Background: an optimization exercise with open tools, aiming at small area. Do not read the settings as production practice. At most, simulation tests tie the RTL to the original design; equivalence was not proved. Some runs may be left out. An edit can pass the tests and still lose a function that they never use. Function not checked in run 2: the RTL went through the layout flow alone.

Run 1, flops by top-level scope:
Scale bar: 50 microns. Other sequential cells in the stronger grey, the rest of the logic in the fainter grey.
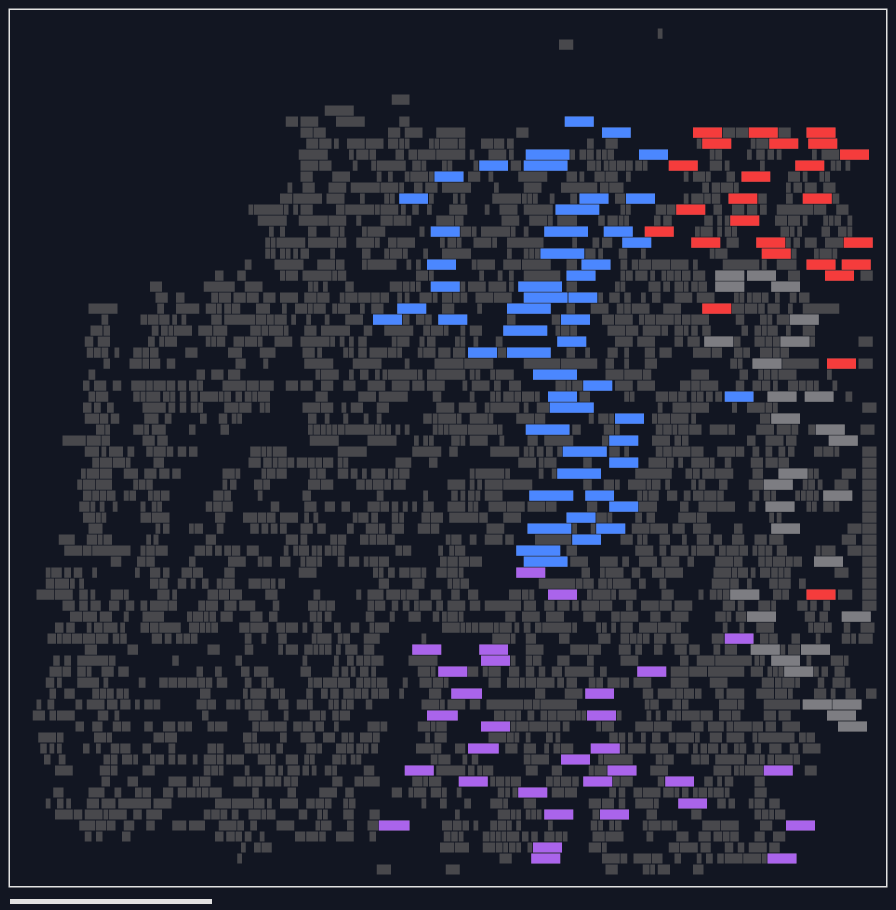
Run 1, placement density heat map:
The die is cut into 22 by 22 equal tiles; black is low, pale yellow is high, 0 to 100% covered.
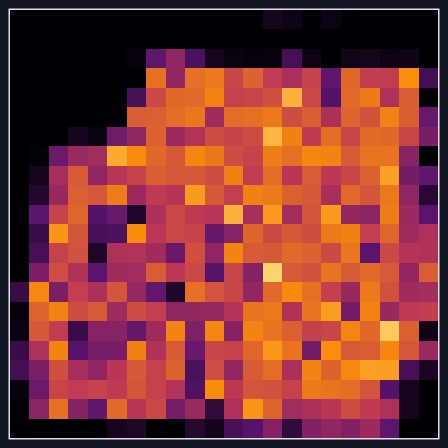
Run 1, signal wires on met4:
Supply wires on this layer in grey. Cells faint in the background.
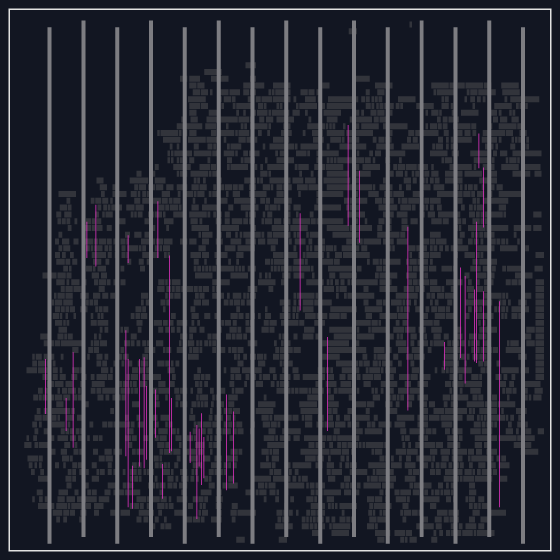
## run.sh

```bash
#!/bin/bash
# synth_recipe.tcl (not shown) runs the flow's synth.tcl, then flattens the netlist and writes it again
# the make line also repeats each setting of config.mk as NAME=value (left out here)
make -C /OpenROAD-flow-scripts/flow DESIGN_CONFIG=/design/flow/config.mk WORK_HOME=/design/flow/orfs CLKGATE_MAP_FILE= SYNTH_SCRIPT=/design/flow/synth_recipe.tcl finish
```

## config.mk

```make
export PLATFORM = sky130hd
export DESIGN_NAME = Ball_thrower
export DESIGN_NICKNAME = Ball_thrower
export VERILOG_FILES = /design/flow/design.v
export SDC_FILE = /design/flow/constraint.sdc
export NUM_CORES = 4
export LEC_CHECK = 0
export CAP_MARGIN = 20
export CORE_MARGIN = 2
export CORE_UTILIZATION = 40
export SLEW_MARGIN = 20
export SYNTH_MEMORY_MAX_BITS = 8192
```

## constraint.sdc

```tcl
create_clock -name core_clock -period 20.0 [get_ports {CLOCK_50}]
set_input_delay 4.0000 -clock core_clock [delete_from_list [all_inputs] [get_ports {CLOCK_50}]]
set_output_delay 4.0000 -clock core_clock [all_outputs]
set_load 0.01 [all_outputs]
```

## design.v

```verilog
module switch_clock(clk, rst, update_en, vga_en, VGA_CLK);
input clk;
input rst;
output update_en;
output vga_en;
output reg VGA_CLK;
reg update;
reg [21:0]count;	
reg i;
always@(posedge clk)
	begin
		if (rst == 1'b1)
		begin
			count <= 22'd0;
			update <= 1'b0;
		end
		else
		begin
			count <= count + 22'd1;
			if(count == 22'd2000)
			begin
				update <= ~update;
				count <= 22'd0;
			end
		end
	end
assign update_en = (count == 22'd2000) && (update == 1'b0);
always@(posedge clk)
	begin
		if (rst == 1'b1)
		begin
			i <= 1'b0;
			VGA_CLK <= 1'b0;
		end
		else
		begin
			i <= ~i; 
			VGA_CLK <= i;
		end
	end
assign vga_en = i;
endmodule
module Look_Up(Vel,Ang,Vel_x,Vel_y);
	input[2:0] Vel;
	input[4:0] Ang;
	output reg [9:0]Vel_x;
	output reg [9:0]Vel_y;
	always @(Vel,Ang)
	begin
		case ({Vel,Ang})
			8'b00000000: 
			begin
				Vel_x <= 10'd120; 
				Vel_y <= 10'd10;
			end
			8'b00000001: 
			begin 
				Vel_x <= 10'd118; 
				Vel_y <= 10'd21;
			end
			8'b00000010: 
			begin
				Vel_x <= 10'd116; 
				Vel_y <= 10'd31;
			end
			8'b00000011: 
			begin
				Vel_x <= 10'd113; 
				Vel_y <= 10'd41;
			end
			8'b00000100: 
			begin
				Vel_x <= 10'd109; 
				Vel_y <= 10'd51;
			end
			8'b00000101:
			begin	
				Vel_x <= 10'd104; 
				Vel_y <= 10'd60;
			end
			8'b00000110: 
			begin
				Vel_x <= 10'd98; 
				Vel_y <= 10'd69;
			end
			8'b00000111: 
			begin 
				Vel_x <= 10'd92; 
				Vel_y <= 10'd77;
			end
			8'b00001000: 
			begin
				Vel_x <= 10'd85; 
				Vel_y <= 10'd85;
			end
			8'b00001001: 
			begin
				Vel_x <= 10'd77; 
				Vel_y <= 10'd92;
			end
			8'b00001010: 
			begin
				Vel_x <= 10'd69; 
				Vel_y <= 10'd98;
			end
			8'b00001011: 
			begin
				Vel_x <= 10'd60; 
				Vel_y <= 10'd104;
			end
			8'b00001100: 
			begin
				Vel_x <= 10'd51; 
				Vel_y <= 10'd109;
			end
			8'b00001101: 
			begin
				Vel_x <= 10'd41; 
				Vel_y <= 10'd113;
			end
			8'b00001111: 
			begin
				Vel_x <= 10'd21; 
				Vel_y <= 10'd116;
			end
			8'b00010000: 
			begin
				Vel_x <= 10'd21; 
				Vel_y <= 10'd118;
			end
			8'b00010001: 
			begin
				Vel_x <= 10'd10; 
				Vel_y <= 10'd120;
			end
			8'b00100000: 
			begin
				Vel_x <= 10'd239; 
				Vel_y <= 10'd21;
			end
			8'b00100001: 
			begin
				Vel_x <= 10'd236; 
				Vel_y <= 10'd42;
			end
			8'b00100010: 
			begin
				Vel_x <= 10'd232; 
				Vel_y <= 10'd62;
			end
			8'b00100011: 
			begin
				Vel_x <= 10'd226; 
				Vel_y <= 10'd82;
			end
			8'b00100100: 
			begin
				Vel_x <= 10'd218; 
				Vel_y <= 10'd101;  
			end
			8'b00100101: 
			begin
				Vel_x <= 10'd208; 
				Vel_y <= 10'd120;
			end
			8'b00100110: 
			begin
				Vel_x <= 10'd197; 
				Vel_y <= 10'd138;
			end
			8'b00100111: 
			begin
				Vel_x <= 10'd184; 
				Vel_y <= 10'd154;
			end
			8'b00101000: 
			begin
				Vel_x <= 10'd170; 
				Vel_y <= 10'd170;
			end
			8'b00101001:
			begin	
				Vel_x <= 10'd154; 
				Vel_y <= 10'd184;
			end
			8'b00101010: 
			begin
				Vel_x <= 10'd138; 
				Vel_y <= 10'd197;
			end
			8'b00101011: 
			begin
				Vel_x <= 10'd120; 
				Vel_y <= 10'd208;
			end
			8'b00101100: 
			begin
				Vel_x <= 10'd101; 
				Vel_y <= 10'd218;
			end
			8'b00101101: 
			begin
				Vel_x <= 10'd82; 
				Vel_y <= 10'd226;
			end
			8'b00101111: 
			begin
				Vel_x <= 10'd62; 
				Vel_y <= 10'd232;
			end
			8'b00110000: 
			begin
				Vel_x <= 10'd42; 
				Vel_y <= 10'd236;
			end
			8'b00110001: 
			begin
				Vel_x <= 10'd21; 
				Vel_y <= 10'd239;
			end
			8'b01000000:
			begin
				Vel_x <= 10'd359; 
				Vel_y <= 10'd31;
			end
			8'b01000001: 
			begin
				Vel_x <= 10'd355; 
				Vel_y <= 10'd63;
			end
			8'b01000010: 
			begin
				Vel_x <= 10'd348; 
				Vel_y <= 10'd93;
			end
			8'b01000011: 
			begin
				Vel_x <= 10'd338; 
				Vel_y <= 10'd123;
			end
			8'b01000100: 
			begin
				Vel_x <= 10'd326; 
				Vel_y <= 10'd152;
			end
			8'b01000101: 
			begin
				Vel_x <= 10'd312; 
				Vel_y <= 10'd180;
			end
			8'b01000110: 
			begin
				Vel_x <= 10'd295; 
				Vel_y <= 10'd206;
			end
			8'b01000111: 
			begin
				Vel_x <= 10'd276; 
				Vel_y <= 10'd231;
			end
			8'b01001000: 
			begin
				Vel_x <= 10'd255; 
				Vel_y <= 10'd255;
			end
			8'b01001001: 
			begin
				Vel_x <= 10'd231; 
				Vel_y <= 10'd276;
			end
			8'b01001010: 
			begin
				Vel_x <= 10'd206; 
				Vel_y <= 10'd295;
			end
			8'b01001011: 
			begin
				Vel_x <= 10'd180; 
				Vel_y <= 10'd312;
			end
			8'b01001100: 
			begin
				Vel_x <= 10'd152; 
				Vel_y <= 10'd326;
			end
			8'b01001101: 
			begin
				Vel_x <= 10'd123; 
				Vel_y <= 10'd338;
			end
			8'b01001111: 
			begin
				Vel_x <= 10'd93; 
				Vel_y <= 10'd348;
			end
			8'b01010000: 
			begin
				Vel_x <= 10'd63; 
				Vel_y <= 10'd355;
			end
			8'b01010001: 
			begin
				Vel_x <= 10'd31; 
				Vel_y <= 10'd359;
			end
			8'b01100000: 
			begin
				Vel_x <= 10'd478; 
				Vel_y <= 10'd42;
			end
			8'b01100001: 
			begin
				Vel_x <= 10'd473; 
				Vel_y <= 10'd83;
			end
			8'b01100010: 
			begin
				Vel_x <= 10'd464; 
				Vel_y <= 10'd124;
			end
			8'b01100011: 
			begin
				Vel_x <= 10'd451; 
				Vel_y <= 10'd164;
			end
			8'b01100100: 
			begin
				Vel_x <= 10'd435; 
				Vel_y <= 10'd203;
			end
			8'b01100101: 
			begin
				Vel_x <= 10'd416; 
				Vel_y <= 10'd240;
			end
			8'b01100110: 
			begin
				Vel_x <= 10'd393; 
				Vel_y <= 10'd275;
			end
			8'b01100111: 
			begin
				Vel_x <= 10'd368; 
				Vel_y <= 10'd309;
			end
			8'b01101000: 
			begin
				Vel_x <= 10'd339; 
				Vel_y <= 10'd339;
			end
			8'b01101001: 
			begin
				Vel_x <= 10'd309; 
				Vel_y <= 10'd368;
			end
			8'b01101010: 
			begin
				Vel_x <= 10'd275; 
				Vel_y <= 10'd393;
			end
			8'b01101011: 
			begin
				Vel_x <= 10'd240; 
				Vel_y <= 10'd416;
			end
			8'b01101100: 
			begin
				Vel_x <= 10'd203; 
				Vel_y <= 10'd435;
			end
			8'b01101101: 
			begin
				Vel_x <= 10'd164; 
				Vel_y <= 10'd451;
			end
			8'b01101111: 
			begin
				Vel_x <= 10'd124; 
				Vel_y <= 10'd464;
			end
			8'b01110000: 
			begin
				Vel_x <= 10'd83; 
				Vel_y <= 10'd473;
			end
			8'b01110001: 
			begin
				Vel_x <= 10'd42; 
				Vel_y <= 10'd478;
			end
			8'b10000000: 
			begin
				Vel_x <= 10'd598; 
				Vel_y <= 10'd52;
			end
			8'b10000001: 
			begin
				Vel_x <= 10'd591; 
				Vel_y <= 10'd104;
			end
			8'b10000010: 
			begin
				Vel_x <= 10'd580; 
				Vel_y <= 10'd155;
			end
			8'b10000011: 
			begin
				Vel_x <= 10'd564; 
				Vel_y <= 10'd205;
			end
			8'b10000100: 
			begin
				Vel_x <= 10'd544; 
				Vel_y <= 10'd254;
			end
			8'b10000101: 
			begin
				Vel_x <= 10'd520; 
				Vel_y <= 10'd300;
			end
			8'b10000110: 
			begin
				Vel_x <= 10'd491; 
				Vel_y <= 10'd344;
			end
			8'b10000111: 
			begin
				Vel_x <= 10'd460; 
				Vel_y <= 10'd386;
			end
			8'b10001000: 
			begin
				Vel_x <= 10'd424; 
				Vel_y <= 10'd424;
			end
			8'b10001001: 
			begin
				Vel_x <= 10'd386; 
				Vel_y <= 10'd460;
			end
			8'b10001010: 
			begin
				Vel_x <= 10'd344; 
				Vel_y <= 10'd491;
			end
			8'b10001011: 
			begin
				Vel_x <= 10'd300; 
				Vel_y <= 10'd520;
			end
			8'b10001100: 
			begin
				Vel_x <= 10'd254; 
				Vel_y <= 10'd544;
			end
			8'b10001101: 
			begin
				Vel_x <= 10'd205; 
				Vel_y <= 10'd564;
			end
			8'b10001111: 
			begin
				Vel_x <= 10'd155; 
				Vel_y <= 10'd580;
			end
			8'b10010000: 
			begin
				Vel_x <= 10'd104; 
				Vel_y <= 10'd591;
			end
			8'b10010001: 
			begin
				Vel_x <= 10'd52; 
				Vel_y <= 10'd598;
			end
			8'b10100000: 
			begin
				Vel_x <= 10'd717; 
				Vel_y <= 10'd63;
			end
			8'b10100001: 
			begin
				Vel_x <= 10'd709; 
				Vel_y <= 10'd125;
			end
			8'b10100010: 
			begin
				Vel_x <= 10'd695; 
				Vel_y <= 10'd186;
			end
			8'b10100011: 
			begin
				Vel_x <= 10'd677; 
				Vel_y <= 10'd246;
			end
			8'b10100100: 
			begin
				Vel_x <= 10'd653; 
				Vel_y <= 10'd304;
			end
			8'b10100101: 
			begin
				Vel_x <= 10'd624; 
				Vel_y <= 10'd360;
			end
			8'b10100110: 
			begin
				Vel_x <= 10'd590; 
				Vel_y <= 10'd413;
			end
			8'b10100111: 
			begin
				Vel_x <= 10'd552; 
				Vel_y <= 10'd463;
			end
			8'b10101000: 
			begin
				Vel_x <= 10'd509; 
				Vel_y <= 10'd509;
			end
			8'b10101001: 
			begin
				Vel_x <= 10'd463; 
				Vel_y <= 10'd552;
			end
			8'b10101010: 
			begin
				Vel_x <= 10'd413; 
				Vel_y <= 10'd590;
			end
			8'b10101011: 
			begin
				Vel_x <= 10'd360; 
				Vel_y <= 10'd624;
			end
			8'b10101100: 
			begin
				Vel_x <= 10'd304; 
				Vel_y <= 10'd653;
			end
			8'b10101101: 
			begin
				Vel_x <= 10'd246; 
				Vel_y <= 10'd677;
			end
			8'b10101111: 
			begin
				Vel_x <= 10'd186; 
				Vel_y <= 10'd695;
			end
			8'b10110000: 
			begin
				Vel_x <= 10'd125; 
				Vel_y <= 10'd709;
			end
			8'b10110001: 
			begin
				Vel_x <= 10'd63; 
				Vel_y <= 10'd717;
			end
			default:
			begin
				Vel_x <= 10'd0;
				Vel_y <= 10'd0;
			end
		endcase
	end
endmodule 
module angle_power(clk, vga_en, rst, angleup, angledown, powerup, powerdown, update, xCount, yCount, arrow, Vel, Ang);
input clk, vga_en, rst, angleup, angledown, powerup, powerdown, update;
input [9:0]xCount;
input [9:0]yCount;
output arrow;
output reg[2:0]Vel;
output reg[4:0]Ang;
reg arrow;
wire rst;
always @(posedge clk)
begin
	if (rst == 1'b1)
		arrow <= 1'b0;
	else if (vga_en == 1'b1)
	arrow <= (xCount > arrowX[0] && xCount < (arrowX[0] + 10'd5)) && (yCount > arrowY[0] && yCount < (arrowY[0] + 10'd5));
end
reg[9:0] arrowX[0:9];
reg [8:0]arrowY[0:9]; 
reg [3:0]S; 
reg [3:0]NS;
localparam ANGLEUP = 4'd0, 
	ANGLEDOWN = 4'd1,
	POWERUP = 4'd2, 
	POWERDOWN = 4'd3, 
	STAY = 4'd4,
	DELAY1A = 4'd5,
	DELAY2A = 4'd6,
	DELAY3A = 4'd7,
	DELAY1P = 4'd8,
	DELAY2P = 4'd9,
	DELAY3P = 4'd10,
	DELAY4P = 4'd11,
	DELAY5P = 4'd12,
	DELAY6P = 4'd13;
	always @(posedge clk) 
	begin
		if (rst == 1'b1)
			S <= STAY;
		else if (update == 1'b1)
			S <= NS;
	end
always @(*) 
	case (S)
		ANGLEUP: NS = DELAY1A;
		ANGLEDOWN: NS = DELAY1A;
		POWERUP: NS = DELAY1P;
		POWERDOWN: NS = DELAY1P;
		DELAY1A: NS = DELAY2A;
		DELAY2A: NS = DELAY3A;
		DELAY3A: NS = STAY;
		DELAY1P: NS = DELAY2P;
		DELAY2P: NS = DELAY3P;
		DELAY3P: NS = DELAY4P;
		DELAY4P: NS = DELAY5P;
		DELAY5P: NS = DELAY6P;
		DELAY6P: NS = STAY;
		STAY: 
			begin
				if(angleup == 1'b0 && Ang < 5'd16)
					NS = ANGLEUP;
				else if (angledown == 1'b0 && Ang > 5'd0)
					NS = ANGLEDOWN;
				else if (powerup == 1'b0 && Vel < 3'd5)
					NS = POWERUP;
				else if (powerdown == 1'b0 && Vel > 3'd0)
					NS = POWERDOWN;
				else
					NS = STAY;
			end
		default: NS = STAY;
	endcase
	always @(posedge clk) 
	begin
	if (rst == 1'b1)
		begin  
			arrowX[0] <= 10'd42;
			arrowY[0] <= 9'd425;
			Vel <= 3'd0;
			Ang <= 5'd0;
		end
	else if (update == 1'b1)
		case(S)
			ANGLEUP:
				begin
					arrowX[0] <= (arrowX[0] - 10'd1);
					arrowY[0] <= (arrowY[0] - 9'd4);
					Ang <= Ang + 5'd1;
				end
			ANGLEDOWN:
				begin
					arrowX[0] <= (arrowX[0] + 10'd1);
					arrowY[0] <= (arrowY[0] + 9'd4);
					Ang <= Ang - 5'd1;
				end
			POWERUP:
				begin
					arrowX[0] <= (arrowX[0] + 10'd4);
					arrowY[0] <= (arrowY[0] - 9'd10);
					Vel <= Vel + 3'd1;
				end
			POWERDOWN:
				begin
					arrowX[0] <= (arrowX[0] - 10'd4);
					arrowY[0] <= (arrowY[0] + 9'd10);
					Vel <= Vel - 3'd1;
				end
			STAY:
				begin
					arrowX[0] <= arrowX[0];
					arrowY[0] <= arrowY[0];
					Vel <= Vel;
					Ang <= Ang;
				end
		endcase
	end
endmodule 
module ball(clk,vga_en,rst,update,go,xCount,yCount,Vel_x,Vel_y,ball);
input clk, vga_en, rst, update,go;
input [9:0]xCount;
input [9:0]yCount;
input [9:0]Vel_x;
input [9:0]Vel_y;
output ball;
reg [9:0]holdx;
reg [9:0]holdy;
reg ball;
wire rst;
reg [10:0]i;
always @(posedge clk)
begin
	if (rst == 1'b1)
		ball <= 1'b0;
	else if (vga_en == 1'b1)
	ball <= (xCount > ballX[0] && xCount < (ballX[0] + 10'd5)) && (yCount > ballY[0] && yCount < (ballY[0] + 10'd5));
end
reg[9:0] ballX [0:9];
reg [8:0]ballY [0:9]; 
reg [2:0]S; 
reg [2:0]NS;
localparam START = 3'd0, 
	Check_loop = 3'd1,
	adjust_value = 3'd2, 
	move_ball = 3'd3, 
	done = 3'd4;
	always @(posedge clk) 
	begin
		if (rst == 1'b1)
			S <= START;
		else if (update == 1'b1)
			S <= NS;
	end
always @(*) 
	case (S)
		START:
			begin
				if (go == 1'd1)
				begin
					NS=Check_loop;
				end
				else
					NS=START;
			end
		Check_loop:
			begin
				if(ballY[0]>=9'd445)
				begin
					NS=done;
				end
				else
					NS=adjust_value;
			end
		adjust_value:NS=move_ball;
		move_ball:NS=Check_loop;
		done: NS=done;
		default: NS=START;
	endcase
	always @(posedge clk) 
	begin
	if (rst == 1'b1)
		begin  
			ballX[0] <=10'd24;
			ballY[0] <=9'd435;
			i<=0;
		end
	else if (update == 1'b1)
		case(S)
			START:
				begin
					ballX[0] <=10'd24;
					ballY[0] <=9'd435;
				end
			Check_loop:;
			adjust_value:
				begin
					holdx <= (24+((Vel_x/10)*i));
					holdy <=	(435-((Vel_y/10)*i)+((981/200)*(i*i)));
				end
			move_ball: 
			begin
				ballX[0]<=holdx;
				ballY[0]<=holdy;
				i<=i+1;
			end
			done:;
		endcase
	end
endmodule 
module VGA_Controller(clk, rst, VGA_CLK, xCount, yCount, ScreenArea, hsync, vsync, blank_n);
input clk, rst;
input VGA_CLK;  
output reg [9:0]xCount, yCount; 
output reg ScreenArea;  
output hsync, vsync, blank_n;
reg p_hSync, p_vSync; 
localparam integer porchHF = 10'd640;  
localparam integer syncH = 10'd655; 
localparam integer porchHB = 10'd747;  
localparam integer maxH = 10'd793;  
localparam integer porchVF = 10'd480;  
localparam integer syncV = 10'd490;  
localparam integer porchVB = 10'd492;  
localparam integer maxV = 10'd525;  
always@(posedge clk)
	begin
		if (rst == 1'b1)
			xCount <= 10'd0;
		else if (VGA_CLK == 1'b0)
			xCount <= xCount;
		else if(xCount == maxH)
			xCount <= 10'd0;
		else
			xCount <= xCount + 10'd1;
	end
always@(posedge clk)
	begin
		if (rst == 1'b1)
			yCount <= 10'd0;
		else if(VGA_CLK == 1'b1 && xCount == maxH)
			begin
				if(yCount == maxV)
					yCount <= 10'd0;
				else
					yCount <= yCount + 10'd1;
			end
	end
always@(posedge clk)  
	begin
		if (rst == 1'b1)
			ScreenArea <= 1'b0;
		else if (VGA_CLK == 1'b1)
		ScreenArea <= ((xCount < porchHF) && (yCount < porchVF)); 
	end
always@(posedge clk)  
	begin
		if (rst == 1'b1)
		begin
			p_hSync <= 1'b0;
			p_vSync <= 1'b0;
		end
		else if (VGA_CLK == 1'b1)
		begin
		p_hSync <= ((xCount >= syncH) && (xCount < porchHB)); 
		p_vSync <= ((yCount >= syncV) && (yCount < porchVB)); 
		end
	end
assign vsync = ~p_vSync; 
assign hsync = ~p_hSync;
assign blank_n = ScreenArea;
endmodule 
module Ball_thrower(
  input         CLOCK_50,
  input  [3:0] KEY,          
  input  [17:0] SW,           
  output        VGA_CLK,      
  output        VGA_HS,       
  output        VGA_VS,       
  output        VGA_BLANK_N,  
  output        VGA_SYNC_N,   
  output reg [7:0]  VGA_R,        
  output reg [7:0]  VGA_G,        
  output reg [7:0]  VGA_B        
  );
wire clk;
wire rst;
assign clk = CLOCK_50;
assign go = SW[0];
assign rst = SW[17];
assign VGA_SYNC_N = 1'b0;
wire go;
wire [9:0] xCount; 
wire [9:0] yCount;
wire [9:0]Vel_x;
wire [9:0]Vel_y;
wire update;
wire vga_en;
switch_clock clocks(clk, rst, update, vga_en, VGA_CLK);  
wire arrow;
wire ball;
wire angleup;
wire angledown;
wire powerup;
wire powerdown;
assign angleup = KEY[0];
assign angledown = KEY[1];
assign powerup = KEY[2];
assign powerdown = KEY[3];
wire [2:0]Vel;
wire [4:0]Ang;
angle_power aandp(clk, vga_en, rst, angleup, angledown, powerup, powerdown, update, xCount, yCount, arrow, Vel, Ang);
Look_Up dataneeded(Vel,Ang,Vel_x,Vel_y);
ball paul(clk,vga_en,rst,update,go,xCount,yCount,Vel_x,Vel_y,ball);
wire ScreenArea;
reg ground;
reg target;
reg whitering;
reg center;
always @(posedge clk) 
begin
	if (rst == 1'b1)
	begin
	ground <= 1'b0;
	target <= 1'b0;
	whitering <= 1'b0;
	center <= 1'b0;
	end
	else if (vga_en == 1'b1)
	begin
	ground <= ((yCount >= 450) && (yCount < 481));
	target <= ((yCount >= 450) && (yCount < 481) && (xCount > 420) && (xCount <540));
	whitering <= ((yCount >= 458) && (yCount < 474) && (xCount > 425) && (xCount <535));
	center <= ((yCount >= 462) && (yCount < 468) && (xCount > 435) && (xCount <525));
	end
end
VGA_Controller VGA(clk, rst, vga_en, xCount, yCount, ScreenArea, VGA_HS, VGA_VS, VGA_BLANK_N);
wire R;
wire G;
wire B;
assign R = ((target && ~ball) || (arrow) || (center && ~ball));
assign G = (ground && ~target && ~ball)||(whitering && ~center && ~ball)||(ScreenArea && ~ground && ~ball && ~arrow);
assign B = (ball)||(whitering && ~center) || (ScreenArea && ~ground && ~ball && ~arrow);
always @ (posedge clk)
	begin
		if (rst == 1'b1)
		begin
			VGA_R <= 8'd0;
			VGA_G <= 8'd0;
			VGA_B <= 8'd0;
		end
		else if (vga_en == 1'b1)
		begin
		VGA_R <= {8{R}};
		VGA_G <= {8{G}};
		VGA_B <= {8{B}};
		end
	end 
endmodule 
```

==> results.cfg, run 1 <==
[global_routing]
grt_pass1_wl_microns = 85700
grt_max_degree = 65

[floorplan]
fp.dieH_microns = 217
io_pins = 52

[layout]
num-nets-final = 2572
area_growth_pct = 5.94

[place]
dp_hpwl_microns = 37700

[hold_path]
worstHoldStart = whitering$_SDFFE_PP0P_

[run_status]
status = complete, no violations

[worst_setup_path]
endpoint_kind = flop
arrival_ns = 14.21
cp_common_cell = xnor2_1

[logic_synthesis]
syn_inst = 2371
synth_edf_count = 19
synth_area_sq_mm = 0.0181
async_reset_ff_share_pct = 0
yosys_register_bits = 138

[clock_tree]
cts_sinks = 138
hold_buffers = 0
clk_latency_ns = 0.44
cts_buffers = 17

[sta]
setup_ws_ns = 5.97
rsz0062_at_grt = false
setup_tns_ns = 0
hold_viol_final = 0

[power_and_ir_drop]
Notes on 'flops by top-level scope' above:
legend:
  red:
    scope: clocks
    placed_flops: 25
    where: upper right
  blue:
    scope: paul
    placed_flops: 52
  purple:
    scope: aandp
    placed_flops: 31
not coloured: 30
Die Area: 0.0469 sq mm
Layout Cells excl Fill: 2900
Layout Utilization: 43.1%

Notes on 'placement density heat map' above:
nearly empty tiles: 20%
fullest tile: 91%
tiles over 75% full: 3.7%

Notes on 'signal wires on met4' above:
share of all routed wire: 2.4%
main direction: vertical
wire length on this layer: 1240 microns
longest straight run: 82.3 microns
nets with wire on the layer: 33

## run 1: synthesized netlist by cell type (all sizes together) (13+ instances only)
cell	count	share of area [%]
nand4	28	0.97
a211oi	36	1.5
xnor2	114	5.5
dfxtp	119	13
nand3	62	1.7
ha	202	14
o21bai	17	0.71
a311oi	13	0.70
edfxtp	19	3.2
fa	52	5.8
o22ai	13	0.45
o211ai	33	1.4
nor2b	36	1.2
or2	16	0.55
a31oi	29	1.0
and3	22	0.76
o31ai	19	1.0
and2	35	1.2
nor4	17	0.71
inv	183	3.8
nand2b	56	2.0
or3	18	0.62
a21o	33	1.4
xor2	48	2.4
a22oi	23	0.95
nand2	185	3.9
nor3	65	1.9
nor2	228	4.8
o21ai	120	3.3
a21oi	168	4.7
clkbuf	90	1.9
o21a	17	0.71
buf	67	2.6
## run 1: per-stage QoR
stage               hold WS (ns)  cells  area [sq um]
global route               0.463   2900         19200
finish                     0.439   2900         19200
CTS                        0.442   2900         19200
detailed placement         0.433   2868         18600
global placement           0.432   2868         18600
floorplan                  0.416   2372         18100
## run 1: per-layer routing
layer | GRT usage [%] | vias up | routed length, microns
met1 | 28.5 | 8179 | 23000
li1 | - | 8269 | -
met2 | 37.5 | 531 | 24400
met3 | 2.96 | 82 | 2770
met5 | 0 | - | 0
met4 | 7.15 | 0 | 1240
## run 1: cell families after synthesis
logic type | Yosys count | synth area share [%]
adder cells (fa/ha/maj) | 255 | 19.8
other | 1 | 0.0207
XOR/XNOR | 162 | 7.89
AO/OA/AOI/OAI | 643 | 24.2
multiplexers | 19 | 1.18
buffers and inverters | 344 | 8.35
AND/OR/NAND/NOR | 809 | 22.2
flip-flops | 138 | 16.3
## run 1: layout make-up
type,count,area (sq um)
clock buffers,22,507
clock inverters,10,77.6
fillers,4476,25300
inverters,187,702
multi-input cells,1890,13600
flip-flops and latches,138,2960
well taps,592,741
repair buffers,61,538
## run 1: worst max-delay path, delay by kind of cell, from the launching register on
kind | cells | cell delay (ns)
AO/OA/AOI/OAI | 13 | 3.73
adder cells (fa/ha/maj) | 10 | 3.57
AND/OR/NAND/NOR | 12 | 3.10
XOR/XNOR | 11 | 1.85
buffers and inverters | 10 | 1.18
flip-flops | 1 | 0.31
## run 1: final timing paths
| check | cells past startpoint | endpoint | slack [ns] |
|---|---|---|---|
| worst max-delay path | 56 | paul.holdy[8]$_DFFE_PP_ | 5.97 |
| worst min-delay path | 2 | whitering$_SDFFE_PP0P_ | 0.44 |
| worst max register to register | 56 | paul.holdy[8]$_DFFE_PP_ | 5.97 |
| worst min register to register | 2 | whitering$_SDFFE_PP0P_ | 0.44 |
## run 1: state kept, by name, indices dropped and copies added (netlist names), 3 cells and up
signal        count
paul.holdx       10
aandp.Vel         3
paul.ballX       10
clocks.count     22
paul.i           10
paul.S            3
paul.ballY        9
aandp.arrowY      8
VGA.xCount       10
aandp.arrowX     10
paul.holdy        9
VGA.yCount       10
aandp.Ang         5
aandp.S           4
--- run 2 (changed files replaced; the others as in run 1) ---
removed: run.sh
==> design.v <==
module Look_Up(Vel, cs, cm, q);
input [2:0] Vel;
input cs;
input [3:0] cm;
output [6:0] q;
  wire new_n16, new_n17, new_n18, new_n19, new_n20, new_n21, new_n22,
    new_n23, new_n24, new_n25, new_n26, new_n27, new_n28, new_n29, new_n30,
    new_n31, new_n32, new_n33, new_n34, new_n35, new_n36, new_n37, new_n38,
    new_n39, new_n40, new_n41, new_n42, new_n43, new_n44, new_n45, new_n46,
    new_n47, new_n48, new_n49, new_n50, new_n51, new_n52, new_n53, new_n54,
    new_n55, new_n56, new_n57, new_n59, new_n60, new_n61, new_n62, new_n63,
    new_n64, new_n65, new_n66, new_n67, new_n68, new_n69, new_n70, new_n71,
    new_n72, new_n73, new_n74, new_n75, new_n76, new_n77, new_n78, new_n79,
    new_n80, new_n81, new_n82, new_n83, new_n84, new_n85, new_n86, new_n87,
    new_n88, new_n89, new_n90, new_n91, new_n92, new_n93, new_n94, new_n95,
    new_n96, new_n97, new_n98, new_n99, new_n100, new_n101, new_n102,
    new_n103, new_n105, new_n106, new_n107, new_n108, new_n109, new_n110,
    new_n111, new_n112, new_n113, new_n114, new_n115, new_n116, new_n117,
    new_n118, new_n119, new_n120, new_n121, new_n122, new_n123, new_n124,
    new_n125, new_n126, new_n127, new_n128, new_n129, new_n130, new_n131,
    new_n132, new_n133, new_n134, new_n135, new_n136, new_n137, new_n138,
    new_n139, new_n140, new_n141, new_n142, new_n143, new_n144, new_n145,
    new_n146, new_n147, new_n148, new_n149, new_n150, new_n151, new_n153,
    new_n154, new_n155, new_n156, new_n157, new_n158, new_n159, new_n160,
    new_n161, new_n162, new_n163, new_n164, new_n165, new_n166, new_n167,
    new_n168, new_n169, new_n170, new_n171, new_n172, new_n173, new_n174,
    new_n175, new_n176, new_n177, new_n178, new_n179, new_n180, new_n181,
    new_n182, new_n183, new_n184, new_n185, new_n186, new_n187, new_n188,
    new_n190, new_n191, new_n192, new_n193, new_n194, new_n195, new_n196,
    new_n197, new_n198, new_n199, new_n200, new_n201, new_n202, new_n203,
    new_n204, new_n205, new_n206, new_n207, new_n208, new_n209, new_n210,
    new_n211, new_n212, new_n213, new_n214, new_n215, new_n216, new_n218,
    new_n219, new_n220, new_n221, new_n222, new_n223, new_n224, new_n225,
    new_n226, new_n227, new_n228;
  assign new_n16 = ~cm[0] & Vel[0];
  assign new_n17 = ~Vel[2] & new_n16;
  assign new_n18 = ~Vel[0] & Vel[1];
  assign new_n19 = ~Vel[1] & ~Vel[2];
  assign new_n20 = cm[0] & cs;
  assign new_n21 = new_n19 & new_n20;
  assign new_n22 = ~new_n18 & ~new_n21;
  assign new_n23 = ~cm[1] & ~new_n22;
  assign new_n24 = ~new_n17 & ~new_n23;
  assign new_n25 = ~cm[3] & ~new_n24;
  assign new_n26 = cm[1] & new_n16;
  assign new_n27 = ~new_n25 & ~new_n26;
  assign new_n28 = ~cm[2] & ~new_n27;
  assign new_n29 = cm[0] & ~Vel[1];
  assign new_n30 = ~cm[2] & new_n29;
  assign new_n31 = cm[0] & ~Vel[0];
  assign new_n32 = cm[2] & ~new_n19;
  assign new_n33 = ~new_n31 & new_n32;
  assign new_n34 = ~new_n30 & ~new_n33;
  assign new_n35 = cm[1] & ~new_n34;
  assign new_n36 = cm[0] & ~cm[3];
  assign new_n37 = Vel[0] & Vel[2];
  assign new_n38 = ~Vel[0] & ~Vel[2];
  assign new_n39 = ~new_n37 & ~new_n38;
  assign new_n40 = new_n36 & ~new_n39;
  assign new_n41 = ~cm[1] & ~new_n17;
  assign new_n42 = ~new_n40 & new_n41;
  assign new_n43 = ~new_n35 & ~new_n42;
  assign new_n44 = ~cm[0] & cm[3];
  assign new_n45 = ~new_n19 & new_n44;
  assign new_n46 = Vel[0] & ~Vel[1];
  assign new_n47 = ~cm[0] & ~new_n46;
  assign new_n48 = cm[2] & ~new_n29;
  assign new_n49 = ~new_n47 & new_n48;
  assign new_n50 = ~new_n45 & ~new_n49;
  assign new_n51 = ~new_n43 & new_n50;
  assign new_n52 = ~cs & ~new_n51;
  assign new_n53 = ~cm[0] & ~Vel[0];
  assign new_n54 = ~cm[2] & ~cm[3];
  assign new_n55 = cs & new_n53;
  assign new_n56 = ~new_n54 & new_n55;
  assign new_n57 = ~new_n28 & ~new_n56;
  assign q[0] = new_n52 | ~new_n57;
  assign new_n59 = cm[3] & Vel[1];
  assign new_n60 = cs & Vel[1];
  assign new_n61 = cm[1] & new_n60;
  assign new_n62 = ~cs & Vel[1];
  assign new_n63 = cs & ~Vel[1];
  assign new_n64 = cm[2] & ~new_n62;
  assign new_n65 = ~new_n63 & new_n64;
  assign new_n66 = ~new_n61 & new_n65;
  assign new_n67 = ~new_n59 & ~new_n66;
  assign new_n68 = ~Vel[0] & ~new_n67;
  assign new_n69 = ~cs & ~new_n46;
  assign new_n70 = ~new_n38 & new_n69;
  assign new_n71 = ~new_n46 & ~new_n70;
  assign new_n72 = cm[3] & ~new_n71;
  assign new_n73 = cm[1] & ~new_n63;
  assign new_n74 = ~cm[2] & ~new_n73;
  assign new_n75 = Vel[0] & ~new_n65;
  assign new_n76 = ~new_n74 & new_n75;
  assign new_n77 = ~new_n72 & ~new_n76;
  assign new_n78 = ~new_n68 & new_n77;
  assign new_n79 = ~cm[0] & ~new_n78;
  assign new_n80 = ~cm[1] & Vel[2];
  assign new_n81 = ~cm[2] & new_n80;
  assign new_n82 = ~cs & new_n37;
  assign new_n83 = ~cm[2] & new_n18;
  assign new_n84 = cm[2] & cs;
  assign new_n85 = ~cm[1] & ~new_n84;
  assign new_n86 = ~new_n69 & new_n85;
  assign new_n87 = ~new_n82 & ~new_n83;
  assign new_n88 = ~new_n86 & new_n87;
  assign new_n89 = cm[0] & ~new_n88;
  assign new_n90 = ~new_n81 & ~new_n89;
  assign new_n91 = ~cm[3] & ~new_n90;
  assign new_n92 = cm[1] & ~Vel[0];
  assign new_n93 = cm[2] & ~cs;
  assign new_n94 = ~Vel[1] & new_n93;
  assign new_n95 = ~new_n92 & ~new_n94;
  assign new_n96 = cm[0] & ~new_n95;
  assign new_n97 = cm[1] & new_n93;
  assign new_n98 = ~new_n96 & ~new_n97;
  assign new_n99 = ~Vel[2] & ~new_n98;
  assign new_n100 = ~new_n63 & ~new_n93;
  assign new_n101 = new_n92 & ~new_n100;
  assign new_n102 = ~new_n99 & ~new_n101;
  assign new_n103 = ~new_n91 & new_n102;
  assign q[1] = new_n79 | ~new_n103;
  assign new_n105 = ~Vel[0] & new_n84;
  assign new_n106 = ~cm[2] & cs;
  assign new_n107 = Vel[0] & new_n62;
  assign new_n108 = ~new_n106 & ~new_n107;
  assign new_n109 = ~cm[3] & ~new_n108;
  assign new_n110 = ~new_n105 & ~new_n109;
  assign new_n111 = cm[0] & ~new_n110;
  assign new_n112 = cs & Vel[2];
  assign new_n113 = ~Vel[0] & ~new_n112;
  assign new_n114 = ~cm[0] & Vel[2];
  assign new_n115 = ~cs & ~new_n114;
  assign new_n116 = new_n113 & ~new_n115;
  assign new_n117 = ~Vel[1] & ~new_n37;
  assign new_n118 = ~cm[0] & cs;
  assign new_n119 = ~new_n117 & new_n118;
  assign new_n120 = ~new_n116 & ~new_n119;
  assign new_n121 = cm[2] & ~new_n120;
  assign new_n122 = ~new_n111 & ~new_n121;
  assign new_n123 = ~cm[1] & ~new_n122;
  assign new_n124 = cm[2] & Vel[0];
  assign new_n125 = ~new_n44 & ~new_n124;
  assign new_n126 = ~cs & new_n19;
  assign new_n127 = ~new_n125 & new_n126;
  assign new_n128 = new_n45 & ~new_n113;
  assign new_n129 = Vel[2] & new_n54;
  assign new_n130 = cm[1] & new_n46;
  assign new_n131 = cm[2] & ~Vel[0];
  assign new_n132 = new_n60 & new_n131;
  assign new_n133 = ~new_n129 & ~new_n130;
  assign new_n134 = ~new_n132 & new_n133;
  assign new_n135 = cm[0] & ~new_n134;
  assign new_n136 = ~cm[2] & new_n19;
  assign new_n137 = new_n114 & new_n131;
  assign new_n138 = ~new_n136 & ~new_n137;
  assign new_n139 = cs & ~new_n138;
  assign new_n140 = ~new_n20 & new_n83;
  assign new_n141 = cm[2] & ~Vel[2];
  assign new_n142 = ~new_n62 & ~new_n141;
  assign new_n143 = ~cm[0] & ~new_n142;
  assign new_n144 = ~new_n93 & ~new_n143;
  assign new_n145 = Vel[0] & ~new_n144;
  assign new_n146 = ~new_n139 & ~new_n140;
  assign new_n147 = ~new_n145 & new_n146;
  assign new_n148 = cm[1] & ~new_n147;
  assign new_n149 = ~new_n127 & ~new_n128;
  assign new_n150 = ~new_n135 & new_n149;
  assign new_n151 = ~new_n148 & new_n150;
  assign q[2] = new_n123 | ~new_n151;
  assign new_n153 = new_n33 & new_n105;
  assign new_n154 = ~new_n18 & ~new_n46;
  assign new_n155 = cm[2] & ~new_n154;
  assign new_n156 = ~cm[2] & Vel[0];
  assign new_n157 = new_n36 & new_n156;
  assign new_n158 = ~new_n155 & ~new_n157;
  assign new_n159 = cs & ~new_n158;
  assign new_n160 = new_n53 & new_n54;
  assign new_n161 = ~new_n159 & ~new_n160;
  assign new_n162 = ~cm[1] & ~new_n161;
  assign new_n163 = ~cm[0] & ~cs;
  assign new_n164 = Vel[1] & ~new_n163;
  assign new_n165 = ~Vel[2] & new_n106;
  assign new_n166 = ~new_n164 & ~new_n165;
  assign new_n167 = Vel[0] & ~new_n166;
  assign new_n168 = new_n20 & ~new_n156;
  assign new_n169 = ~cm[2] & new_n16;
  assign new_n170 = ~new_n131 & ~new_n168;
  assign new_n171 = ~new_n169 & new_n170;
  assign new_n172 = Vel[2] & ~new_n171;
  assign new_n173 = ~new_n167 & ~new_n172;
  assign new_n174 = cm[1] & ~new_n173;
  assign new_n175 = ~new_n125 & new_n154;
  assign new_n176 = cm[1] & new_n37;
  assign new_n177 = ~cm[3] & ~Vel[0];
  assign new_n178 = Vel[1] & new_n177;
  assign new_n179 = ~new_n176 & ~new_n178;
  assign new_n180 = ~cm[2] & ~new_n179;
  assign new_n181 = cm[0] & new_n80;
  assign new_n182 = ~new_n19 & ~new_n181;
  assign new_n183 = new_n177 & ~new_n182;
  assign new_n184 = ~new_n175 & ~new_n180;
  assign new_n185 = ~new_n183 & new_n184;
  assign new_n186 = ~cs & ~new_n185;
  assign new_n187 = ~new_n153 & ~new_n162;
  assign new_n188 = ~new_n174 & ~new_n186;
  assign q[3] = ~new_n187 | ~new_n188;
  assign new_n190 = ~Vel[0] & Vel[2];
  assign new_n191 = cm[1] & new_n190;
  assign new_n192 = Vel[0] & Vel[1];
  assign new_n193 = new_n39 & ~new_n192;
  assign new_n194 = ~cm[0] & ~new_n177;
  assign new_n195 = new_n193 & new_n194;
  assign new_n196 = ~new_n191 & ~new_n195;
  assign new_n197 = ~cs & ~new_n196;
  assign new_n198 = ~cs & ~new_n193;
  assign new_n199 = cm[1] & ~new_n16;
  assign new_n200 = ~cm[1] & new_n192;
  assign new_n201 = ~Vel[2] & ~new_n200;
  assign new_n202 = ~new_n199 & ~new_n201;
  assign new_n203 = cs & ~new_n202;
  assign new_n204 = cm[2] & ~new_n198;
  assign new_n205 = ~new_n203 & new_n204;
  assign new_n206 = ~cm[3] & new_n60;
  assign new_n207 = ~new_n191 & ~new_n206;
  assign new_n208 = cm[0] & ~new_n207;
  assign new_n209 = ~cm[0] & ~cm[1];
  assign new_n210 = cs & ~new_n209;
  assign new_n211 = ~cm[3] & ~new_n154;
  assign new_n212 = ~new_n210 & new_n211;
  assign new_n213 = ~new_n61 & ~new_n208;
  assign new_n214 = ~new_n212 & new_n213;
  assign new_n215 = ~cm[2] & ~new_n214;
  assign new_n216 = ~new_n197 & ~new_n205;
  assign q[4] = new_n215 | ~new_n216;
  assign new_n218 = Vel[2] & ~new_n92;
  assign new_n219 = cm[0] & ~new_n218;
  assign new_n220 = ~cm[2] & ~new_n201;
  assign new_n221 = ~new_n219 & new_n220;
  assign new_n222 = ~new_n70 & ~new_n221;
  assign new_n223 = ~cm[3] & ~new_n222;
  assign new_n224 = ~new_n59 & ~new_n190;
  assign new_n225 = ~cm[0] & ~new_n224;
  assign new_n226 = cm[2] & Vel[1];
  assign new_n227 = ~new_n225 & ~new_n226;
  assign new_n228 = ~cs & ~new_n227;
  assign q[5] = new_n223 | new_n228;
  assign q[6] = new_n82 & ~new_n125;
endmodule
module Ball_thrower(
  input         CLOCK_50,
  input  [3:0] KEY,          
  input  [17:0] SW,           
  output        VGA_CLK,      
  output        VGA_HS,       
  output        VGA_VS,       
  output        VGA_BLANK_N,  
  output        VGA_SYNC_N,   
  output [7:0]  VGA_R,        
  output [7:0]  VGA_G,        
  output [7:0]  VGA_B         
  );
function [11:0] add;
	input [10:0] a;
	input [10:0] b;
	input cin;
	integer k;
	reg c;
	begin
		c = cin;
		for (k = 0; k < 11; k = k + 1) begin
			add[k] = a[k] ^ b[k] ^ c;
			c = (a[k] & b[k]) | (a[k] & c) | (b[k] & c);
		end
		add[11] = c;
	end
endfunction
function [10:0] inc;
	input [10:0] a;
	integer k;
	reg c;
	begin
		c = 1'b1;
		for (k = 0; k < 11; k = k + 1) begin
			inc[k] = a[k] ^ c;
			c = a[k] & c;
		end
	end
endfunction
function ge;
	input [10:0] a;
	input [10:0] b;
	integer k;
	reg r;
	begin
		r = 1'b1;
		for (k = 0; k < 11; k = k + 1)
			r = (a[k] & ~b[k]) | (~(a[k] ^ b[k]) & r);
		ge = r;
	end
endfunction
wire clk = CLOCK_50;
wire rst = SW[17];
wire go = SW[0];
assign VGA_SYNC_N = 1'b0;
reg [10:0] count;
reg half;
reg vga_en;
reg vga_clk_q;
assign VGA_CLK = vga_clk_q;
wire last = &count[10:6] & count[4];    
wire update = last & ~half;
always @(posedge clk)
begin
	if (rst) begin
		count <= 11'd0;
		half <= 1'b0;
	end else if (last) begin
		count <= 11'd0;
		half <= ~half;
	end else
		count <= inc(count);
end
always @(posedge clk)
begin
	if (rst) begin
		vga_en <= 1'b0;
		vga_clk_q <= 1'b0;
	end else begin
		vga_en <= ~vga_en;
		vga_clk_q <= vga_en;
	end
end
reg [9:0] xCount, yCount;
wire xmax = xCount[9] & xCount[8] & xCount[4] & xCount[3] & xCount[0];   
wire ymax = yCount[9] & yCount[3] & yCount[2] & yCount[0];               
wire x0 = ~|xCount;
wire [10:0] xinc = inc({1'b0, xCount});
wire [10:0] yinc = inc({1'b0, yCount});
always @(posedge clk)
begin
	if (rst)
		xCount <= 10'd0;
	else if (vga_en)
		xCount <= xmax ? 10'd0 : xinc[9:0];
end
always @(posedge clk)
begin
	if (rst)
		yCount <= 10'd0;
	else if (vga_en && xmax)
		yCount <= ymax ? 10'd0 : yinc[9:0];
end
wire [10:0] X = {1'b0, xCount};
wire [10:0] Y = {1'b0, yCount};
wire ScreenArea = ~x0 && ~ge(X, 11'd641) && ~ge(Y, 11'd480);
wire p_hSync = ge(X, 11'd656) && ~ge(X, 11'd748);
wire p_vSync = (yCount == 10'd491) || (x0 ? (yCount == 10'd492) : (yCount == 10'd490));
wire ground = (ge(Y, 11'd451) && ~ge(Y, 11'd481)) || (x0 ? (yCount == 10'd481) : (yCount == 10'd450));
wire target = ge(Y, 11'd450) && ~ge(Y, 11'd481) && ge(X, 11'd422) && ~ge(X, 11'd541);
wire whitering = ge(Y, 11'd458) && ~ge(Y, 11'd474) && ge(X, 11'd427) && ~ge(X, 11'd536);
wire center = ge(Y, 11'd462) && ~ge(Y, 11'd468) && ge(X, 11'd437) && ~ge(X, 11'd526);
assign VGA_HS = ~p_hSync;
assign VGA_VS = ~p_vSync;
assign VGA_BLANK_N = ScreenArea;
reg [3:0] S;
reg [3:0] NS;
reg [2:0] Vel;
reg [4:0] Ang;
localparam ANGLEUP = 4'd0,
	ANGLEDOWN = 4'd1,
	POWERUP = 4'd2,
	POWERDOWN = 4'd3,
	STAY = 4'd4,
	DELAY1A = 4'd5,
	DELAY2A = 4'd6,
	DELAY3A = 4'd7,
	DELAY1P = 4'd8,
	DELAY2P = 4'd9,
	DELAY3P = 4'd10,
	DELAY4P = 4'd11,
	DELAY5P = 4'd12,
	DELAY6P = 4'd13;
always @(*)
	case (S)
		ANGLEUP: NS = DELAY1A;
		ANGLEDOWN: NS = DELAY1A;
		POWERUP: NS = DELAY1P;
		POWERDOWN: NS = DELAY1P;
		DELAY1A: NS = DELAY2A;
		DELAY2A: NS = DELAY3A;
		DELAY3A: NS = STAY;
		DELAY1P: NS = DELAY2P;
		DELAY2P: NS = DELAY3P;
		DELAY3P: NS = DELAY4P;
		DELAY4P: NS = DELAY5P;
		DELAY5P: NS = DELAY6P;
		DELAY6P: NS = STAY;
		STAY:
			if (KEY[0] == 1'b0 && ~Ang[4])
				NS = ANGLEUP;
			else if (KEY[1] == 1'b0 && |Ang)
				NS = ANGLEDOWN;
			else if (KEY[2] == 1'b0 && ~(Vel[2] & Vel[0]))
				NS = POWERUP;
			else if (KEY[3] == 1'b0 && |Vel)
				NS = POWERDOWN;
			else
				NS = STAY;
		default: NS = STAY;
	endcase
wire [10:0] ang_up = inc({6'd0, Ang});
wire [11:0] ang_dn = add({6'd0, Ang}, 11'h7ff, 1'b0);
wire [10:0] vel_up = inc({8'd0, Vel});
wire [11:0] vel_dn = add({8'd0, Vel}, 11'h7ff, 1'b0);
always @(posedge clk)
begin
	if (rst) begin
		S <= STAY;
		Vel <= 3'd0;
		Ang <= 5'd0;
	end else if (update) begin
		S <= NS;
		case (S)
			ANGLEUP: Ang <= ang_up[4:0];
			ANGLEDOWN: Ang <= ang_dn[4:0];
			POWERUP: Vel <= vel_up[2:0];
			POWERDOWN: Vel <= vel_dn[2:0];
			default: ;
		endcase
	end
end
wire [11:0] v21 = add(11'd21, {8'hff, ~Vel}, 1'b1);                   
wire [11:0] apx = add({6'd0, Ang}, {4'd0, v21[4:0], 2'b01}, 1'b0);    
wire [11:0] apy0 = add({5'd0, Ang, 1'b0}, {6'd0, Vel, 2'b00}, 1'b0);
wire [11:0] apy = add(apy0[10:0], {8'd0, Vel}, 1'b0);                 
wire [11:0] apy1 = add(apy[10:0], 11'd43, 1'b0);
wire [11:0] adx = add({4'd0, xCount[6:0]}, {4'd0, apx[6:0]}, 1'b0);
wire [11:0] ady = add({3'd0, yCount[7:0]}, {3'd0, apy1[6:0], 1'b0}, 1'b0);
wire arrow_hit = ~|xCount[9:7] & adx[7] & ~|adx[6:2] &
	~yCount[9] & yCount[8] & ady[8] & ~|ady[7:2];
reg arrow;
always @(posedge clk)
begin
	if (rst)
		arrow <= 1'b0;
	else if (vga_en)
		arrow <= arrow_hit;
end
wire ys = ~Ang[3] & ~Ang[4];
wire [3:0] cm;
assign cm[0] = (Ang[0] & ~Ang[3]) | (Ang[0] & ~Ang[2]) | Ang[4] | (Ang[0] & ~Ang[1]) | (~Ang[0] & Ang[1] & Ang[2] & Ang[3]);
assign cm[1] = (Ang[0] & ~Ang[1] & ~Ang[3]) | (~Ang[0] & Ang[1] & ~Ang[3]) | Ang[4] | (Ang[0] & Ang[1] & Ang[3]) | (Ang[1] & ~Ang[2] & Ang[3]);
assign cm[2] = (Ang[0] & ~Ang[2] & ~Ang[3]) | (Ang[1] & ~Ang[2] & ~Ang[3]) | (~Ang[0] & ~Ang[1] & Ang[2]) | Ang[4] | (Ang[0] & Ang[2] & Ang[3]);
assign cm[3] = (~Ang[0] & ~Ang[1] & ~Ang[2] & ~Ang[3] & ~Ang[4]) | (~Ang[0] & Ang[1] & Ang[2] & Ang[3]);
wire [6:0] qt;
Look_Up dataneeded(Vel, ys ^ half, cm, qt);
wire [6:0] q = {qt[6:1], qt[0] & ~(half & ~|Vel & (&Ang[3:0]))};
localparam START = 3'd0,
	Check_loop = 3'd1,
	adjust_value = 3'd2,
	move_ball = 3'd3,
	done = 3'd4;
reg [2:0] BS;
reg [9:0] ballX;
reg [8:0] ballY;
reg [9:0] i;         
reg [9:0] holdx;
reg [8:0] holdy;
wire [10:0] i_inc = inc({1'b0, i});
always @(posedge clk)
begin
	if (rst) begin
		BS <= START;
		i <= 10'd0;
	end else if (update)
		case (BS)
			START: if (go) BS <= Check_loop;
			Check_loop: BS <= ge({2'd0, ballY}, 11'd445) ? done : adjust_value;
			adjust_value: BS <= move_ball;
			move_ball: begin
				i <= i_inc[9:0];
				BS <= Check_loop;
			end
			done: ;
			default: BS <= START;
		endcase
end
always @(posedge clk)
begin
	if (BS == START || (update && BS == move_ball)) begin
		ballX <= holdx;
		ballY <= holdy;
	end
end
wire [11:0] hx_next = add({1'b0, holdx}, {4'd0, q}, 1'b0);
wire [8:0] yop = half ? {count[5:0], 3'b100} : {2'b11, ~q};
wire [11:0] hy_next = add({2'd0, holdy}, {2'd0, yop}, ~half);
wire step = (BS == adjust_value) && ~ge(count, {1'b0, i});
always @(posedge clk)
begin
	if (rst || BS[2:1] == 2'b00) begin
		holdx <= 10'd24;
		holdy <= 9'd435;
	end else if (step) begin
		if (half)
			holdx <= hx_next[9:0];
		holdy <= hy_next[8:0];
	end
end
wire [11:0] bdx = add(X, {1'b0, ~ballX}, 1'b0);
wire [11:0] bdy = add(Y, {1'b1, ~ballY}, 1'b0);
wire ball_hit = bdx[10] & ~|bdx[9:2] & bdy[10] & ~|bdy[9:2];
reg ball;
always @(posedge clk)
begin
	if (rst)
		ball <= 1'b0;
	else if (vga_en)
		ball <= ball_hit;
end
wire R = ((target && ~ball) || (arrow) || (center && ~ball));
wire G = (ground && ~target && ~ball)||(whitering && ~center && ~ball)||(ScreenArea && ~ground && ~ball && ~arrow);
wire B = (ball)||(whitering && ~center) || (ScreenArea && ~ground && ~ball && ~arrow);
reg r, g, b;
always @(posedge clk)
begin
	if (rst) begin
		r <= 1'b0;
		g <= 1'b0;
		b <= 1'b0;
	end else if (vga_en) begin
		r <= R;
		g <= G;
		b <= B;
	end
end
assign VGA_R = {8{r}};
assign VGA_G = {8{g}};
assign VGA_B = {8{b}};
endmodule
==> flow/run.sh <==
#!/bin/bash
set -euo pipefail
W=$(pwd)
F=$W/flow

# synth.tcl from ORFS with two changes: the abc call uses flow/area.abc, and
# extract_fa is skipped
sed -e 's|^\( *\)log_cmd abc {\*}\$abc_args$|\1log_cmd abc {*}[lreplace $abc_args 1 1 '"$F"'/area.abc]|' \
    -e 's|^\( *\)extract_fa {\*}\[dont_use_extract_fa_args\]$|\1# extract_fa skipped|' \
    "$FLOW_HOME/scripts/synth.tcl" > "$W/synth_area.tcl"
grep -q "area.abc" "$W/synth_area.tcl"
grep -q "# extract_fa skipped" "$W/synth_area.tcl"

# The standard flow's synthesis script, sourcing the changed synth.tcl
sed -e "s|\$::env(SCRIPTS_DIR)/synth.tcl|$W/synth_area.tcl|" "$W/synth_recipe.tcl" > "$W/synth_recipe_area.tcl"
grep -q "synth_area.tcl" "$W/synth_recipe_area.tcl"

# standard.sh with that synthesis script
sed -e "s|$W/synth_recipe.tcl|$W/synth_recipe_area.tcl|g" "$W/standard.sh" > "$W/standard_area.sh"
grep -q "synth_recipe_area.tcl" "$W/standard_area.sh"

bash "$W/standard_area.sh" finish > "$W/flow_make.log" 2>&1
==> flow/area.abc <==
strash; dc2; resub -K 8; dc2; dch -f; amap -m -F 4 -A 8; topo; mfs2 -W 4 -M 5000; strash; dc2; dch -f; amap -m -F 4 -A 8; topo; mfs2; strash; dch -f; amap -m; topo
==> standard.sh <==
#!/bin/bash
# synth_recipe.tcl (not shown) runs the flow's synth.tcl, then flattens the netlist and writes it again
# the make line also repeats each setting of config.mk as NAME=value (left out here)
make -C /OpenROAD-flow-scripts/flow DESIGN_CONFIG=/design/flow/config.mk WORK_HOME=/design/flow/orfs CLKGATE_MAP_FILE= SYNTH_SCRIPT=/design/flow/synth_recipe.tcl "${@:-finish}"
Run 2, signal wires on met4:
Supply wires on this layer in grey. Cells faint in the background.
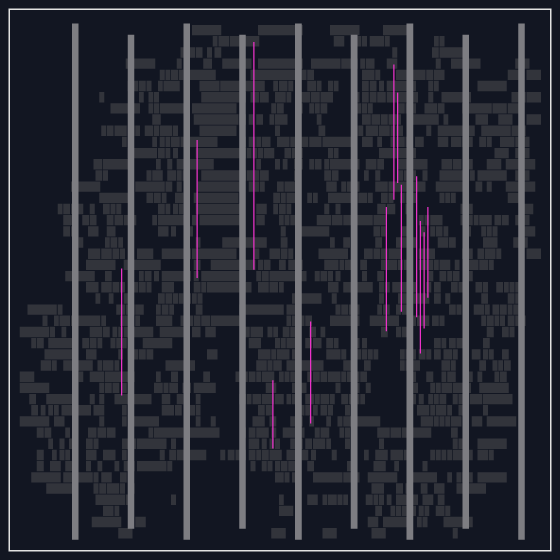
main direction: vertical
nets with wire on the layer: 11
longest straight run: 55.1 microns
wire length on this layer: 386 microns

==> run 2 against run 1 <==
Effect of this change:
- synthesized cell count shrank 61%
- sequential share of layout area is 15 points higher
- die area decreased by 63%
- worst setup slack improved by 7.0 ns
- critical path type unchanged
- highest routed layer unchanged
==> results.cfg, run 2 <==
[worst_setup_path]
endpoint_kind = flop
arrival_ns = 7.25
r2r_slack_ns = 12.99

[drt]
drtIter0Drc = 444

[logic_synthesis]
yosysTopAreaCellShare_pct = 25.6
async_reset_ff_share_pct = 0
syn_inst = 933
synth.most_common_cell = nor2_1
synth_area_leaders = dfxtp_1, nor2_1, edfxtp_1, clkinv_1, o21ai_0
synth_top_area_cell = dfxtp_1
synth_area_sq_mm = 0.00649
synth_common_cells = nor2_1, clkinv_1, nand2_1
synth_edf_count = 19
yosysSeqAreaShare_pct = 34.4
yosys_register_bits = 102

[layout]
nFillCells = 1641
area_growth_pct = 11.9
fin_cells = 1179
num-nets-final = 981
largest_reg_flops = 11

[global_routing]
first_global_vias = 5731
grt_pass1_wl_microns = 28300
grt_max_degree = 27

[clock_tree]
hold_buffers = 0
cts_sinks = 102
cts_buffers = 9
clk_latency_ns = 0.35

[place]
dp_cells = 1163
dp_hpwl_microns = 13100

[run_status]
status = complete, no violations

[floorplan]
die_area_sq_mm = 0.0173
fp.dieH_microns = 131
io_pins = 52

[sta]
setup_viol = 0
rsz0062_at_grt = false
hold_viol_final = 0
setup_tns_ns = 0
Run 2, placement density heat map:
The die is cut into 13 by 13 equal tiles; black is low, pale yellow is high, 0 to 100% covered.
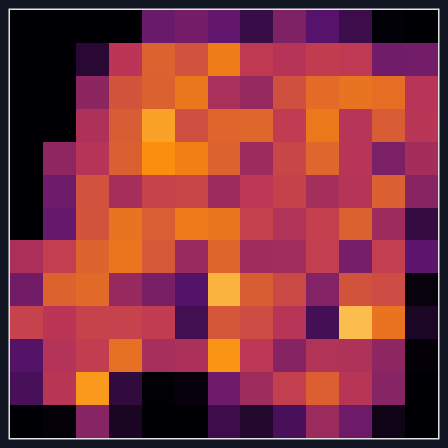
emptiest ninth of the die: upper left
nearly empty tiles: 14%
fullest tile: 86%
tiles over 75% full: 3.6%
mean over tiles: 41%
Layout Utilization: 45.7%
core area: 0.0159 sq mm
initial core utilization: 40.9%

==> run 2: cell types whose count changed after synthesis, sizes merged, moves of 90 or more <==
cell,previous run,this run
inv,183,0
ha,202,0
clkinv,4,103
a21oi,168,63
xnor2,114,1
clkbuf,90,0
nand2,185,87
==> run 2: critical path, delay by kind of cell, from the launching register on <==
kind	cells	cell delay (ns)
buffers and inverters	4	1.01
flip-flops	1	0.43
AO/OA/AOI/OAI	10	1.78
AND/OR/NAND/NOR	16	3.68
==> run 2: through the flow <==
stage               cell area, sq um  util (%)  setup slack (ns)  hold WS, ns
finish                          7260      45.7             12.99        0.420
global route                    7260      45.7             12.42        0.445
CTS                             7260      45.7             13.26        0.423
detailed placement              6960      43.8             12.97        0.413
global placement                6960      43.8             13.00        0.408
floorplan                       6490         -             14.18        0.401
==> run 2: final timing paths <==
check,endpoint,from,cells past startpoint
hold / removal,count[0]$_SDFF_PP0_,count[0]$_SDFF_PP0_,1
setup reg to reg,holdy[8]$_SDFFE_PP1P_,Ang[0]$_SDFFE_PP0P_,30
hold reg to reg,count[0]$_SDFF_PP0_,count[0]$_SDFF_PP0_,1
setup / recovery,holdy[8]$_SDFFE_PP1P_,Ang[0]$_SDFFE_PP0P_,30
==> run 2: cells by family after synthesis <==
logic type | after synthesis | synth area share [%]
compound gates | 311 | 31.3
other cells | 1 | 0.0578
simple gates | 390 | 25.2
flops | 102 | 34.4
xor+xnor | 1 | 0.135
buf+inv | 128 | 8.85
==> run 2: layout make-up <==
| type | count | area [sq um] | area share [%] |
|---|---|---|---|
| Clock inverter | 3 | 22.5 | 0.310 |
| Inverter | 103 | 387 | 5.32 |
| Clock buffer | 13 | 282 | 3.88 |
| Tap cell | 216 | 270 | 3.72 |
| Sequential cell | 102 | 2230 | 30.7 |
| Multi-Input combinational cell | 703 | 3690 | 50.8 |
| Timing Repair Buffer | 39 | 378 | 5.20 |
==> run 2: metal layers <==
metal / wire [microns] / part of all wire [%] / track usage [%]
met1: 8210 / 47 / 27.3
met2: 7750 / 45 / 32.2
met3: 1040 / 6.0 / 3.09
met4: 385 / 2.2 / 7.07
met5: 0 / 0 / 0
## Run 3: what changed since run 2
--- a/design.v
+++ b/design.v
@@ -432,13 +432,12 @@
 	end
 end
-wire [11:0] v21 = add(11'd21, {8'hff, ~Vel}, 1'b1);                   
-wire [11:0] apx = add({6'd0, Ang}, {4'd0, v21[4:0], 2'b01}, 1'b0);    
-wire [11:0] apy0 = add({5'd0, Ang, 1'b0}, {6'd0, Vel, 2'b00}, 1'b0);
-wire [11:0] apy = add(apy0[10:0], {8'd0, Vel}, 1'b0);                 
-wire [11:0] apy1 = add(apy[10:0], 11'd43, 1'b0);
-wire [11:0] adx = add({4'd0, xCount[6:0]}, {4'd0, apx[6:0]}, 1'b0);
-wire [11:0] ady = add({3'd0, yCount[7:0]}, {3'd0, apy1[6:0], 1'b0}, 1'b0);
-wire arrow_hit = ~|xCount[9:7] & adx[7] & ~|adx[6:2] &
-	~yCount[9] & yCount[8] & ady[8] & ~|ady[7:2];
+wire [11:0] nax0 = add({6'd0, Ang}, 11'd981, 1'b0);
+wire [11:0] nax = add(nax0[10:0], {6'h3f, ~Vel, 2'b11}, 1'b1);
+wire [11:0] nay0 = add({4'd0, Ang, 2'b00}, {5'd0, Vel, 3'b000}, 1'b0);
+wire [11:0] nay1 = add(nay0[10:0], {7'd0, Vel, 1'b0}, 1'b0);
+wire [11:0] nay = add(nay1[10:0], 11'd598, 1'b0);
+wire [11:0] adx = add(X, {1'b0, nax[9:0]}, 1'b0);
+wire [11:0] ady = add(Y, {1'b0, nay[9:0]}, 1'b0);
+wire arrow_hit = adx[10] & ~|adx[9:2] & ady[10] & ~|ady[9:2];
 reg arrow;
 always @(posedge clk)
==> run.sh (new file) <==
#!/bin/bash
# synth_recipe.tcl (not shown) runs the flow's synth.tcl, then flattens the netlist and writes it again
# the make line also repeats each setting of config.mk as NAME=value (left out here)
make -C /OpenROAD-flow-scripts/flow DESIGN_CONFIG=/design/flow/config.mk WORK_HOME=/design/flow/orfs CLKGATE_MAP_FILE= SYNTH_SCRIPT=/design/flow/synth_recipe.tcl finish
removed: flow/run.sh
removed: flow/area.abc
removed: standard.sh
Run 3, the metal 1 layer:
Supply wires on this layer in grey. Cells faint in the background.
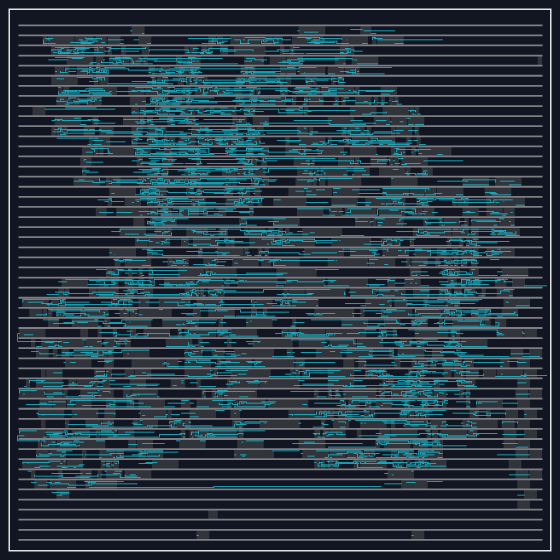
wire length on this layer: 8320 microns
longest straight run: 45.1 microns
share of all routed wire: 46%
grt met1 use: 23.0%
total wire length: 18000 microns
vias: 6158

==> run 3 against run 2 <==
Effect of this change:
- still clean
- die area rose by 23%
- hold slack improved by 0.045 ns
- critical path depth shrank 22
- highest routed layer unchanged
==> results.cfg, run 3 <==
[logic_synthesis]
synth_area_leaders = dfxtp_1, ha_1, fa_1, edfxtp_1, inv_1
yosysSeqAreaShare_pct = 27.8
synthFlopType = dfxtp_1
syn_avg_cell_area_sq_um = 9.04
async_reset_ff_share_pct = 0
synth_area_sq_mm = 0.00802
synth_common_cells = inv_1, ha_1, dfxtp_1
syn_inst = 887
synth_edf_count = 19
synth.most_common_cell = inv_1
yosys_register_bits = 102
synth_top_area_cell = dfxtp_1
yosysTopAreaCellShare_pct = 20.7

[worst_setup_path]
reg2reg_depth = 20
endpoint_kind = output pin
r2r_slack_ns = 13.73
crit_fanout = 4
arrival_ns = 2.75

[run_status]
status = complete, no violations

[place]
dp_cells = 1124

[global_routing]
grt_pass1_wl_microns = 29900
grt_max_degree = 40
first_global_vias = 5860

[layout]
fin_cells = 1140
num-nets-final = 1030
utilization_pct = 44.0
largest_reg_flops = 11
area_growth_pct = 7.44
largest_register = count

[floorplan]
fp.dieH_microns = 146
die_area_sq_mm = 0.0212
initial_core_util_pct = 40.9
die_w_microns = 146
io_pins = 52

[clock_tree]
htreeDepth = 3
clk_latency_ns = 0.36
cts_buffers = 9
cts_sinks = 102
hold_buffers = 0

[sta]
fmax_ghz = 0.148
hold_viol_final = 0
rsz0062_at_grt = false
setup_viol = 0

[drt]
ant_nets = 0
drtIter0Drc = 468

[hold_path]
hold_depth = 0
Run 3, signal wires on met4:
Supply wires on this layer in grey. Cells faint in the background.
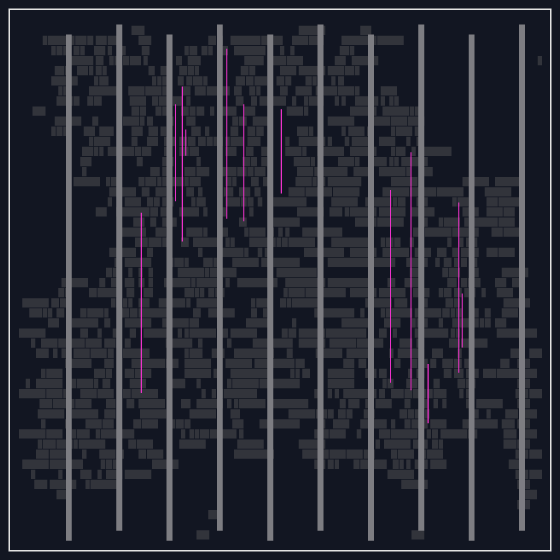
longest straight run: 63.9 microns
main direction: vertical
share of all routed wire: 2.3%
nets with wire on the layer: 11

run 3: cells by family after synthesis:
logic type | after synthesis | share of synthesized area, %
AO/OA/AOI/OAI | 186 | 16.0
XOR/XNOR | 19 | 2.08
adder cells (fa/ha/maj) | 137 | 25.9
buffers and inverters | 158 | 9.13
flip-flops | 102 | 27.8
multiplexers | 18 | 2.51
other | 1 | 0.0468
AND/OR/NAND/NOR | 266 | 16.6
run 3: area by class of cell:
cell class | instances | area [sq um]
sequential | 102 | 2230
tap | 265 | 332
clock inverter | 6 | 45.0
multi-input combinational | 627 | 5060
timing repair buffer | 37 | 363
fill | 1973 | 11000
clock buffer | 10 | 229
inverter | 93 | 349
run 3: path summary, 6_finish.rpt:
check | start | endpoint
worst max-delay path | xCount[0]$_SDFFE_PP0P_ | VGA_VS
worst min-delay path | holdx[2]$_SDFFE_PP0P_ | ballX[2]$_DFFE_PP_
worst max register to register | Ang[4]$_SDFFE_PP0P_ | holdy[8]$_SDFFE_PP1P_
worst min register to register | holdx[2]$_SDFFE_PP0P_ | ballX[2]$_DFFE_PP_
run 3: worst max-delay path, delay by kind of cell (launching register included):
| family | cells | cell delay (ns) |
|---|---|---|
| AND/OR/NAND/NOR | 3 | 0.94 |
| AO/OA/AOI/OAI | 2 | 0.27 |
| adder cells (fa/ha/maj) | 1 | 0.18 |
| flip-flops | 1 | 0.36 |
| buffers and inverters | 2 | 0.64 |
run 3: metrics by stage:
| step | setup WS [ns] | instance area [sq um] | hold WS [ns] |
|---|---|---|---|
| floorplan | 14.41 | 8020 | 0.417 |
| global placement | 13.65 | 8330 | 0.437 |
| detailed placement | 13.63 | 8330 | 0.443 |
| CTS | 13.22 | 8610 | 0.459 |
| global route | 13.08 | 8610 | 0.480 |
| finish | 13.25 | 8610 | 0.465 |
run 3: per-layer routing:
metal / part of all wire [%] / global-route usage, % / up-vias
met2: 46 / 28.5 / 183
met5: 0 / 0 / -
met4: 2.3 / 5.39 / 0
met3: 5.0 / 3.07 / 28
met1: 46 / 23.0 / 2892
li1: - / - / 3055
## Run 4: what changed since run 3
--- a/design.v
+++ b/design.v
@@ -307,6 +307,6 @@
 reg [10:0] count;
 reg half;
-reg vga_en;
 reg vga_clk_q;
+wire vga_en = count[0] ^ half;
 assign VGA_CLK = vga_clk_q;
 wire last = &count[10:6] & count[4];    
@@ -325,11 +325,8 @@
 always @(posedge clk)
 begin
-	if (rst) begin
-		vga_en <= 1'b0;
+	if (rst)
 		vga_clk_q <= 1'b0;
-	end else begin
-		vga_en <= ~vga_en;
+	else
 		vga_clk_q <= vga_en;
-	end
 end
 reg [9:0] xCount, yCount;
@@ -369,46 +366,20 @@
 reg [2:0] Vel;
 reg [4:0] Ang;
-localparam ANGLEUP = 4'd0,
-	ANGLEDOWN = 4'd1,
-	POWERUP = 4'd2,
-	POWERDOWN = 4'd3,
-	STAY = 4'd4,
-	DELAY1A = 4'd5,
-	DELAY2A = 4'd6,
-	DELAY3A = 4'd7,
-	DELAY1P = 4'd8,
-	DELAY2P = 4'd9,
-	DELAY3P = 4'd10,
-	DELAY4P = 4'd11,
-	DELAY5P = 4'd12,
-	DELAY6P = 4'd13;
+wire [11:0] S_dec = add({7'd0, S}, 11'h7ff, 1'b0);
 always @(*)
-	case (S)
-		ANGLEUP: NS = DELAY1A;
-		ANGLEDOWN: NS = DELAY1A;
-		POWERUP: NS = DELAY1P;
-		POWERDOWN: NS = DELAY1P;
-		DELAY1A: NS = DELAY2A;
-		DELAY2A: NS = DELAY3A;
-		DELAY3A: NS = STAY;
-		DELAY1P: NS = DELAY2P;
-		DELAY2P: NS = DELAY3P;
-		DELAY3P: NS = DELAY4P;
-		DELAY4P: NS = DELAY5P;
-		DELAY5P: NS = DELAY6P;
-		DELAY6P: NS = STAY;
-		STAY:
-			if (KEY[0] == 1'b0 && ~Ang[4])
-				NS = ANGLEUP;
-			else if (KEY[1] == 1'b0 && |Ang)
-				NS = ANGLEDOWN;
-			else if (KEY[2] == 1'b0 && ~(Vel[2] & Vel[0]))
-				NS = POWERUP;
-			else if (KEY[3] == 1'b0 && |Vel)
-				NS = POWERDOWN;
-			else
-				NS = STAY;
-		default: NS = STAY;
-	endcase
+	if (S[3])
+		NS = S[1] ? 4'd6 : 4'd3;
+	else if (S != 4'd0)
+		NS = S_dec[3:0];
+	else if (KEY[0] == 1'b0 && ~Ang[4])
+		NS = 4'b1000;
+	else if (KEY[1] == 1'b0 && |Ang)
+		NS = 4'b1001;
+	else if (KEY[2] == 1'b0 && ~(Vel[2] & Vel[0]))
+		NS = 4'b1010;
+	else if (KEY[3] == 1'b0 && |Vel)
+		NS = 4'b1011;
+	else
+		NS = 4'd0;
 wire [10:0] ang_up = inc({6'd0, Ang});
 wire [11:0] ang_dn = add({6'd0, Ang}, 11'h7ff, 1'b0);
@@ -418,5 +389,5 @@
 begin
 	if (rst) begin
-		S <= STAY;
+		S <= 4'd0;
 		Vel <= 3'd0;
 		Ang <= 5'd0;
@@ -424,20 +395,21 @@
 		S <= NS;
 		case (S)
-			ANGLEUP: Ang <= ang_up[4:0];
-			ANGLEDOWN: Ang <= ang_dn[4:0];
-			POWERUP: Vel <= vel_up[2:0];
-			POWERDOWN: Vel <= vel_dn[2:0];
+			4'b1000: Ang <= ang_up[4:0];
+			4'b1001: Ang <= ang_dn[4:0];
+			4'b1010: Vel <= vel_up[2:0];
+			4'b1011: Vel <= vel_dn[2:0];
 			default: ;
 		endcase
 	end
 end
-wire [11:0] nax0 = add({6'd0, Ang}, 11'd981, 1'b0);
-wire [11:0] nax = add(nax0[10:0], {6'h3f, ~Vel, 2'b11}, 1'b1);
-wire [11:0] nay0 = add({4'd0, Ang, 2'b00}, {5'd0, Vel, 3'b000}, 1'b0);
-wire [11:0] nay1 = add(nay0[10:0], {7'd0, Vel, 1'b0}, 1'b0);
-wire [11:0] nay = add(nay1[10:0], 11'd598, 1'b0);
-wire [11:0] adx = add(X, {1'b0, nax[9:0]}, 1'b0);
-wire [11:0] ady = add(Y, {1'b0, nay[9:0]}, 1'b0);
-wire arrow_hit = adx[10] & ~|adx[9:2] & ady[10] & ~|ady[9:2];
+wire [11:0] v21 = add(11'd21, {8'hff, ~Vel}, 1'b1);                   
+wire [11:0] apx = add({6'd0, Ang}, {4'd0, v21[4:0], 2'b01}, 1'b0);    
+wire [11:0] apy0 = add({5'd0, Ang, 1'b0}, {6'd0, Vel, 2'b00}, 1'b0);
+wire [11:0] apy = add(apy0[10:0], {8'd0, Vel}, 1'b0);                 
+wire [11:0] apy1 = add(apy[10:0], 11'd43, 1'b0);
+wire [11:0] adx = add({4'd0, xCount[6:0]}, {4'd0, apx[6:0]}, 1'b0);
+wire [11:0] ady = add({3'd0, yCount[7:0]}, {3'd0, apy1[6:0], 1'b0}, 1'b0);
+wire arrow_hit = ~|xCount[9:7] & adx[7] & ~|adx[6:2] &
+	~yCount[9] & yCount[8] & ady[8] & ~|ady[7:2];
 reg arrow;
 always @(posedge clk)
==> flow/run.sh (new file) <==
#!/bin/bash
# Layout flow: the standard flow (standard.sh), with these changes:
# * the port buffers (every input and output port still gets one) and the
#   buffers synthesis puts on outputs driven by the same net are buf_1;
# * the clock tree is built from clkbuf_8 without dummy loads.
set -euo pipefail
W=$(pwd)
F=$W/flow

# synth.tcl from ORFS with two changes: the abc call uses flow/area.abc, and
# extract_fa is skipped
sed -e 's|^\( *\)log_cmd abc {\*}\$abc_args$|\1log_cmd abc {*}[lreplace $abc_args 1 1 '"$F"'/area.abc]|' \
    -e 's|^\( *\)extract_fa {\*}\[dont_use_extract_fa_args\]$|\1# extract_fa skipped|' \
    "$FLOW_HOME/scripts/synth.tcl" > "$W/synth_area.tcl"
grep -q "area.abc" "$W/synth_area.tcl"
grep -q "# extract_fa skipped" "$W/synth_area.tcl"

# The standard flow's synthesis script, sourcing the changed synth.tcl
sed -e "s|\$::env(SCRIPTS_DIR)/synth.tcl|$W/synth_area.tcl|" "$W/synth_recipe.tcl" > "$W/synth_recipe_area.tcl"
grep -q "synth_area.tcl" "$W/synth_recipe_area.tcl"

# standard.sh with that synthesis script
sed -e "s|$W/synth_recipe.tcl|$W/synth_recipe_area.tcl|g" "$W/standard.sh" > "$W/standard_area.sh"
grep -q "synth_recipe_area.tcl" "$W/standard_area.sh"

bash "$W/standard_area.sh" \
    "BUFFER_PORTS_ARGS=-buffer_cell sky130_fd_sc_hd__buf_1" \
    "MIN_BUF_CELL_AND_PORTS=sky130_fd_sc_hd__buf_1 A X" \
    "CTS_ARGS=-sink_clustering_enable -repair_clock_nets -buf_list sky130_fd_sc_hd__clkbuf_8 -dont_use_dummy_load" \
    finish > "$W/flow_make.log" 2>&1
==> flow/area.abc (new file) <==
strash; dc2; resub -K 8; dc2; dch -f; amap -m -F 4 -A 8; topo; mfs2 -W 4 -M 5000; strash; dc2; dch -f; amap -m -F 4 -A 8; topo; mfs2; strash; dch -f; amap -m; topo
==> standard.sh (new file) <==
#!/bin/bash
# synth_recipe.tcl (not shown) runs the flow's synth.tcl, then flattens the netlist and writes it again
# the make line also repeats each setting of config.mk as NAME=value (left out here)
make -C /OpenROAD-flow-scripts/flow DESIGN_CONFIG=/design/flow/config.mk WORK_HOME=/design/flow/orfs CLKGATE_MAP_FILE= SYNTH_SCRIPT=/design/flow/synth_recipe.tcl "${@:-finish}"
removed: run.sh
Run 4, track usage over the die:
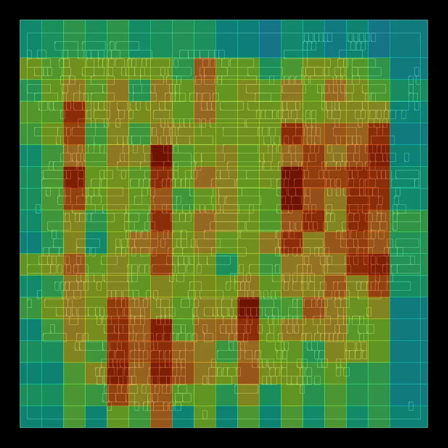
met3 usage in global routing: 4.91%
grt met1 use: 27.8%
wire per inst: 14.6 microns
GR Util All Layers: 21.2%
Layout Utilization: 44.4%

==> run 4 against run 3 <==
Effect of this change:
- hold slack better by 0.0027 ns
- count of clock-buffer cells in the layout is 1 lower
- critical path depth is 1 higher
- still clean on timing, DRC and antenna
- final cell count is 2.3% higher
- maximum frequency is 5.7% higher
- sequential share of layout area is 6.8 points higher
- worst setup slack better by 0.37 ns
- critical endpoint unchanged
- sequential cell count is 1 lower
==> results.cfg, run 4 <==
[run_status]
status = complete, no violations

[clock_tree]
htreeDepth = 3
cts_sinks = 101

[place]
pre_cts_ws_ns = 14.03
dp_hpwl_microns = 12900
dp_cells = 1157

[floorplan]
initial_core_util_pct = 41.1
fp.dieH_microns = 129
core-area_sq_mm = 0.0153
io_pins = 52

[sta]
hold_viol_final = 0
setup_viol = 0
rsz0062_at_grt = false

[hold_path]
hold_path_end = ballY[7]$_DFFE_PP_
hold_depth = 0

[logic_synthesis]
synth_area_leaders = dfxtp_1, nor2_1, edfxtp_1, o21ai_0, clkinv_1
yosysTopAreaCellShare_pct = 26.2
synthSimpleGateAreaFrac_pct = 26.1
yosysSeqAreaShare_pct = 35.3
syn_avg_cell_area_sq_um = 6.76
syn_inst = 928
synth-xor-area-share_pct = 0
async_reset_ff_share_pct = 0
synthFlopType = dfxtp_1
synthAdderAreaFrac_pct = 0
yosys_register_bits = 101
synth_edf_count = 19
synth_common_cells = nor2_1, clkinv_1, nand2_1
synth_area_sq_mm = 0.00627
synth_top_area_cell = dfxtp_1
synthMuxAreaShare_pct = 0
synth-compound-area-share_pct = 31.0

[layout]
largest_reg_flops = 11
nFillCells = 1601

[worst_setup_path]
r2r-end = holdy[8]$_SDFFE_PP1P_
reg2reg_depth = 29
r2r_start = Ang[3]$_SDFFE_PP0P_
endpoint_kind = output pin
arrival_ns = 2.39
r2r_slack_ns = 14.10

[drt]
ant_nets = 0
Run 4, register map, names as in the netlist:
Scale bar: 50 microns. Other sequential cells in the stronger grey, the rest of the logic in the fainter grey.
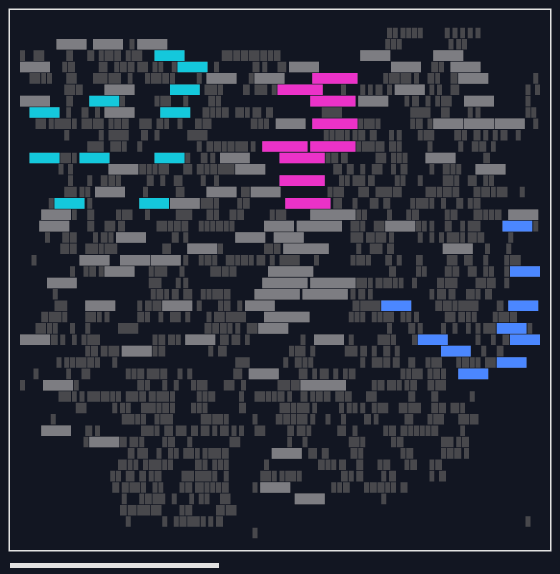
legend:
  magenta:
    name_in_the_netlist: ballY
    placed_flops: 9
    where: top centre
  blue:
    name_in_the_netlist: xCount
    placed_flops: 10
    where: middle right
  cyan:
    name_in_the_netlist: count
    placed_flops: 11
    where: upper left
not coloured: 71
sequential cell area share: 32.7%
register area: 0.00221 sq mm

[run 4: cell count changes in the layout (fill, tap and decap cells not counted), moves of 23 or more]
cell / delta
nor2_1: +140
clkinv_1: +102
inv_1: -90
ha_1: -89
o21ai_0: +53
fa_1: -48
buf_1: +34
clkdlybuf4s50_1: -34
nand2_1: +34
a21oi_1: +23
[run 4: cell families (layout without fill, tap and decap cells)]
logic type      count (synthesis)  after routing
compound gates                304            304
flops                         101            101
simple gates                  394            394
other cells                     1              1
buf+inv                       128            155
[run 4: how the worst max path moves through the flow]
stage / startpoint / end / slack, ns / cells past startpoint
2_1_floorplan: Ang[0]$_SDFFE_PP0P_ / holdy[8]$_SDFFE_PP1P_ / 14.16 / 23
3_3_place_gp: xCount[1]$_SDFFE_PP0P_ / VGA_VS / 14.04 / 9
3_5_place_dp: xCount[1]$_SDFFE_PP0P_ / VGA_VS / 14.03 / 9
4_1_cts: xCount[1]$_SDFFE_PP0P_ / VGA_VS / 13.62 / 9
5_1_grt: xCount[1]$_SDFFE_PP0P_ / VGA_VS / 13.24 / 9
6_report: xCount[1]$_SDFFE_PP0P_ / VGA_VS / 13.61 / 9
[run 4: cell type report]
cell class / count / area [sq um] / share of cell area [%]
multi-input cells: 699 / 3590 / 53.0
clock buffers: 9 / 124 / 1.83
flip-flops and latches: 101 / 2210 / 32.7
repair buffers: 43 / 195 / 2.88
well taps: 211 / 264 / 3.90
inverters: 103 / 387 / 5.71
[run 4: critical path: stages, from the launching register on]
cell and delay, ns:
dfxtp_1 0.37, nor2_1 0.24, clkinv_1 0.14, nor4_1 0.39
nand4_1 0.24, nor3_1 0.21, a31oi_1 0.08, nand2_1 0.09
o2111ai_1 0.11, buf_1 0.15
[run 4: metal layers]
metal  GRT usage, %  routed length, microns  vias up
met5              0                       0        -
met4           7.42                     522        0
met3           4.91                    1060       36
met2           34.4                    7510      210
met1           27.8                    7910     2825
li1               -                       -     3379
[run 4: metrics by stage]
stage,utilization [%],instance area (sq um)
global placement,43.5,6640
global route,44.4,6770
floorplan,-,6270
CTS,44.4,6770
detailed placement,43.5,6640
finish,44.4,6770
## Run 5: what changed since run 4
--- a/design.v
+++ b/design.v
@@ -403,12 +403,11 @@
 	end
 end
-wire [11:0] v21 = add(11'd21, {8'hff, ~Vel}, 1'b1);                   
-wire [11:0] apx = add({6'd0, Ang}, {4'd0, v21[4:0], 2'b01}, 1'b0);    
+wire [11:0] asx = add({4'd0, xCount[6:0]}, {6'd0, Ang}, 1'b1);
+wire [11:0] v11 = add({8'd0, Vel}, 11'd11, 1'b0);
 wire [11:0] apy0 = add({5'd0, Ang, 1'b0}, {6'd0, Vel, 2'b00}, 1'b0);
 wire [11:0] apy = add(apy0[10:0], {8'd0, Vel}, 1'b0);                 
 wire [11:0] apy1 = add(apy[10:0], 11'd43, 1'b0);
-wire [11:0] adx = add({4'd0, xCount[6:0]}, {4'd0, apx[6:0]}, 1'b0);
 wire [11:0] ady = add({3'd0, yCount[7:0]}, {3'd0, apy1[6:0], 1'b0}, 1'b0);
-wire arrow_hit = ~|xCount[9:7] & adx[7] & ~|adx[6:2] &
+wire arrow_hit = ~|xCount[9:7] & (asx[7:2] == v11[5:0]) &
 	~yCount[9] & yCount[8] & ady[8] & ~|ady[7:2];
 reg arrow;
==> flow/area.abc (replaced) <==
strash; &get -n; &deepsyn -T 60; &put; dc2; dch -f; amap -m -F 4 -A 8; topo; mfs2 -W 4 -M 5000; strash; dc2; dch -f; amap -m -F 4 -A 8; topo; mfs2; strash; dch -f; amap -m; topo
--- a/config.mk
+++ b/config.mk
@@ -9,4 +9,5 @@
 export CORE_MARGIN = 2
 export CORE_UTILIZATION = 40
+export GPL_TIMING_DRIVEN = 0
 export SLEW_MARGIN = 20
 export SYNTH_MEMORY_MAX_BITS = 8192
Run 5, track usage over the die:
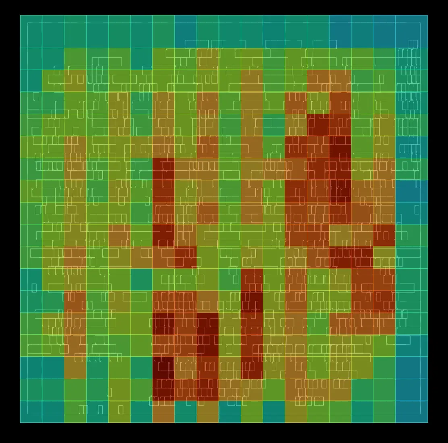
Layout Utilization: 44.0%
wire per inst: 15.6 microns

==> run 5 against run 4 <==
Effect of this change:
- largest cell class unchanged
- utilization down 0.38 points
- critical path type is now reg2reg
- highest routed layer unchanged
- hold slack worse by 0.018 ns
==> results.cfg, run 5 <==
[hold_path]
worstHoldStart = holdy[4]$_SDFFE_PP1P_
hold_path_end = ballY[4]$_DFFE_PP_
hold_depth = 0

[worst_setup_path]
crit_slowest_cell = a2111oi_1
r2r-end = holdy[8]$_SDFFE_PP1P_
arrival_ns = 8.46
path_delay_family = simple AND/OR/NAND/NOR gates
cp_common_cell = nor2_1
endpoint_kind = flop
r2r_start = Ang[3]$_SDFFE_PP0P_
crit_buf_inv = 4
reg2reg_depth = 35

[sta]
hold_viol_final = 0
setup_ws_ns = 11.80
setup_tns_ns = 0
rsz0062_at_grt = false
setup_viol = 0
fmax_ghz = 0.122

[logic_synthesis]
synth_edf_count = 19
synth_top_area_cell = dfxtp_1
synth_common_cells = nor2_1, clkinv_1, dfxtp_1
yosys_register_bits = 101
yosysTopAreaCellShare_pct = 26.9
yosysSeqAreaShare_pct = 36.3
synthFlopType = dfxtp_1
synth.most_common_cell = nor2_1
syn_inst = 889
syn_avg_cell_area_sq_um = 6.86
synth_area_leaders = dfxtp_1, nor2_1, edfxtp_1, clkinv_1, o21ai_0

[layout]
num-nets-final = 958
area_growth_pct = 8.43
largest_reg_flops = 11
largest_register = count

[global_routing]
grt_pass1_wl_microns = 28800
track_usage_pct = 22.0
grt_max_degree = 36
first_global_vias = 5728

[floorplan]
die_w_microns = 127
fp.dieH_microns = 127
core-area_sq_mm = 0.0150
die_area_sq_mm = 0.0162
io_pins = 52

[place]
dp_hpwl_microns = 13300
pre_cts_ws_ns = 11.84

[clock_tree]
hold_buffers = 0
clk_latency_ns = 0.37
cts_buffers = 9
htreeDepth = 3

[run_status]
status = complete, no violations

[drt]
drtIter0Drc = 602
ant_nets = 0

[power_and_ir_drop]
Run 5, signal wires on met4:
Supply wires on this layer in grey. Cells faint in the background.
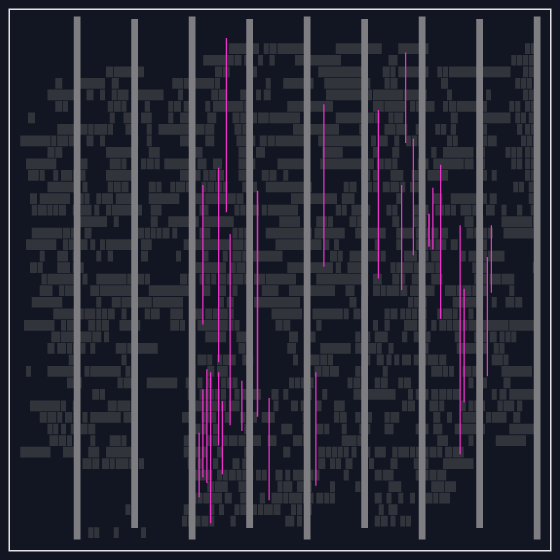
main direction: vertical
nets with wire on the layer: 25
share of all routed wire: 4.2%
vias: 6261
total wire length: 17500 microns

[run 5: cell types whose count changed in the layout (fill, tap and decap cells not counted), moves of 14 or more]
cell / change
nand2_1: -22
nor2_1: -16
o21ai_0: -14
buf_1: +24
a21oi_1: -16
[run 5: kinds of logic (layout without fill, tap and decap cells)]
kind of cell           Yosys count  in the layout  synth area share [%]
other                            1              1                0.0615
AND/OR/NAND/NOR                379            379                  26.7
multiplexers                     1              1                 0.185
buffers and inverters          134            178                  8.25
XOR/XNOR                         1              1                 0.144
flip-flops                     101            101                  36.3
AO/OA/AOI/OAI                  272            272                  28.4
[run 5: stage by stage]
step / util, % / area (sq um) / instances
4_1_cts: 44.0 / 6610 / 1121
3_5_place_dp: 43.2 / 6490 / 1112
3_3_place_gp: 43.0 / 6460 / 1111
6_report: 44.0 / 6610 / 1121
2_1_floorplan: - / 6100 / 889
5_1_grt: 44.0 / 6610 / 1121
[run 5: layer usage]
layer	wire length, microns	up-vias	track usage (%)
li1	-	3244	-
met1	7980	2713	29.5
met2	7620	249	35.4
met3	1190	55	3.60
met4	741	0	9.31
met5	0	-	0
[run 5: worst max path at each step]
stage / slack [ns] / end / depth (start not counted) / from
final: 11.80 / holdy[8]$_SDFFE_PP1P_ / 35 / Ang[3]$_SDFFE_PP0P_
after global placement: 11.62 / holdy[8]$_SDFFE_PP1P_ / 35 / Ang[3]$_SDFFE_PP0P_
after CTS: 11.83 / holdy[8]$_SDFFE_PP1P_ / 35 / Ang[3]$_SDFFE_PP0P_
after global routing: 10.95 / holdy[8]$_SDFFE_PP1P_ / 35 / Ang[3]$_SDFFE_PP0P_
after floorplan: 13.54 / holdy[8]$_SDFFE_PP1P_ / 35 / Ang[1]$_SDFFE_PP0P_
after detailed placement: 11.84 / holdy[8]$_SDFFE_PP1P_ / 35 / Ang[3]$_SDFFE_PP0P_
[run 5: area by class of cell]
cell class | count | area [sq um]
fillers | 1589 | 8420
repair buffers | 35 | 140
multi-input cells | 654 | 3400
clock buffers | 9 | 124
well taps | 188 | 235
inverters | 109 | 409
plain buffers | 25 | 93.8
flip-flops and latches | 101 | 2210
## Run 6: what changed since run 5
--- a/config.mk
+++ b/config.mk
@@ -9,5 +9,4 @@
 export CORE_MARGIN = 2
 export CORE_UTILIZATION = 40
-export GPL_TIMING_DRIVEN = 0
 export SLEW_MARGIN = 20
 export SYNTH_MEMORY_MAX_BITS = 8192
Run 6, the metal 1 layer:
Supply wires on this layer in grey. Cells faint in the background.
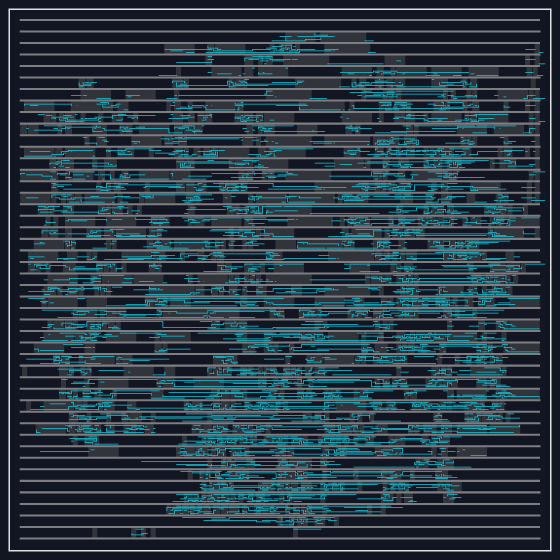
longest straight run: 45.5 microns
share of all routed wire: 46%
main direction: horizontal
nets with wire on the layer: 864

==> run 6 against run 5 <==
Effect of this change:
- clock skew about the same
- global-route usage increased by 0.24 points
- final cell count decreased by 1.8%
- non-clock buffer count decreased by 20
- design area decreased by 0.97%
- register-to-register slack improved by 0.78 ns
- sequential cell count unchanged
- hold slack improved by 0.0068 ns
- critical path type unchanged
==> results.cfg, run 6 <==
[run_status]
status = complete, no violations

[place]
dp_hpwl_microns = 13200
placed_area_sq_mm = 0.00642
dp_cells = 1092

[sta]
setup_tns_ns = 0
setup_viol = 0
fmax_ghz = 0.135
hold_viol_final = 0

[floorplan]
die_w_microns = 127
core-area_sq_mm = 0.0150
initial_core_util_pct = 40.6

[layout]
final_area_sq_mm = 0.00655
multi_input_area_sq_mm = 0.00339
regArea_sq_mm = 0.00221
largest_reg_flops = 11
fin_cells = 1101
area_growth_pct = 7.39

[global_routing]
grt_pass1_wl_microns = 28900
first_global_vias = 5772

[worst_setup_path]
r2r_start = Ang[3]$_SDFFE_PP0P_
arrival_ns = 7.66
max_stage_delay_ns = 0.57

[clock_tree]
hold_buffers = 0
htreeDepth = 3
cts_buffers = 9
clk_latency_ns = 0.38
cts_sinks = 101

[drt]
ant_nets = 0
wl_microns = 17500
vias = 6291

[logic_synthesis]
syn_avg_cell_area_sq_um = 6.86
yosysTopAreaCellShare_pct = 26.9
yosys_register_bits = 101
synth_edf_count = 19
async_reset_ff_share_pct = 0
synth_area_leaders = dfxtp_1, nor2_1, edfxtp_1, clkinv_1, o21ai_0
synth_common_cells = nor2_1, clkinv_1, dfxtp_1

[hold_path]
hold_depth = 0
Run 6, signal wires on met4:
Supply wires on this layer in grey. Cells faint in the background.
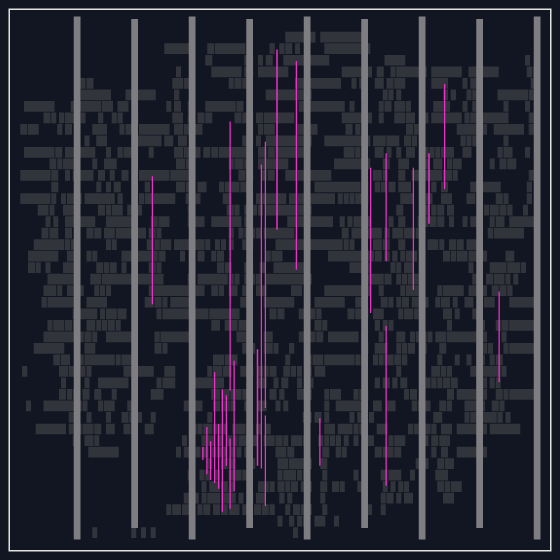
nets with wire on the layer: 24
main direction: vertical
wire length on this layer: 719 microns

-- run 6: kinds of logic after synthesis --
family	Yosys count	share of synthesized area [%]
AND/OR/NAND/NOR	379	26.7
AO/OA/AOI/OAI	272	28.4
buffers and inverters	134	8.25
flip-flops	101	36.3
XOR/XNOR	1	0.144
multiplexers	1	0.185
other	1	0.0615
-- run 6: how the worst min path moves through the flow --
stage | from | endpoint | slack, ns
after CTS | holdx[3]$_SDFFE_PP1P_ | ballX[3]$_DFFE_PP_ | 0.46
after floorplan | holdx[3]$_SDFFE_PP1P_ | ballX[3]$_DFFE_PP_ | 0.42
final | holdx[3]$_SDFFE_PP1P_ | ballX[3]$_DFFE_PP_ | 0.46
after global placement | holdx[3]$_SDFFE_PP1P_ | ballX[3]$_DFFE_PP_ | 0.42
after detailed placement | holdx[3]$_SDFFE_PP1P_ | ballX[3]$_DFFE_PP_ | 0.43
after global routing | holdx[3]$_SDFFE_PP1P_ | ballX[3]$_DFFE_PP_ | 0.48
-- run 6: metrics by stage --
step / hold slack (ns) / worst slack, ns
floorplan: 0.416 / 13.54
global route: 0.477 / 11.88
finish: 0.456 / 12.59
detailed placement: 0.429 / 12.72
CTS: 0.456 / 12.70
global placement: 0.422 / 12.76
-- run 6: cell type report --
class | instances | area share [%]
flip-flops and latches | 101 | 33.8
inverters | 109 | 6.25
well taps | 188 | 3.59
multi-input cells | 654 | 51.8
clock buffers | 9 | 1.89
repair buffers | 40 | 2.66
-- run 6: metal layers --
metal	vias to the layer above	global-route usage [%]	wire, microns
met5	-	0	0
met4	0	10.1	719
met3	54	4.23	966
li1	3220	-	-
met2	252	36.4	7760
met1	2765	28.7	8090
-- run 6: critical path, delay by kind of cell, from the launching register on --
family | cells | cell delay [ns]
compound gates | 8 | 1.80
buf+inv | 6 | 1.24
flops | 1 | 0.47
simple gates | 23 | 3.80
## Run 7: what changed since run 6
--- a/design.v
+++ b/design.v
@@ -305,21 +305,20 @@
 wire go = SW[0];
 assign VGA_SYNC_N = 1'b0;
-reg [10:0] count;
-reg half;
+reg [11:0] cnt;
 reg vga_clk_q;
-wire vga_en = count[0] ^ half;
 assign VGA_CLK = vga_clk_q;
-wire last = &count[10:6] & count[4];    
-wire update = last & ~half;
+wire vga_en = ~cnt[0];
+wire update = &cnt[11:7] & cnt[5] & cnt[0];    
+wire half = ~cnt[11];
+wire [10:0] count = cnt[10:0];
+wire [11:0] cnt_inc = add(cnt[10:0], 11'd0, 1'b1);    
 always @(posedge clk)
 begin
-	if (rst) begin
-		count <= 11'd0;
-		half <= 1'b0;
-	end else if (last) begin
-		count <= 11'd0;
-		half <= ~half;
-	end else
-		count <= inc(count);
+	if (rst)
+		cnt <= 12'd2001;
+	else if (update)
+		cnt <= 12'd0;
+	else
+		cnt <= {cnt[11] | cnt_inc[11], cnt_inc[10:0]};
 end
 always @(posedge clk)
@@ -434,9 +433,9 @@
 	done = 3'd4;
 reg [2:0] BS;
-reg [9:0] ballX;
-reg [8:0] ballY;
+reg [9:0] nballX;    
+reg [8:0] nballY;    
 reg [9:0] i;         
-reg [9:0] holdx;
-reg [8:0] holdy;
+reg [9:0] nholdx;    
+reg [8:0] nholdy;    
 wire [10:0] i_inc = inc({1'b0, i});
 always @(posedge clk)
@@ -448,5 +447,5 @@
 		case (BS)
 			START: if (go) BS <= Check_loop;
-			Check_loop: BS <= ge({2'd0, ballY}, 11'd445) ? done : adjust_value;
+			Check_loop: BS <= ge(11'd66, {2'd0, nballY}) ? done : adjust_value;    
 			adjust_value: BS <= move_ball;
 			move_ball: begin
@@ -461,25 +460,25 @@
 begin
 	if (BS == START || (update && BS == move_ball)) begin
-		ballX <= holdx;
-		ballY <= holdy;
+		nballX <= nholdx;
+		nballY <= nholdy;
 	end
 end
-wire [11:0] hx_next = add({1'b0, holdx}, {4'd0, q}, 1'b0);
-wire [8:0] yop = half ? {count[5:0], 3'b100} : {2'b11, ~q};
-wire [11:0] hy_next = add({2'd0, holdy}, {2'd0, yop}, ~half);
+wire [11:0] hx_next = add({1'b0, nholdx}, {4'b0111, ~q}, 1'b1);
+wire [8:0] yop = half ? ~{count[5:0], 3'b100} : {2'b00, q};
+wire [11:0] hy_next = add({2'd0, nholdy}, {2'd0, yop}, half);
 wire step = (BS == adjust_value) && ~ge(count, {1'b0, i});
 always @(posedge clk)
 begin
 	if (rst || BS[2:1] == 2'b00) begin
-		holdx <= 10'd24;
-		holdy <= 9'd435;
+		nholdx <= ~10'd24;
+		nholdy <= ~9'd435;
 	end else if (step) begin
 		if (half)
-			holdx <= hx_next[9:0];
-		holdy <= hy_next[8:0];
+			nholdx <= hx_next[9:0];
+		nholdy <= hy_next[8:0];
 	end
 end
-wire [11:0] bdx = add(X, {1'b0, ~ballX}, 1'b0);
-wire [11:0] bdy = add(Y, {1'b1, ~ballY}, 1'b0);
+wire [11:0] bdx = add(X, {1'b0, nballX}, 1'b0);
+wire [11:0] bdy = add(Y, {1'b1, nballY}, 1'b0);
 wire ball_hit = bdx[10] & ~|bdx[9:2] & bdy[10] & ~|bdy[9:2];
 reg ball;
--- a/flow/run.sh
+++ b/flow/run.sh
@@ -8,10 +8,10 @@
 F=$W/flow
 
-# synth.tcl from ORFS with two changes: the abc call uses flow/area.abc, and
-# extract_fa is skipped
-sed -e 's|^\( *\)log_cmd abc {\*}\$abc_args$|\1log_cmd abc {*}[lreplace $abc_args 1 1 '"$F"'/area.abc]|' \
+# synth.tcl from ORFS with two changes: the abc call is replaced by
+# flow/abc_pick.tcl, and extract_fa is skipped
+sed -e 's|^\( *\)log_cmd abc {\*}\$abc_args$|\1source '"$F"'/abc_pick.tcl|' \
     -e 's|^\( *\)extract_fa {\*}\[dont_use_extract_fa_args\]$|\1# extract_fa skipped|' \
     "$FLOW_HOME/scripts/synth.tcl" > "$W/synth_area.tcl"
-grep -q "area.abc" "$W/synth_area.tcl"
+grep -q "abc_pick.tcl" "$W/synth_area.tcl"
 grep -q "# extract_fa skipped" "$W/synth_area.tcl"
 
==> flow/abc_1.script (new file) <==
strash; dc2; resub -K 8; dc2; dch -f; amap -m -F 4 -A 8; topo; mfs2 -W 4 -M 5000; strash; dc2; dch -f; amap -m -F 4 -A 8; topo; mfs2; strash; dch -f; amap -m; topo
==> flow/abc_2.script (new file) <==
strash; &get -n; &deepsyn -T 60; &put; dc2; dch -f; amap -m -F 4 -A 8; topo; mfs2 -W 4 -M 5000; strash; dc2; dch -f; amap -m -F 4 -A 8; topo; mfs2; strash; dch -f; amap -m; topo
==> flow/abc_3.script (new file) <==
strash; &get -n; &deepsyn -T 60 -S 1; &put; dc2; dch -f; amap -m -F 4 -A 8; topo; mfs2 -W 4 -M 5000; strash; dc2; dch -f; amap -m -F 4 -A 8; topo; mfs2; strash; dch -f; amap -m; topo
==> flow/abc_4.script (new file) <==
strash; &get -n; &deepsyn -T 60 -S 2; &put; dc2; dch -f; amap -m -F 4 -A 8; topo; mfs2 -W 4 -M 5000; strash; dc2; dch -f; amap -m -F 4 -A 8; topo; mfs2; strash; dch -f; amap -m; topo
==> flow/abc_pick.tcl (new file) <==
# Replaces the abc call of ORFS's synth.tcl: maps the combinational logic with
# each flow/abc_*.script in turn and keeps the smallest result (by the cell
# area that stat reports). $abc_args is ORFS's argument list for abc.
set pick_dir [file dirname [info script]]
set pick_best_area 1e18
set pick_best ""
design -save pick_pre_abc
foreach pick_script [lsort [glob $pick_dir/abc_*.script]] {
  design -load pick_pre_abc
  log_cmd abc {*}[lreplace $abc_args 1 1 $pick_script]
  set pick_name [file rootname [file tail $pick_script]]
  tee -q -o $::env(OBJECTS_DIR)/$pick_name.stat stat {*}$lib_args
  set fh [open $::env(OBJECTS_DIR)/$pick_name.stat r]
  set pick_text [read $fh]
  close $fh
  if { ![regexp {Chip area for module '[^']*': ([0-9.]+)} $pick_text -> pick_area] } {
    error "no area for $pick_name"
  }
  puts "abc_pick: $pick_name area $pick_area"
  design -save $pick_name
  if { $pick_area < $pick_best_area } {
    set pick_best_area $pick_area
    set pick_best $pick_name
  }
}
puts "abc_pick: using $pick_best (area $pick_best_area)"
design -load $pick_best
--- a/config.mk
+++ b/config.mk
@@ -8,5 +8,5 @@
 export CAP_MARGIN = 20
 export CORE_MARGIN = 2
-export CORE_UTILIZATION = 40
+export CORE_UTILIZATION = 65
 export SLEW_MARGIN = 20
 export SYNTH_MEMORY_MAX_BITS = 8192
removed: flow/area.abc
Run 7, signal wires on met4:
Supply wires on this layer in grey. Cells faint in the background.
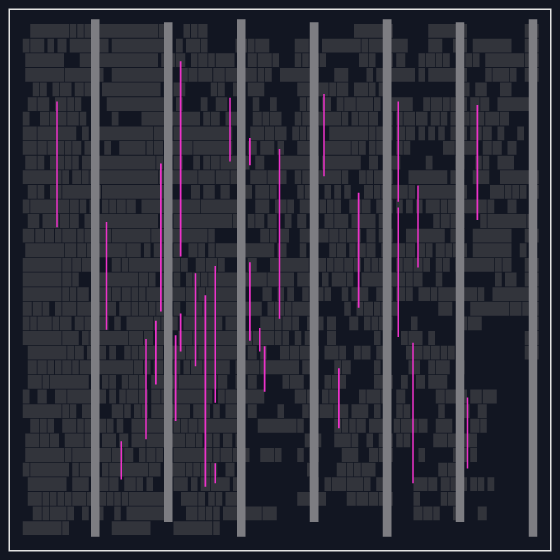
share of all routed wire: 2.8%
nets with wire on the layer: 26
longest straight run: 36.0 microns
vias: 6599
total wire length: 17400 microns

==> run 7 against run 6 <==
Effect of this change:
- die area shrank 38%
- register-to-register slack gained 0.56 ns
- hold slack worse by 0.0040 ns
- synthesized cell count is 1.0% lower
- count of clock-buffer cells in the layout is the same
- maximum frequency grew 8.1%
==> results.cfg, run 7 <==
[sta]
fin_crit_ns = 6.86
hold_viol_final = 0
fmax_ghz = 0.146
setup_tns_ns = 0
setup_ws_ns = 13.14
rsz0062_at_grt = false

[drt]
ant_nets = 0
drtIter0Drc = 608
routedWlPerCell_microns = 17.1

[logic_synthesis]
syn_avg_cell_area_sq_um = 6.87
yosysSeqAreaShare_pct = 36.6
synth_edf_count = 19
synth_area_leaders = dfxtp_1, nor2_1, edfxtp_1, clkinv_1, o21ai_0
yosys_register_bits = 101
synth_area_sq_mm = 0.00605
yosysTopAreaCellShare_pct = 27.1
synthFlopType = dfxtp_1
syn_inst = 880
synth_common_cells = nor2_1, clkinv_1, dfxtp_1
synth.most_common_cell = nor2_1
synth_top_area_cell = dfxtp_1
async_reset_ff_share_pct = 0

[floorplan]
initial_core_util_pct = 66.1
die_area_sq_mm = 0.0101
core-area_sq_mm = 0.00915
io_pins = 52
fp.dieH_microns = 100
die_w_microns = 100

[place]
pre_cts_ws_ns = 13.32
dp_hpwl_microns = 13300

[clock_tree]
hold_buffers = 0
htreeDepth = 3
cts_buffers = 9
clk_latency_ns = 0.37
cts_sinks = 101

[worst_setup_path]
max_stage_delay_ns = 0.55
crit_fanout = 8
endpoint_kind = flop
arrival_ns = 7.10
cp_common_cell = nor2_1

[layout]
utilization_pct = 70.1
largest_register = cnt
largest_reg_flops = 12
regArea_sq_mm = 0.00221
multi_input_area_sq_mm = 0.00332
nFillCells = 727
num-nets-final = 932
area_growth_pct = 6.02

[run_status]
status = complete, no violations

[global_routing]
grt_pass1_wl_microns = 28600
first_global_vias = 6058
grt_max_degree = 24

[power_and_ir_drop]
Run 7, the metal 1 layer:
Supply wires on this layer in grey. Cells faint in the background.
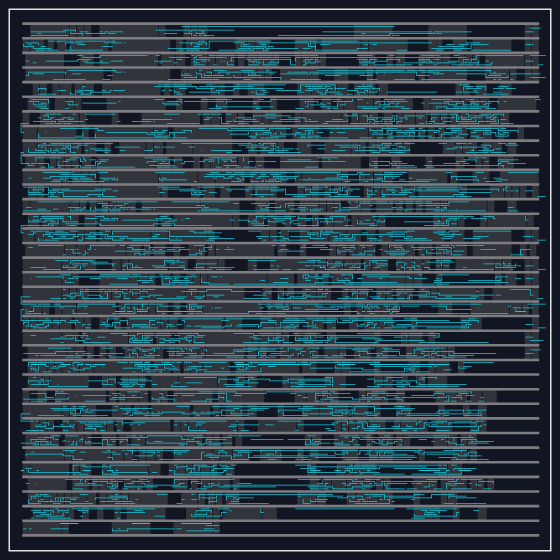
nets with wire on the layer: 872
wire length on this layer: 6930 microns
share of all routed wire: 40%
longest straight run: 39.6 microns

-- run 7: changes by cell type after synthesis, sizes merged, moves of 5 or more --
cell,change
or3,-9
nor3,-10
o22ai,-10
or2,-5
o21ai,+9
nand3,+7
a21oi,+6
nand2,+6
nor2,-9
a31oi,-6
-- run 7: worst max-delay path, delay by kind of cell, from the launching register on --
family | cells | cell delay (ns)
AO/OA/AOI/OAI | 13 | 2.15
AND/OR/NAND/NOR | 20 | 2.84
flip-flops | 1 | 0.52
buffers and inverters | 6 | 1.26
-- run 7: layout make-up --
| cell class | instances | area share [%] |
|---|---|---|
| flip-flops and latches | 101 | 34.5 |
| clock buffers | 9 | 1.93 |
| multi-input cells | 642 | 51.8 |
| well taps | 111 | 2.17 |
| repair buffers | 43 | 3.04 |
| inverters | 112 | 6.56 |
-- run 7: through the flow --
stage                     hold slack, ns  cell area [sq um]  std cells
after CTS                          0.429               6410       1018
after floorplan                    0.416               6050        880
after global routing               0.432               6410       1018
after global placement             0.422               6290       1009
after detailed placement           0.425               6290       1009
final                              0.452               6410       1018
-- run 7: cell families after synthesis --
group | synth area share, %
AOI/OAI and AO/OA | 29.3
buffers and inverters | 8.50
and+or+nand+nor | 25.2
other | 0.0620
xor gates and xnor gates | 0.435
DFF | 36.6
-- run 7: metal layers --
metal	global-route usage, %	wire length [microns]
met1	46.3	6930
met2	59.2	8080
met3	7.98	1880
met4	12.3	484
met5	0	0
-- run 7: path summary, 6_finish.rpt --
kind / depth (start not counted) / start / slack [ns] / endpoint
worst min-delay path: 0 / nholdy[8]$_SDFFE_PP0P_ / 0.45 / nballY[8]$_DFFE_PP_
worst min register to register: 0 / nholdy[8]$_SDFFE_PP0P_ / 0.45 / nballY[8]$_DFFE_PP_
worst max-delay path: 39 / Ang[2]$_SDFFE_PP0P_ / 13.14 / nholdy[8]$_SDFFE_PP0P_
worst max register to register: 39 / Ang[2]$_SDFFE_PP0P_ / 13.14 / nholdy[8]$_SDFFE_PP0P_
## Run 8: what changed since run 7
--- a/config.mk
+++ b/config.mk
@@ -8,5 +8,5 @@
 export CAP_MARGIN = 20
 export CORE_MARGIN = 2
-export CORE_UTILIZATION = 65
+export CORE_UTILIZATION = 40
 export SLEW_MARGIN = 20
 export SYNTH_MEMORY_MAX_BITS = 8192
Run 8, the metal 1 layer:
Supply wires on this layer in grey. Cells faint in the background.
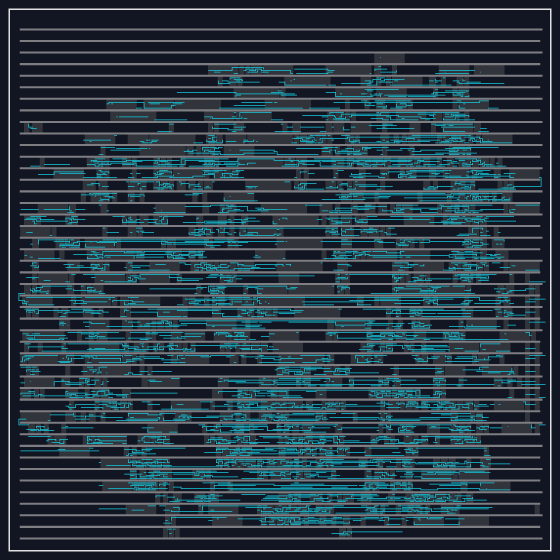
share of all routed wire: 45%
wire length on this layer: 7810 microns
main direction: horizontal
nets with wire on the layer: 853
vias: 6199
total wire length: 17200 microns
grt met1 use: 28.4%

==> run 8 against run 7 <==
Effect of this change:
- still clean on timing, DRC and antenna
- critical path depth is 8 lower
- maximum frequency is 1.5% lower
- routed wire length is 1.0% lower
- via count is 6.1% lower
- global-route usage is 14 points lower
- count of clock-buffer cells in the layout stayed put
- hold slack worse by 0.0076 ns
- worst setup slack worse by 0.10 ns
- largest cell class unchanged
- highest routed layer unchanged
==> results.cfg, run 8 <==
[run_status]
status = complete, no violations

[layout]
area_growth_pct = 7.10
largest_reg_flops = 12
nFillCells = 1531
utilization_pct = 44.2
layout_commonest_cell = nor2_1
largest_register = cnt
fin_cells = 1087
num-nets-final = 928

[drt]
drtIter0Drc = 479
ant_nets = 0
routedWlPerCell_microns = 15.8

[floorplan]
initial_core_util_pct = 41.3
fp.dieH_microns = 127
core-area_sq_mm = 0.0146
die_w_microns = 127
die_area_sq_mm = 0.0161
io_pins = 52

[global_routing]
track_usage_pct = 21.8
grt_max_degree = 24
grt_pass1_wl_microns = 27900
grt-ovfl-total = 0

[place]
dp_cells = 1078
dp_hpwl_microns = 13100

[logic_synthesis]
synth_area_sq_mm = 0.00605
synth_common_cells = nor2_1, clkinv_1, dfxtp_1
yosysTopAreaCellShare_pct = 27.1
yosysSeqAreaShare_pct = 36.6
yosys_register_bits = 101
synth_area_leaders = dfxtp_1, nor2_1, edfxtp_1, clkinv_1, o21ai_0
synthFlopType = dfxtp_1
async_reset_ff_share_pct = 0
syn_inst = 880
synth_top_area_cell = dfxtp_1

[clock_tree]
clk_latency_ns = 0.40
cts_sinks = 101
htreeDepth = 3
cts_buffers = 9

[sta]
setup_viol = 0
setup_tns_ns = 0
fmax_ghz = 0.144
hold_viol_final = 0
rsz0062_at_grt = false

[hold_path]
worstHoldStart = nholdy[4]$_SDFFE_PP0P_

[worst_setup_path]
crit_slowest_cell = a2111oi_0
crit_fanout = 10
path_delay_family = compound AO/OA/AOI/OAI gates
arrival_ns = 7.20
r2r_start = Ang[2]$_SDFFE_PP0P_
endpoint_kind = flop
startpoint = Ang[2]$_SDFFE_PP0P_
Run 8, signal wires on met4:
Supply wires on this layer in grey. Cells faint in the background.
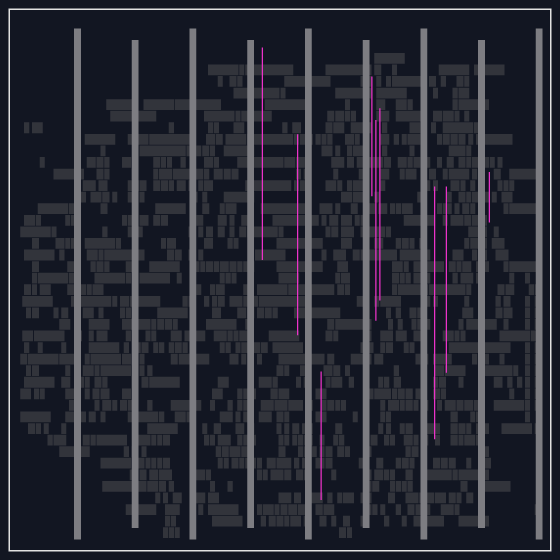
wire length on this layer: 360 microns
longest straight run: 59.2 microns
nets with wire on the layer: 8
main direction: vertical
share of all routed wire: 2.1%

[run 8: worst register-to-register path: cells and delay by family (launching register included)]
kind	cells	cell delay, ns
AO/OA/AOI/OAI	11	3.04
AND/OR/NAND/NOR	17	2.71
buffers and inverters	3	0.57
flip-flops	1	0.50
[run 8: cells by family (layout without fill, tap and decap cells)]
logic type                count (synthesis)  count (layout)  share of synthesized area, %
buffers and inverters                   137             160                          8.50
AOI/OAI and AO/OA                       277             277                          29.3
and+or+nand+nor                         361             361                          25.2
xor gates and xnor gates                  3               3                         0.435
DFF                                     101             101                          36.6
other                                     1               1                        0.0620
[run 8: per-stage QoR]
step / cell area [sq um] / worst slack [ns]
6_report: 6480 / 13.04
5_1_grt: 6480 / 12.13
4_1_cts: 6480 / 13.14
3_5_place_dp: 6350 / 13.16
3_3_place_gp: 6350 / 13.19
2_1_floorplan: 6050 / 14.28
[run 8: area by class of cell]
type | instances | area, sq um | share of cell area (%)
sequential | 101 | 2210 | 34.2
multi-input combinational | 642 | 3330 | 51.3
timing repair buffer | 39 | 165 | 2.55
clock buffer | 9 | 124 | 1.91
tap | 184 | 230 | 3.55
inverter | 112 | 420 | 6.49
[run 8: per-layer routing]
metal,vias up,part of all wire (%),GRT usage (%)
met1,2789,45,28.4
met4,0,2.1,6.85
met3,23,6.4,4.56
li1,3189,-,-
met2,198,46,36.3
met5,-,0,0
[run 8: final timing paths]
check | to | slack (ns) | cells after the start
hold reg to reg | nballY[4]$_DFFE_PP_ | 0.44 | 0
hold / removal | nballY[4]$_DFFE_PP_ | 0.44 | 0
setup / recovery | nholdx[8]$_SDFFE_PP1P_ | 13.04 | 31
setup reg to reg | nholdx[8]$_SDFFE_PP1P_ | 13.04 | 31

==> layout pictures side by side <==
Register map, names as in the netlist.
picture 1
Scale bar: 50 microns. Other sequential cells in the stronger grey, the rest of the logic in the fainter grey.
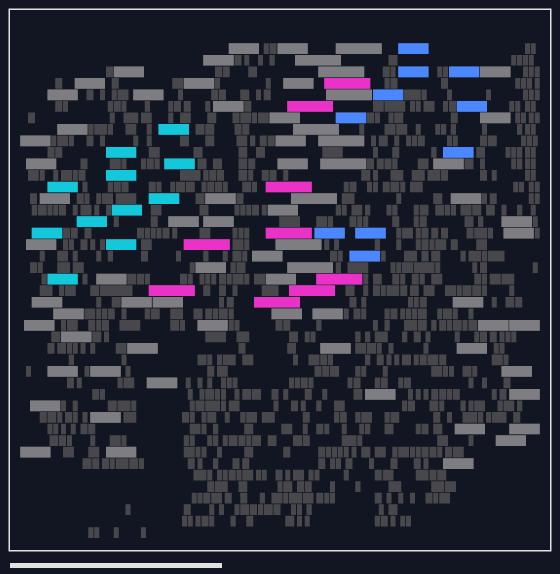
picture 2
Scale bar: 50 microns. Other sequential cells in the stronger grey, the rest of the logic in the fainter grey.
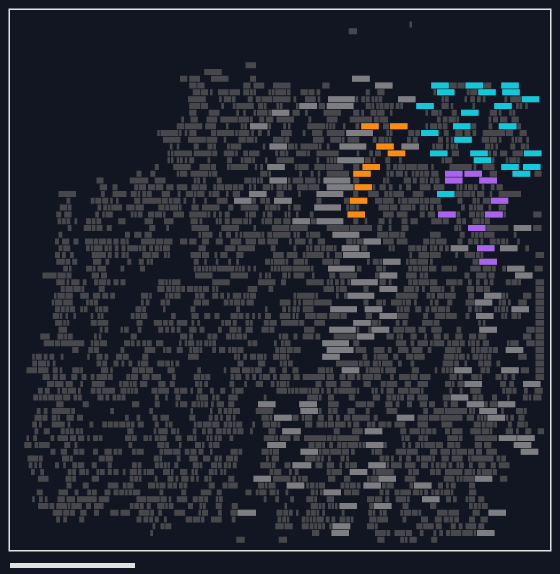
picture 3
Scale bar: 50 microns. Other sequential cells in the stronger grey, the rest of the logic in the fainter grey.
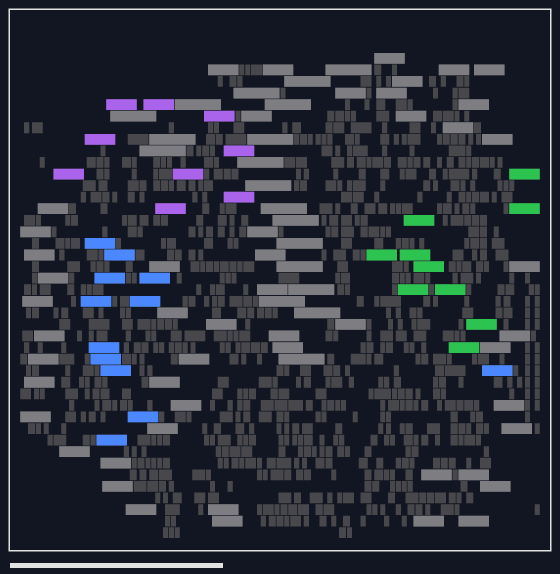
picture 4
Scale bar: 50 microns. Other sequential cells in the stronger grey, the rest of the logic in the fainter grey.
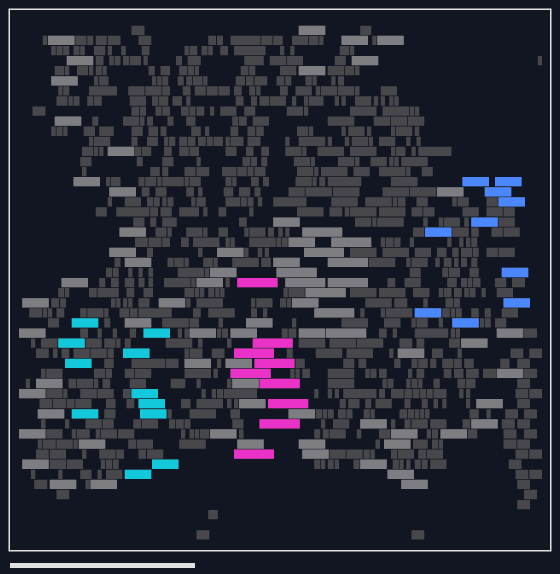
picture 5
Scale bar: 20 microns. Other sequential cells in the stronger grey, the rest of the logic in the fainter grey.
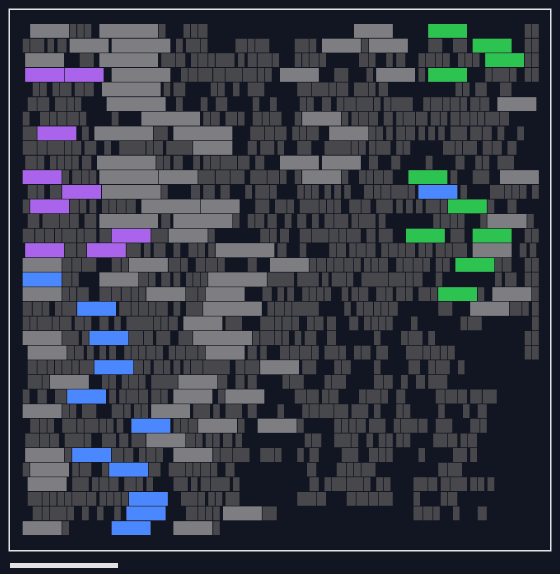
picture 6
Scale bar: 50 microns. Other sequential cells in the stronger grey, the rest of the logic in the fainter grey.
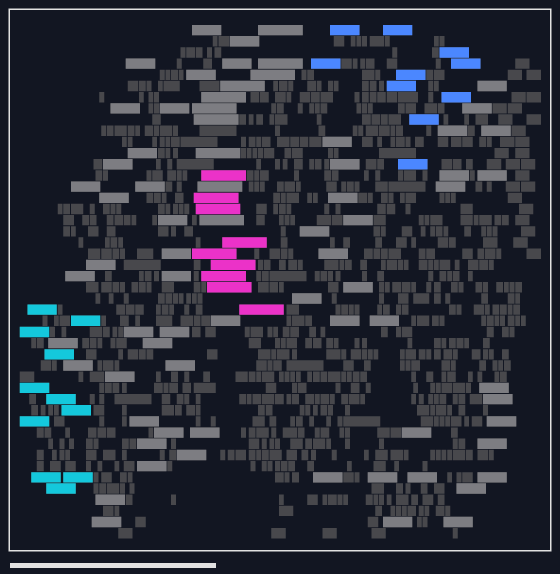
| from | picture |
|---|---|
| run 5 | picture 1 |
| run 1 | picture 2 |
| run 3 | picture 4 |
| run 8 | picture 3 |
| run 7 | picture 5 |
| run 2 | picture 6 |
The one with the smallest die is picture 5.
The one with the most cells is picture 2.


## Gallery

The metal 1 layer.
Supply wires on this layer in grey. Cells faint in the background.
image #1
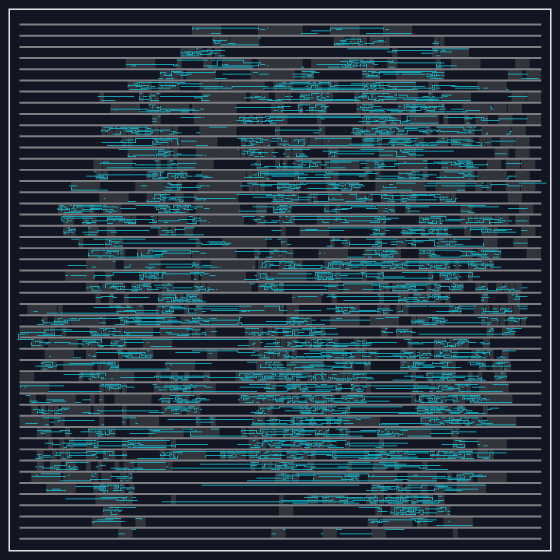
image #2
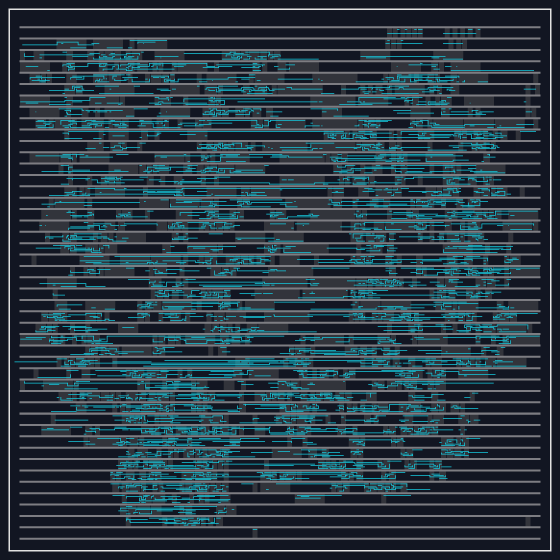
image #3
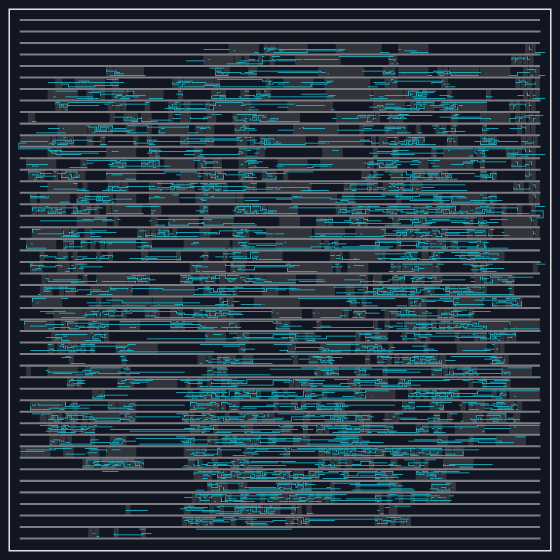
| from | picture |
|---|---|
| run 5 | image #3 |
| run 4 | image #2 |
| run 2 | image #1 |

Key to image #2:
main direction: horizontal
wire length on this layer: 7910 microns
longest straight run: 65.8 microns
share of all routed wire: 47%

==> separate check: timing with driven ports <==
The flow's constraints put no driver on any port. The routed layouts listed below were extracted and timed again, unchanged, in two steps.
Step 1 sets driving cells, clkbuf_16 on the clock port and buf_2 on the other inputs (assumed; they add their load-dependent delay and slew).
Step 2, shift: input delay + t, output delay - t, t = (earliest + latest rising clock arrival at the registers) / 2. This alone moves slack from input paths to output paths.
a / b / c = no drivers / after step 1 / after step 2; a / b = the first two.
run	shift t [ns]	setup WS [ns]	clock arrival spread, ns
run 1	0.481	5.967 / 5.967 / 5.967	0.010 / 0.010
run 2	0.390	12.985 / 12.985 / 12.921	0.012 / 0.012
run 3	0.391	13.248 / 13.208 / 13.599	0.014 / 0.014
run 4	0.401	13.614 / 13.576 / 13.977	0.023 / 0.024
run 5	0.392	11.804 / 11.804 / 11.804	0.029 / 0.028
run 6	0.397	12.586 / 12.586 / 12.586	0.028 / 0.028
run 7	0.388	13.143 / 13.143 / 13.143	0.028 / 0.028
run 8	0.412	13.041 / 13.041 / 13.041	0.035 / 0.036
After both steps every run listed still meets setup and hold. For run 2, which loses most, drivers alone change the setup slack by 0.000 ns; drivers and shift together by -0.064 ns.
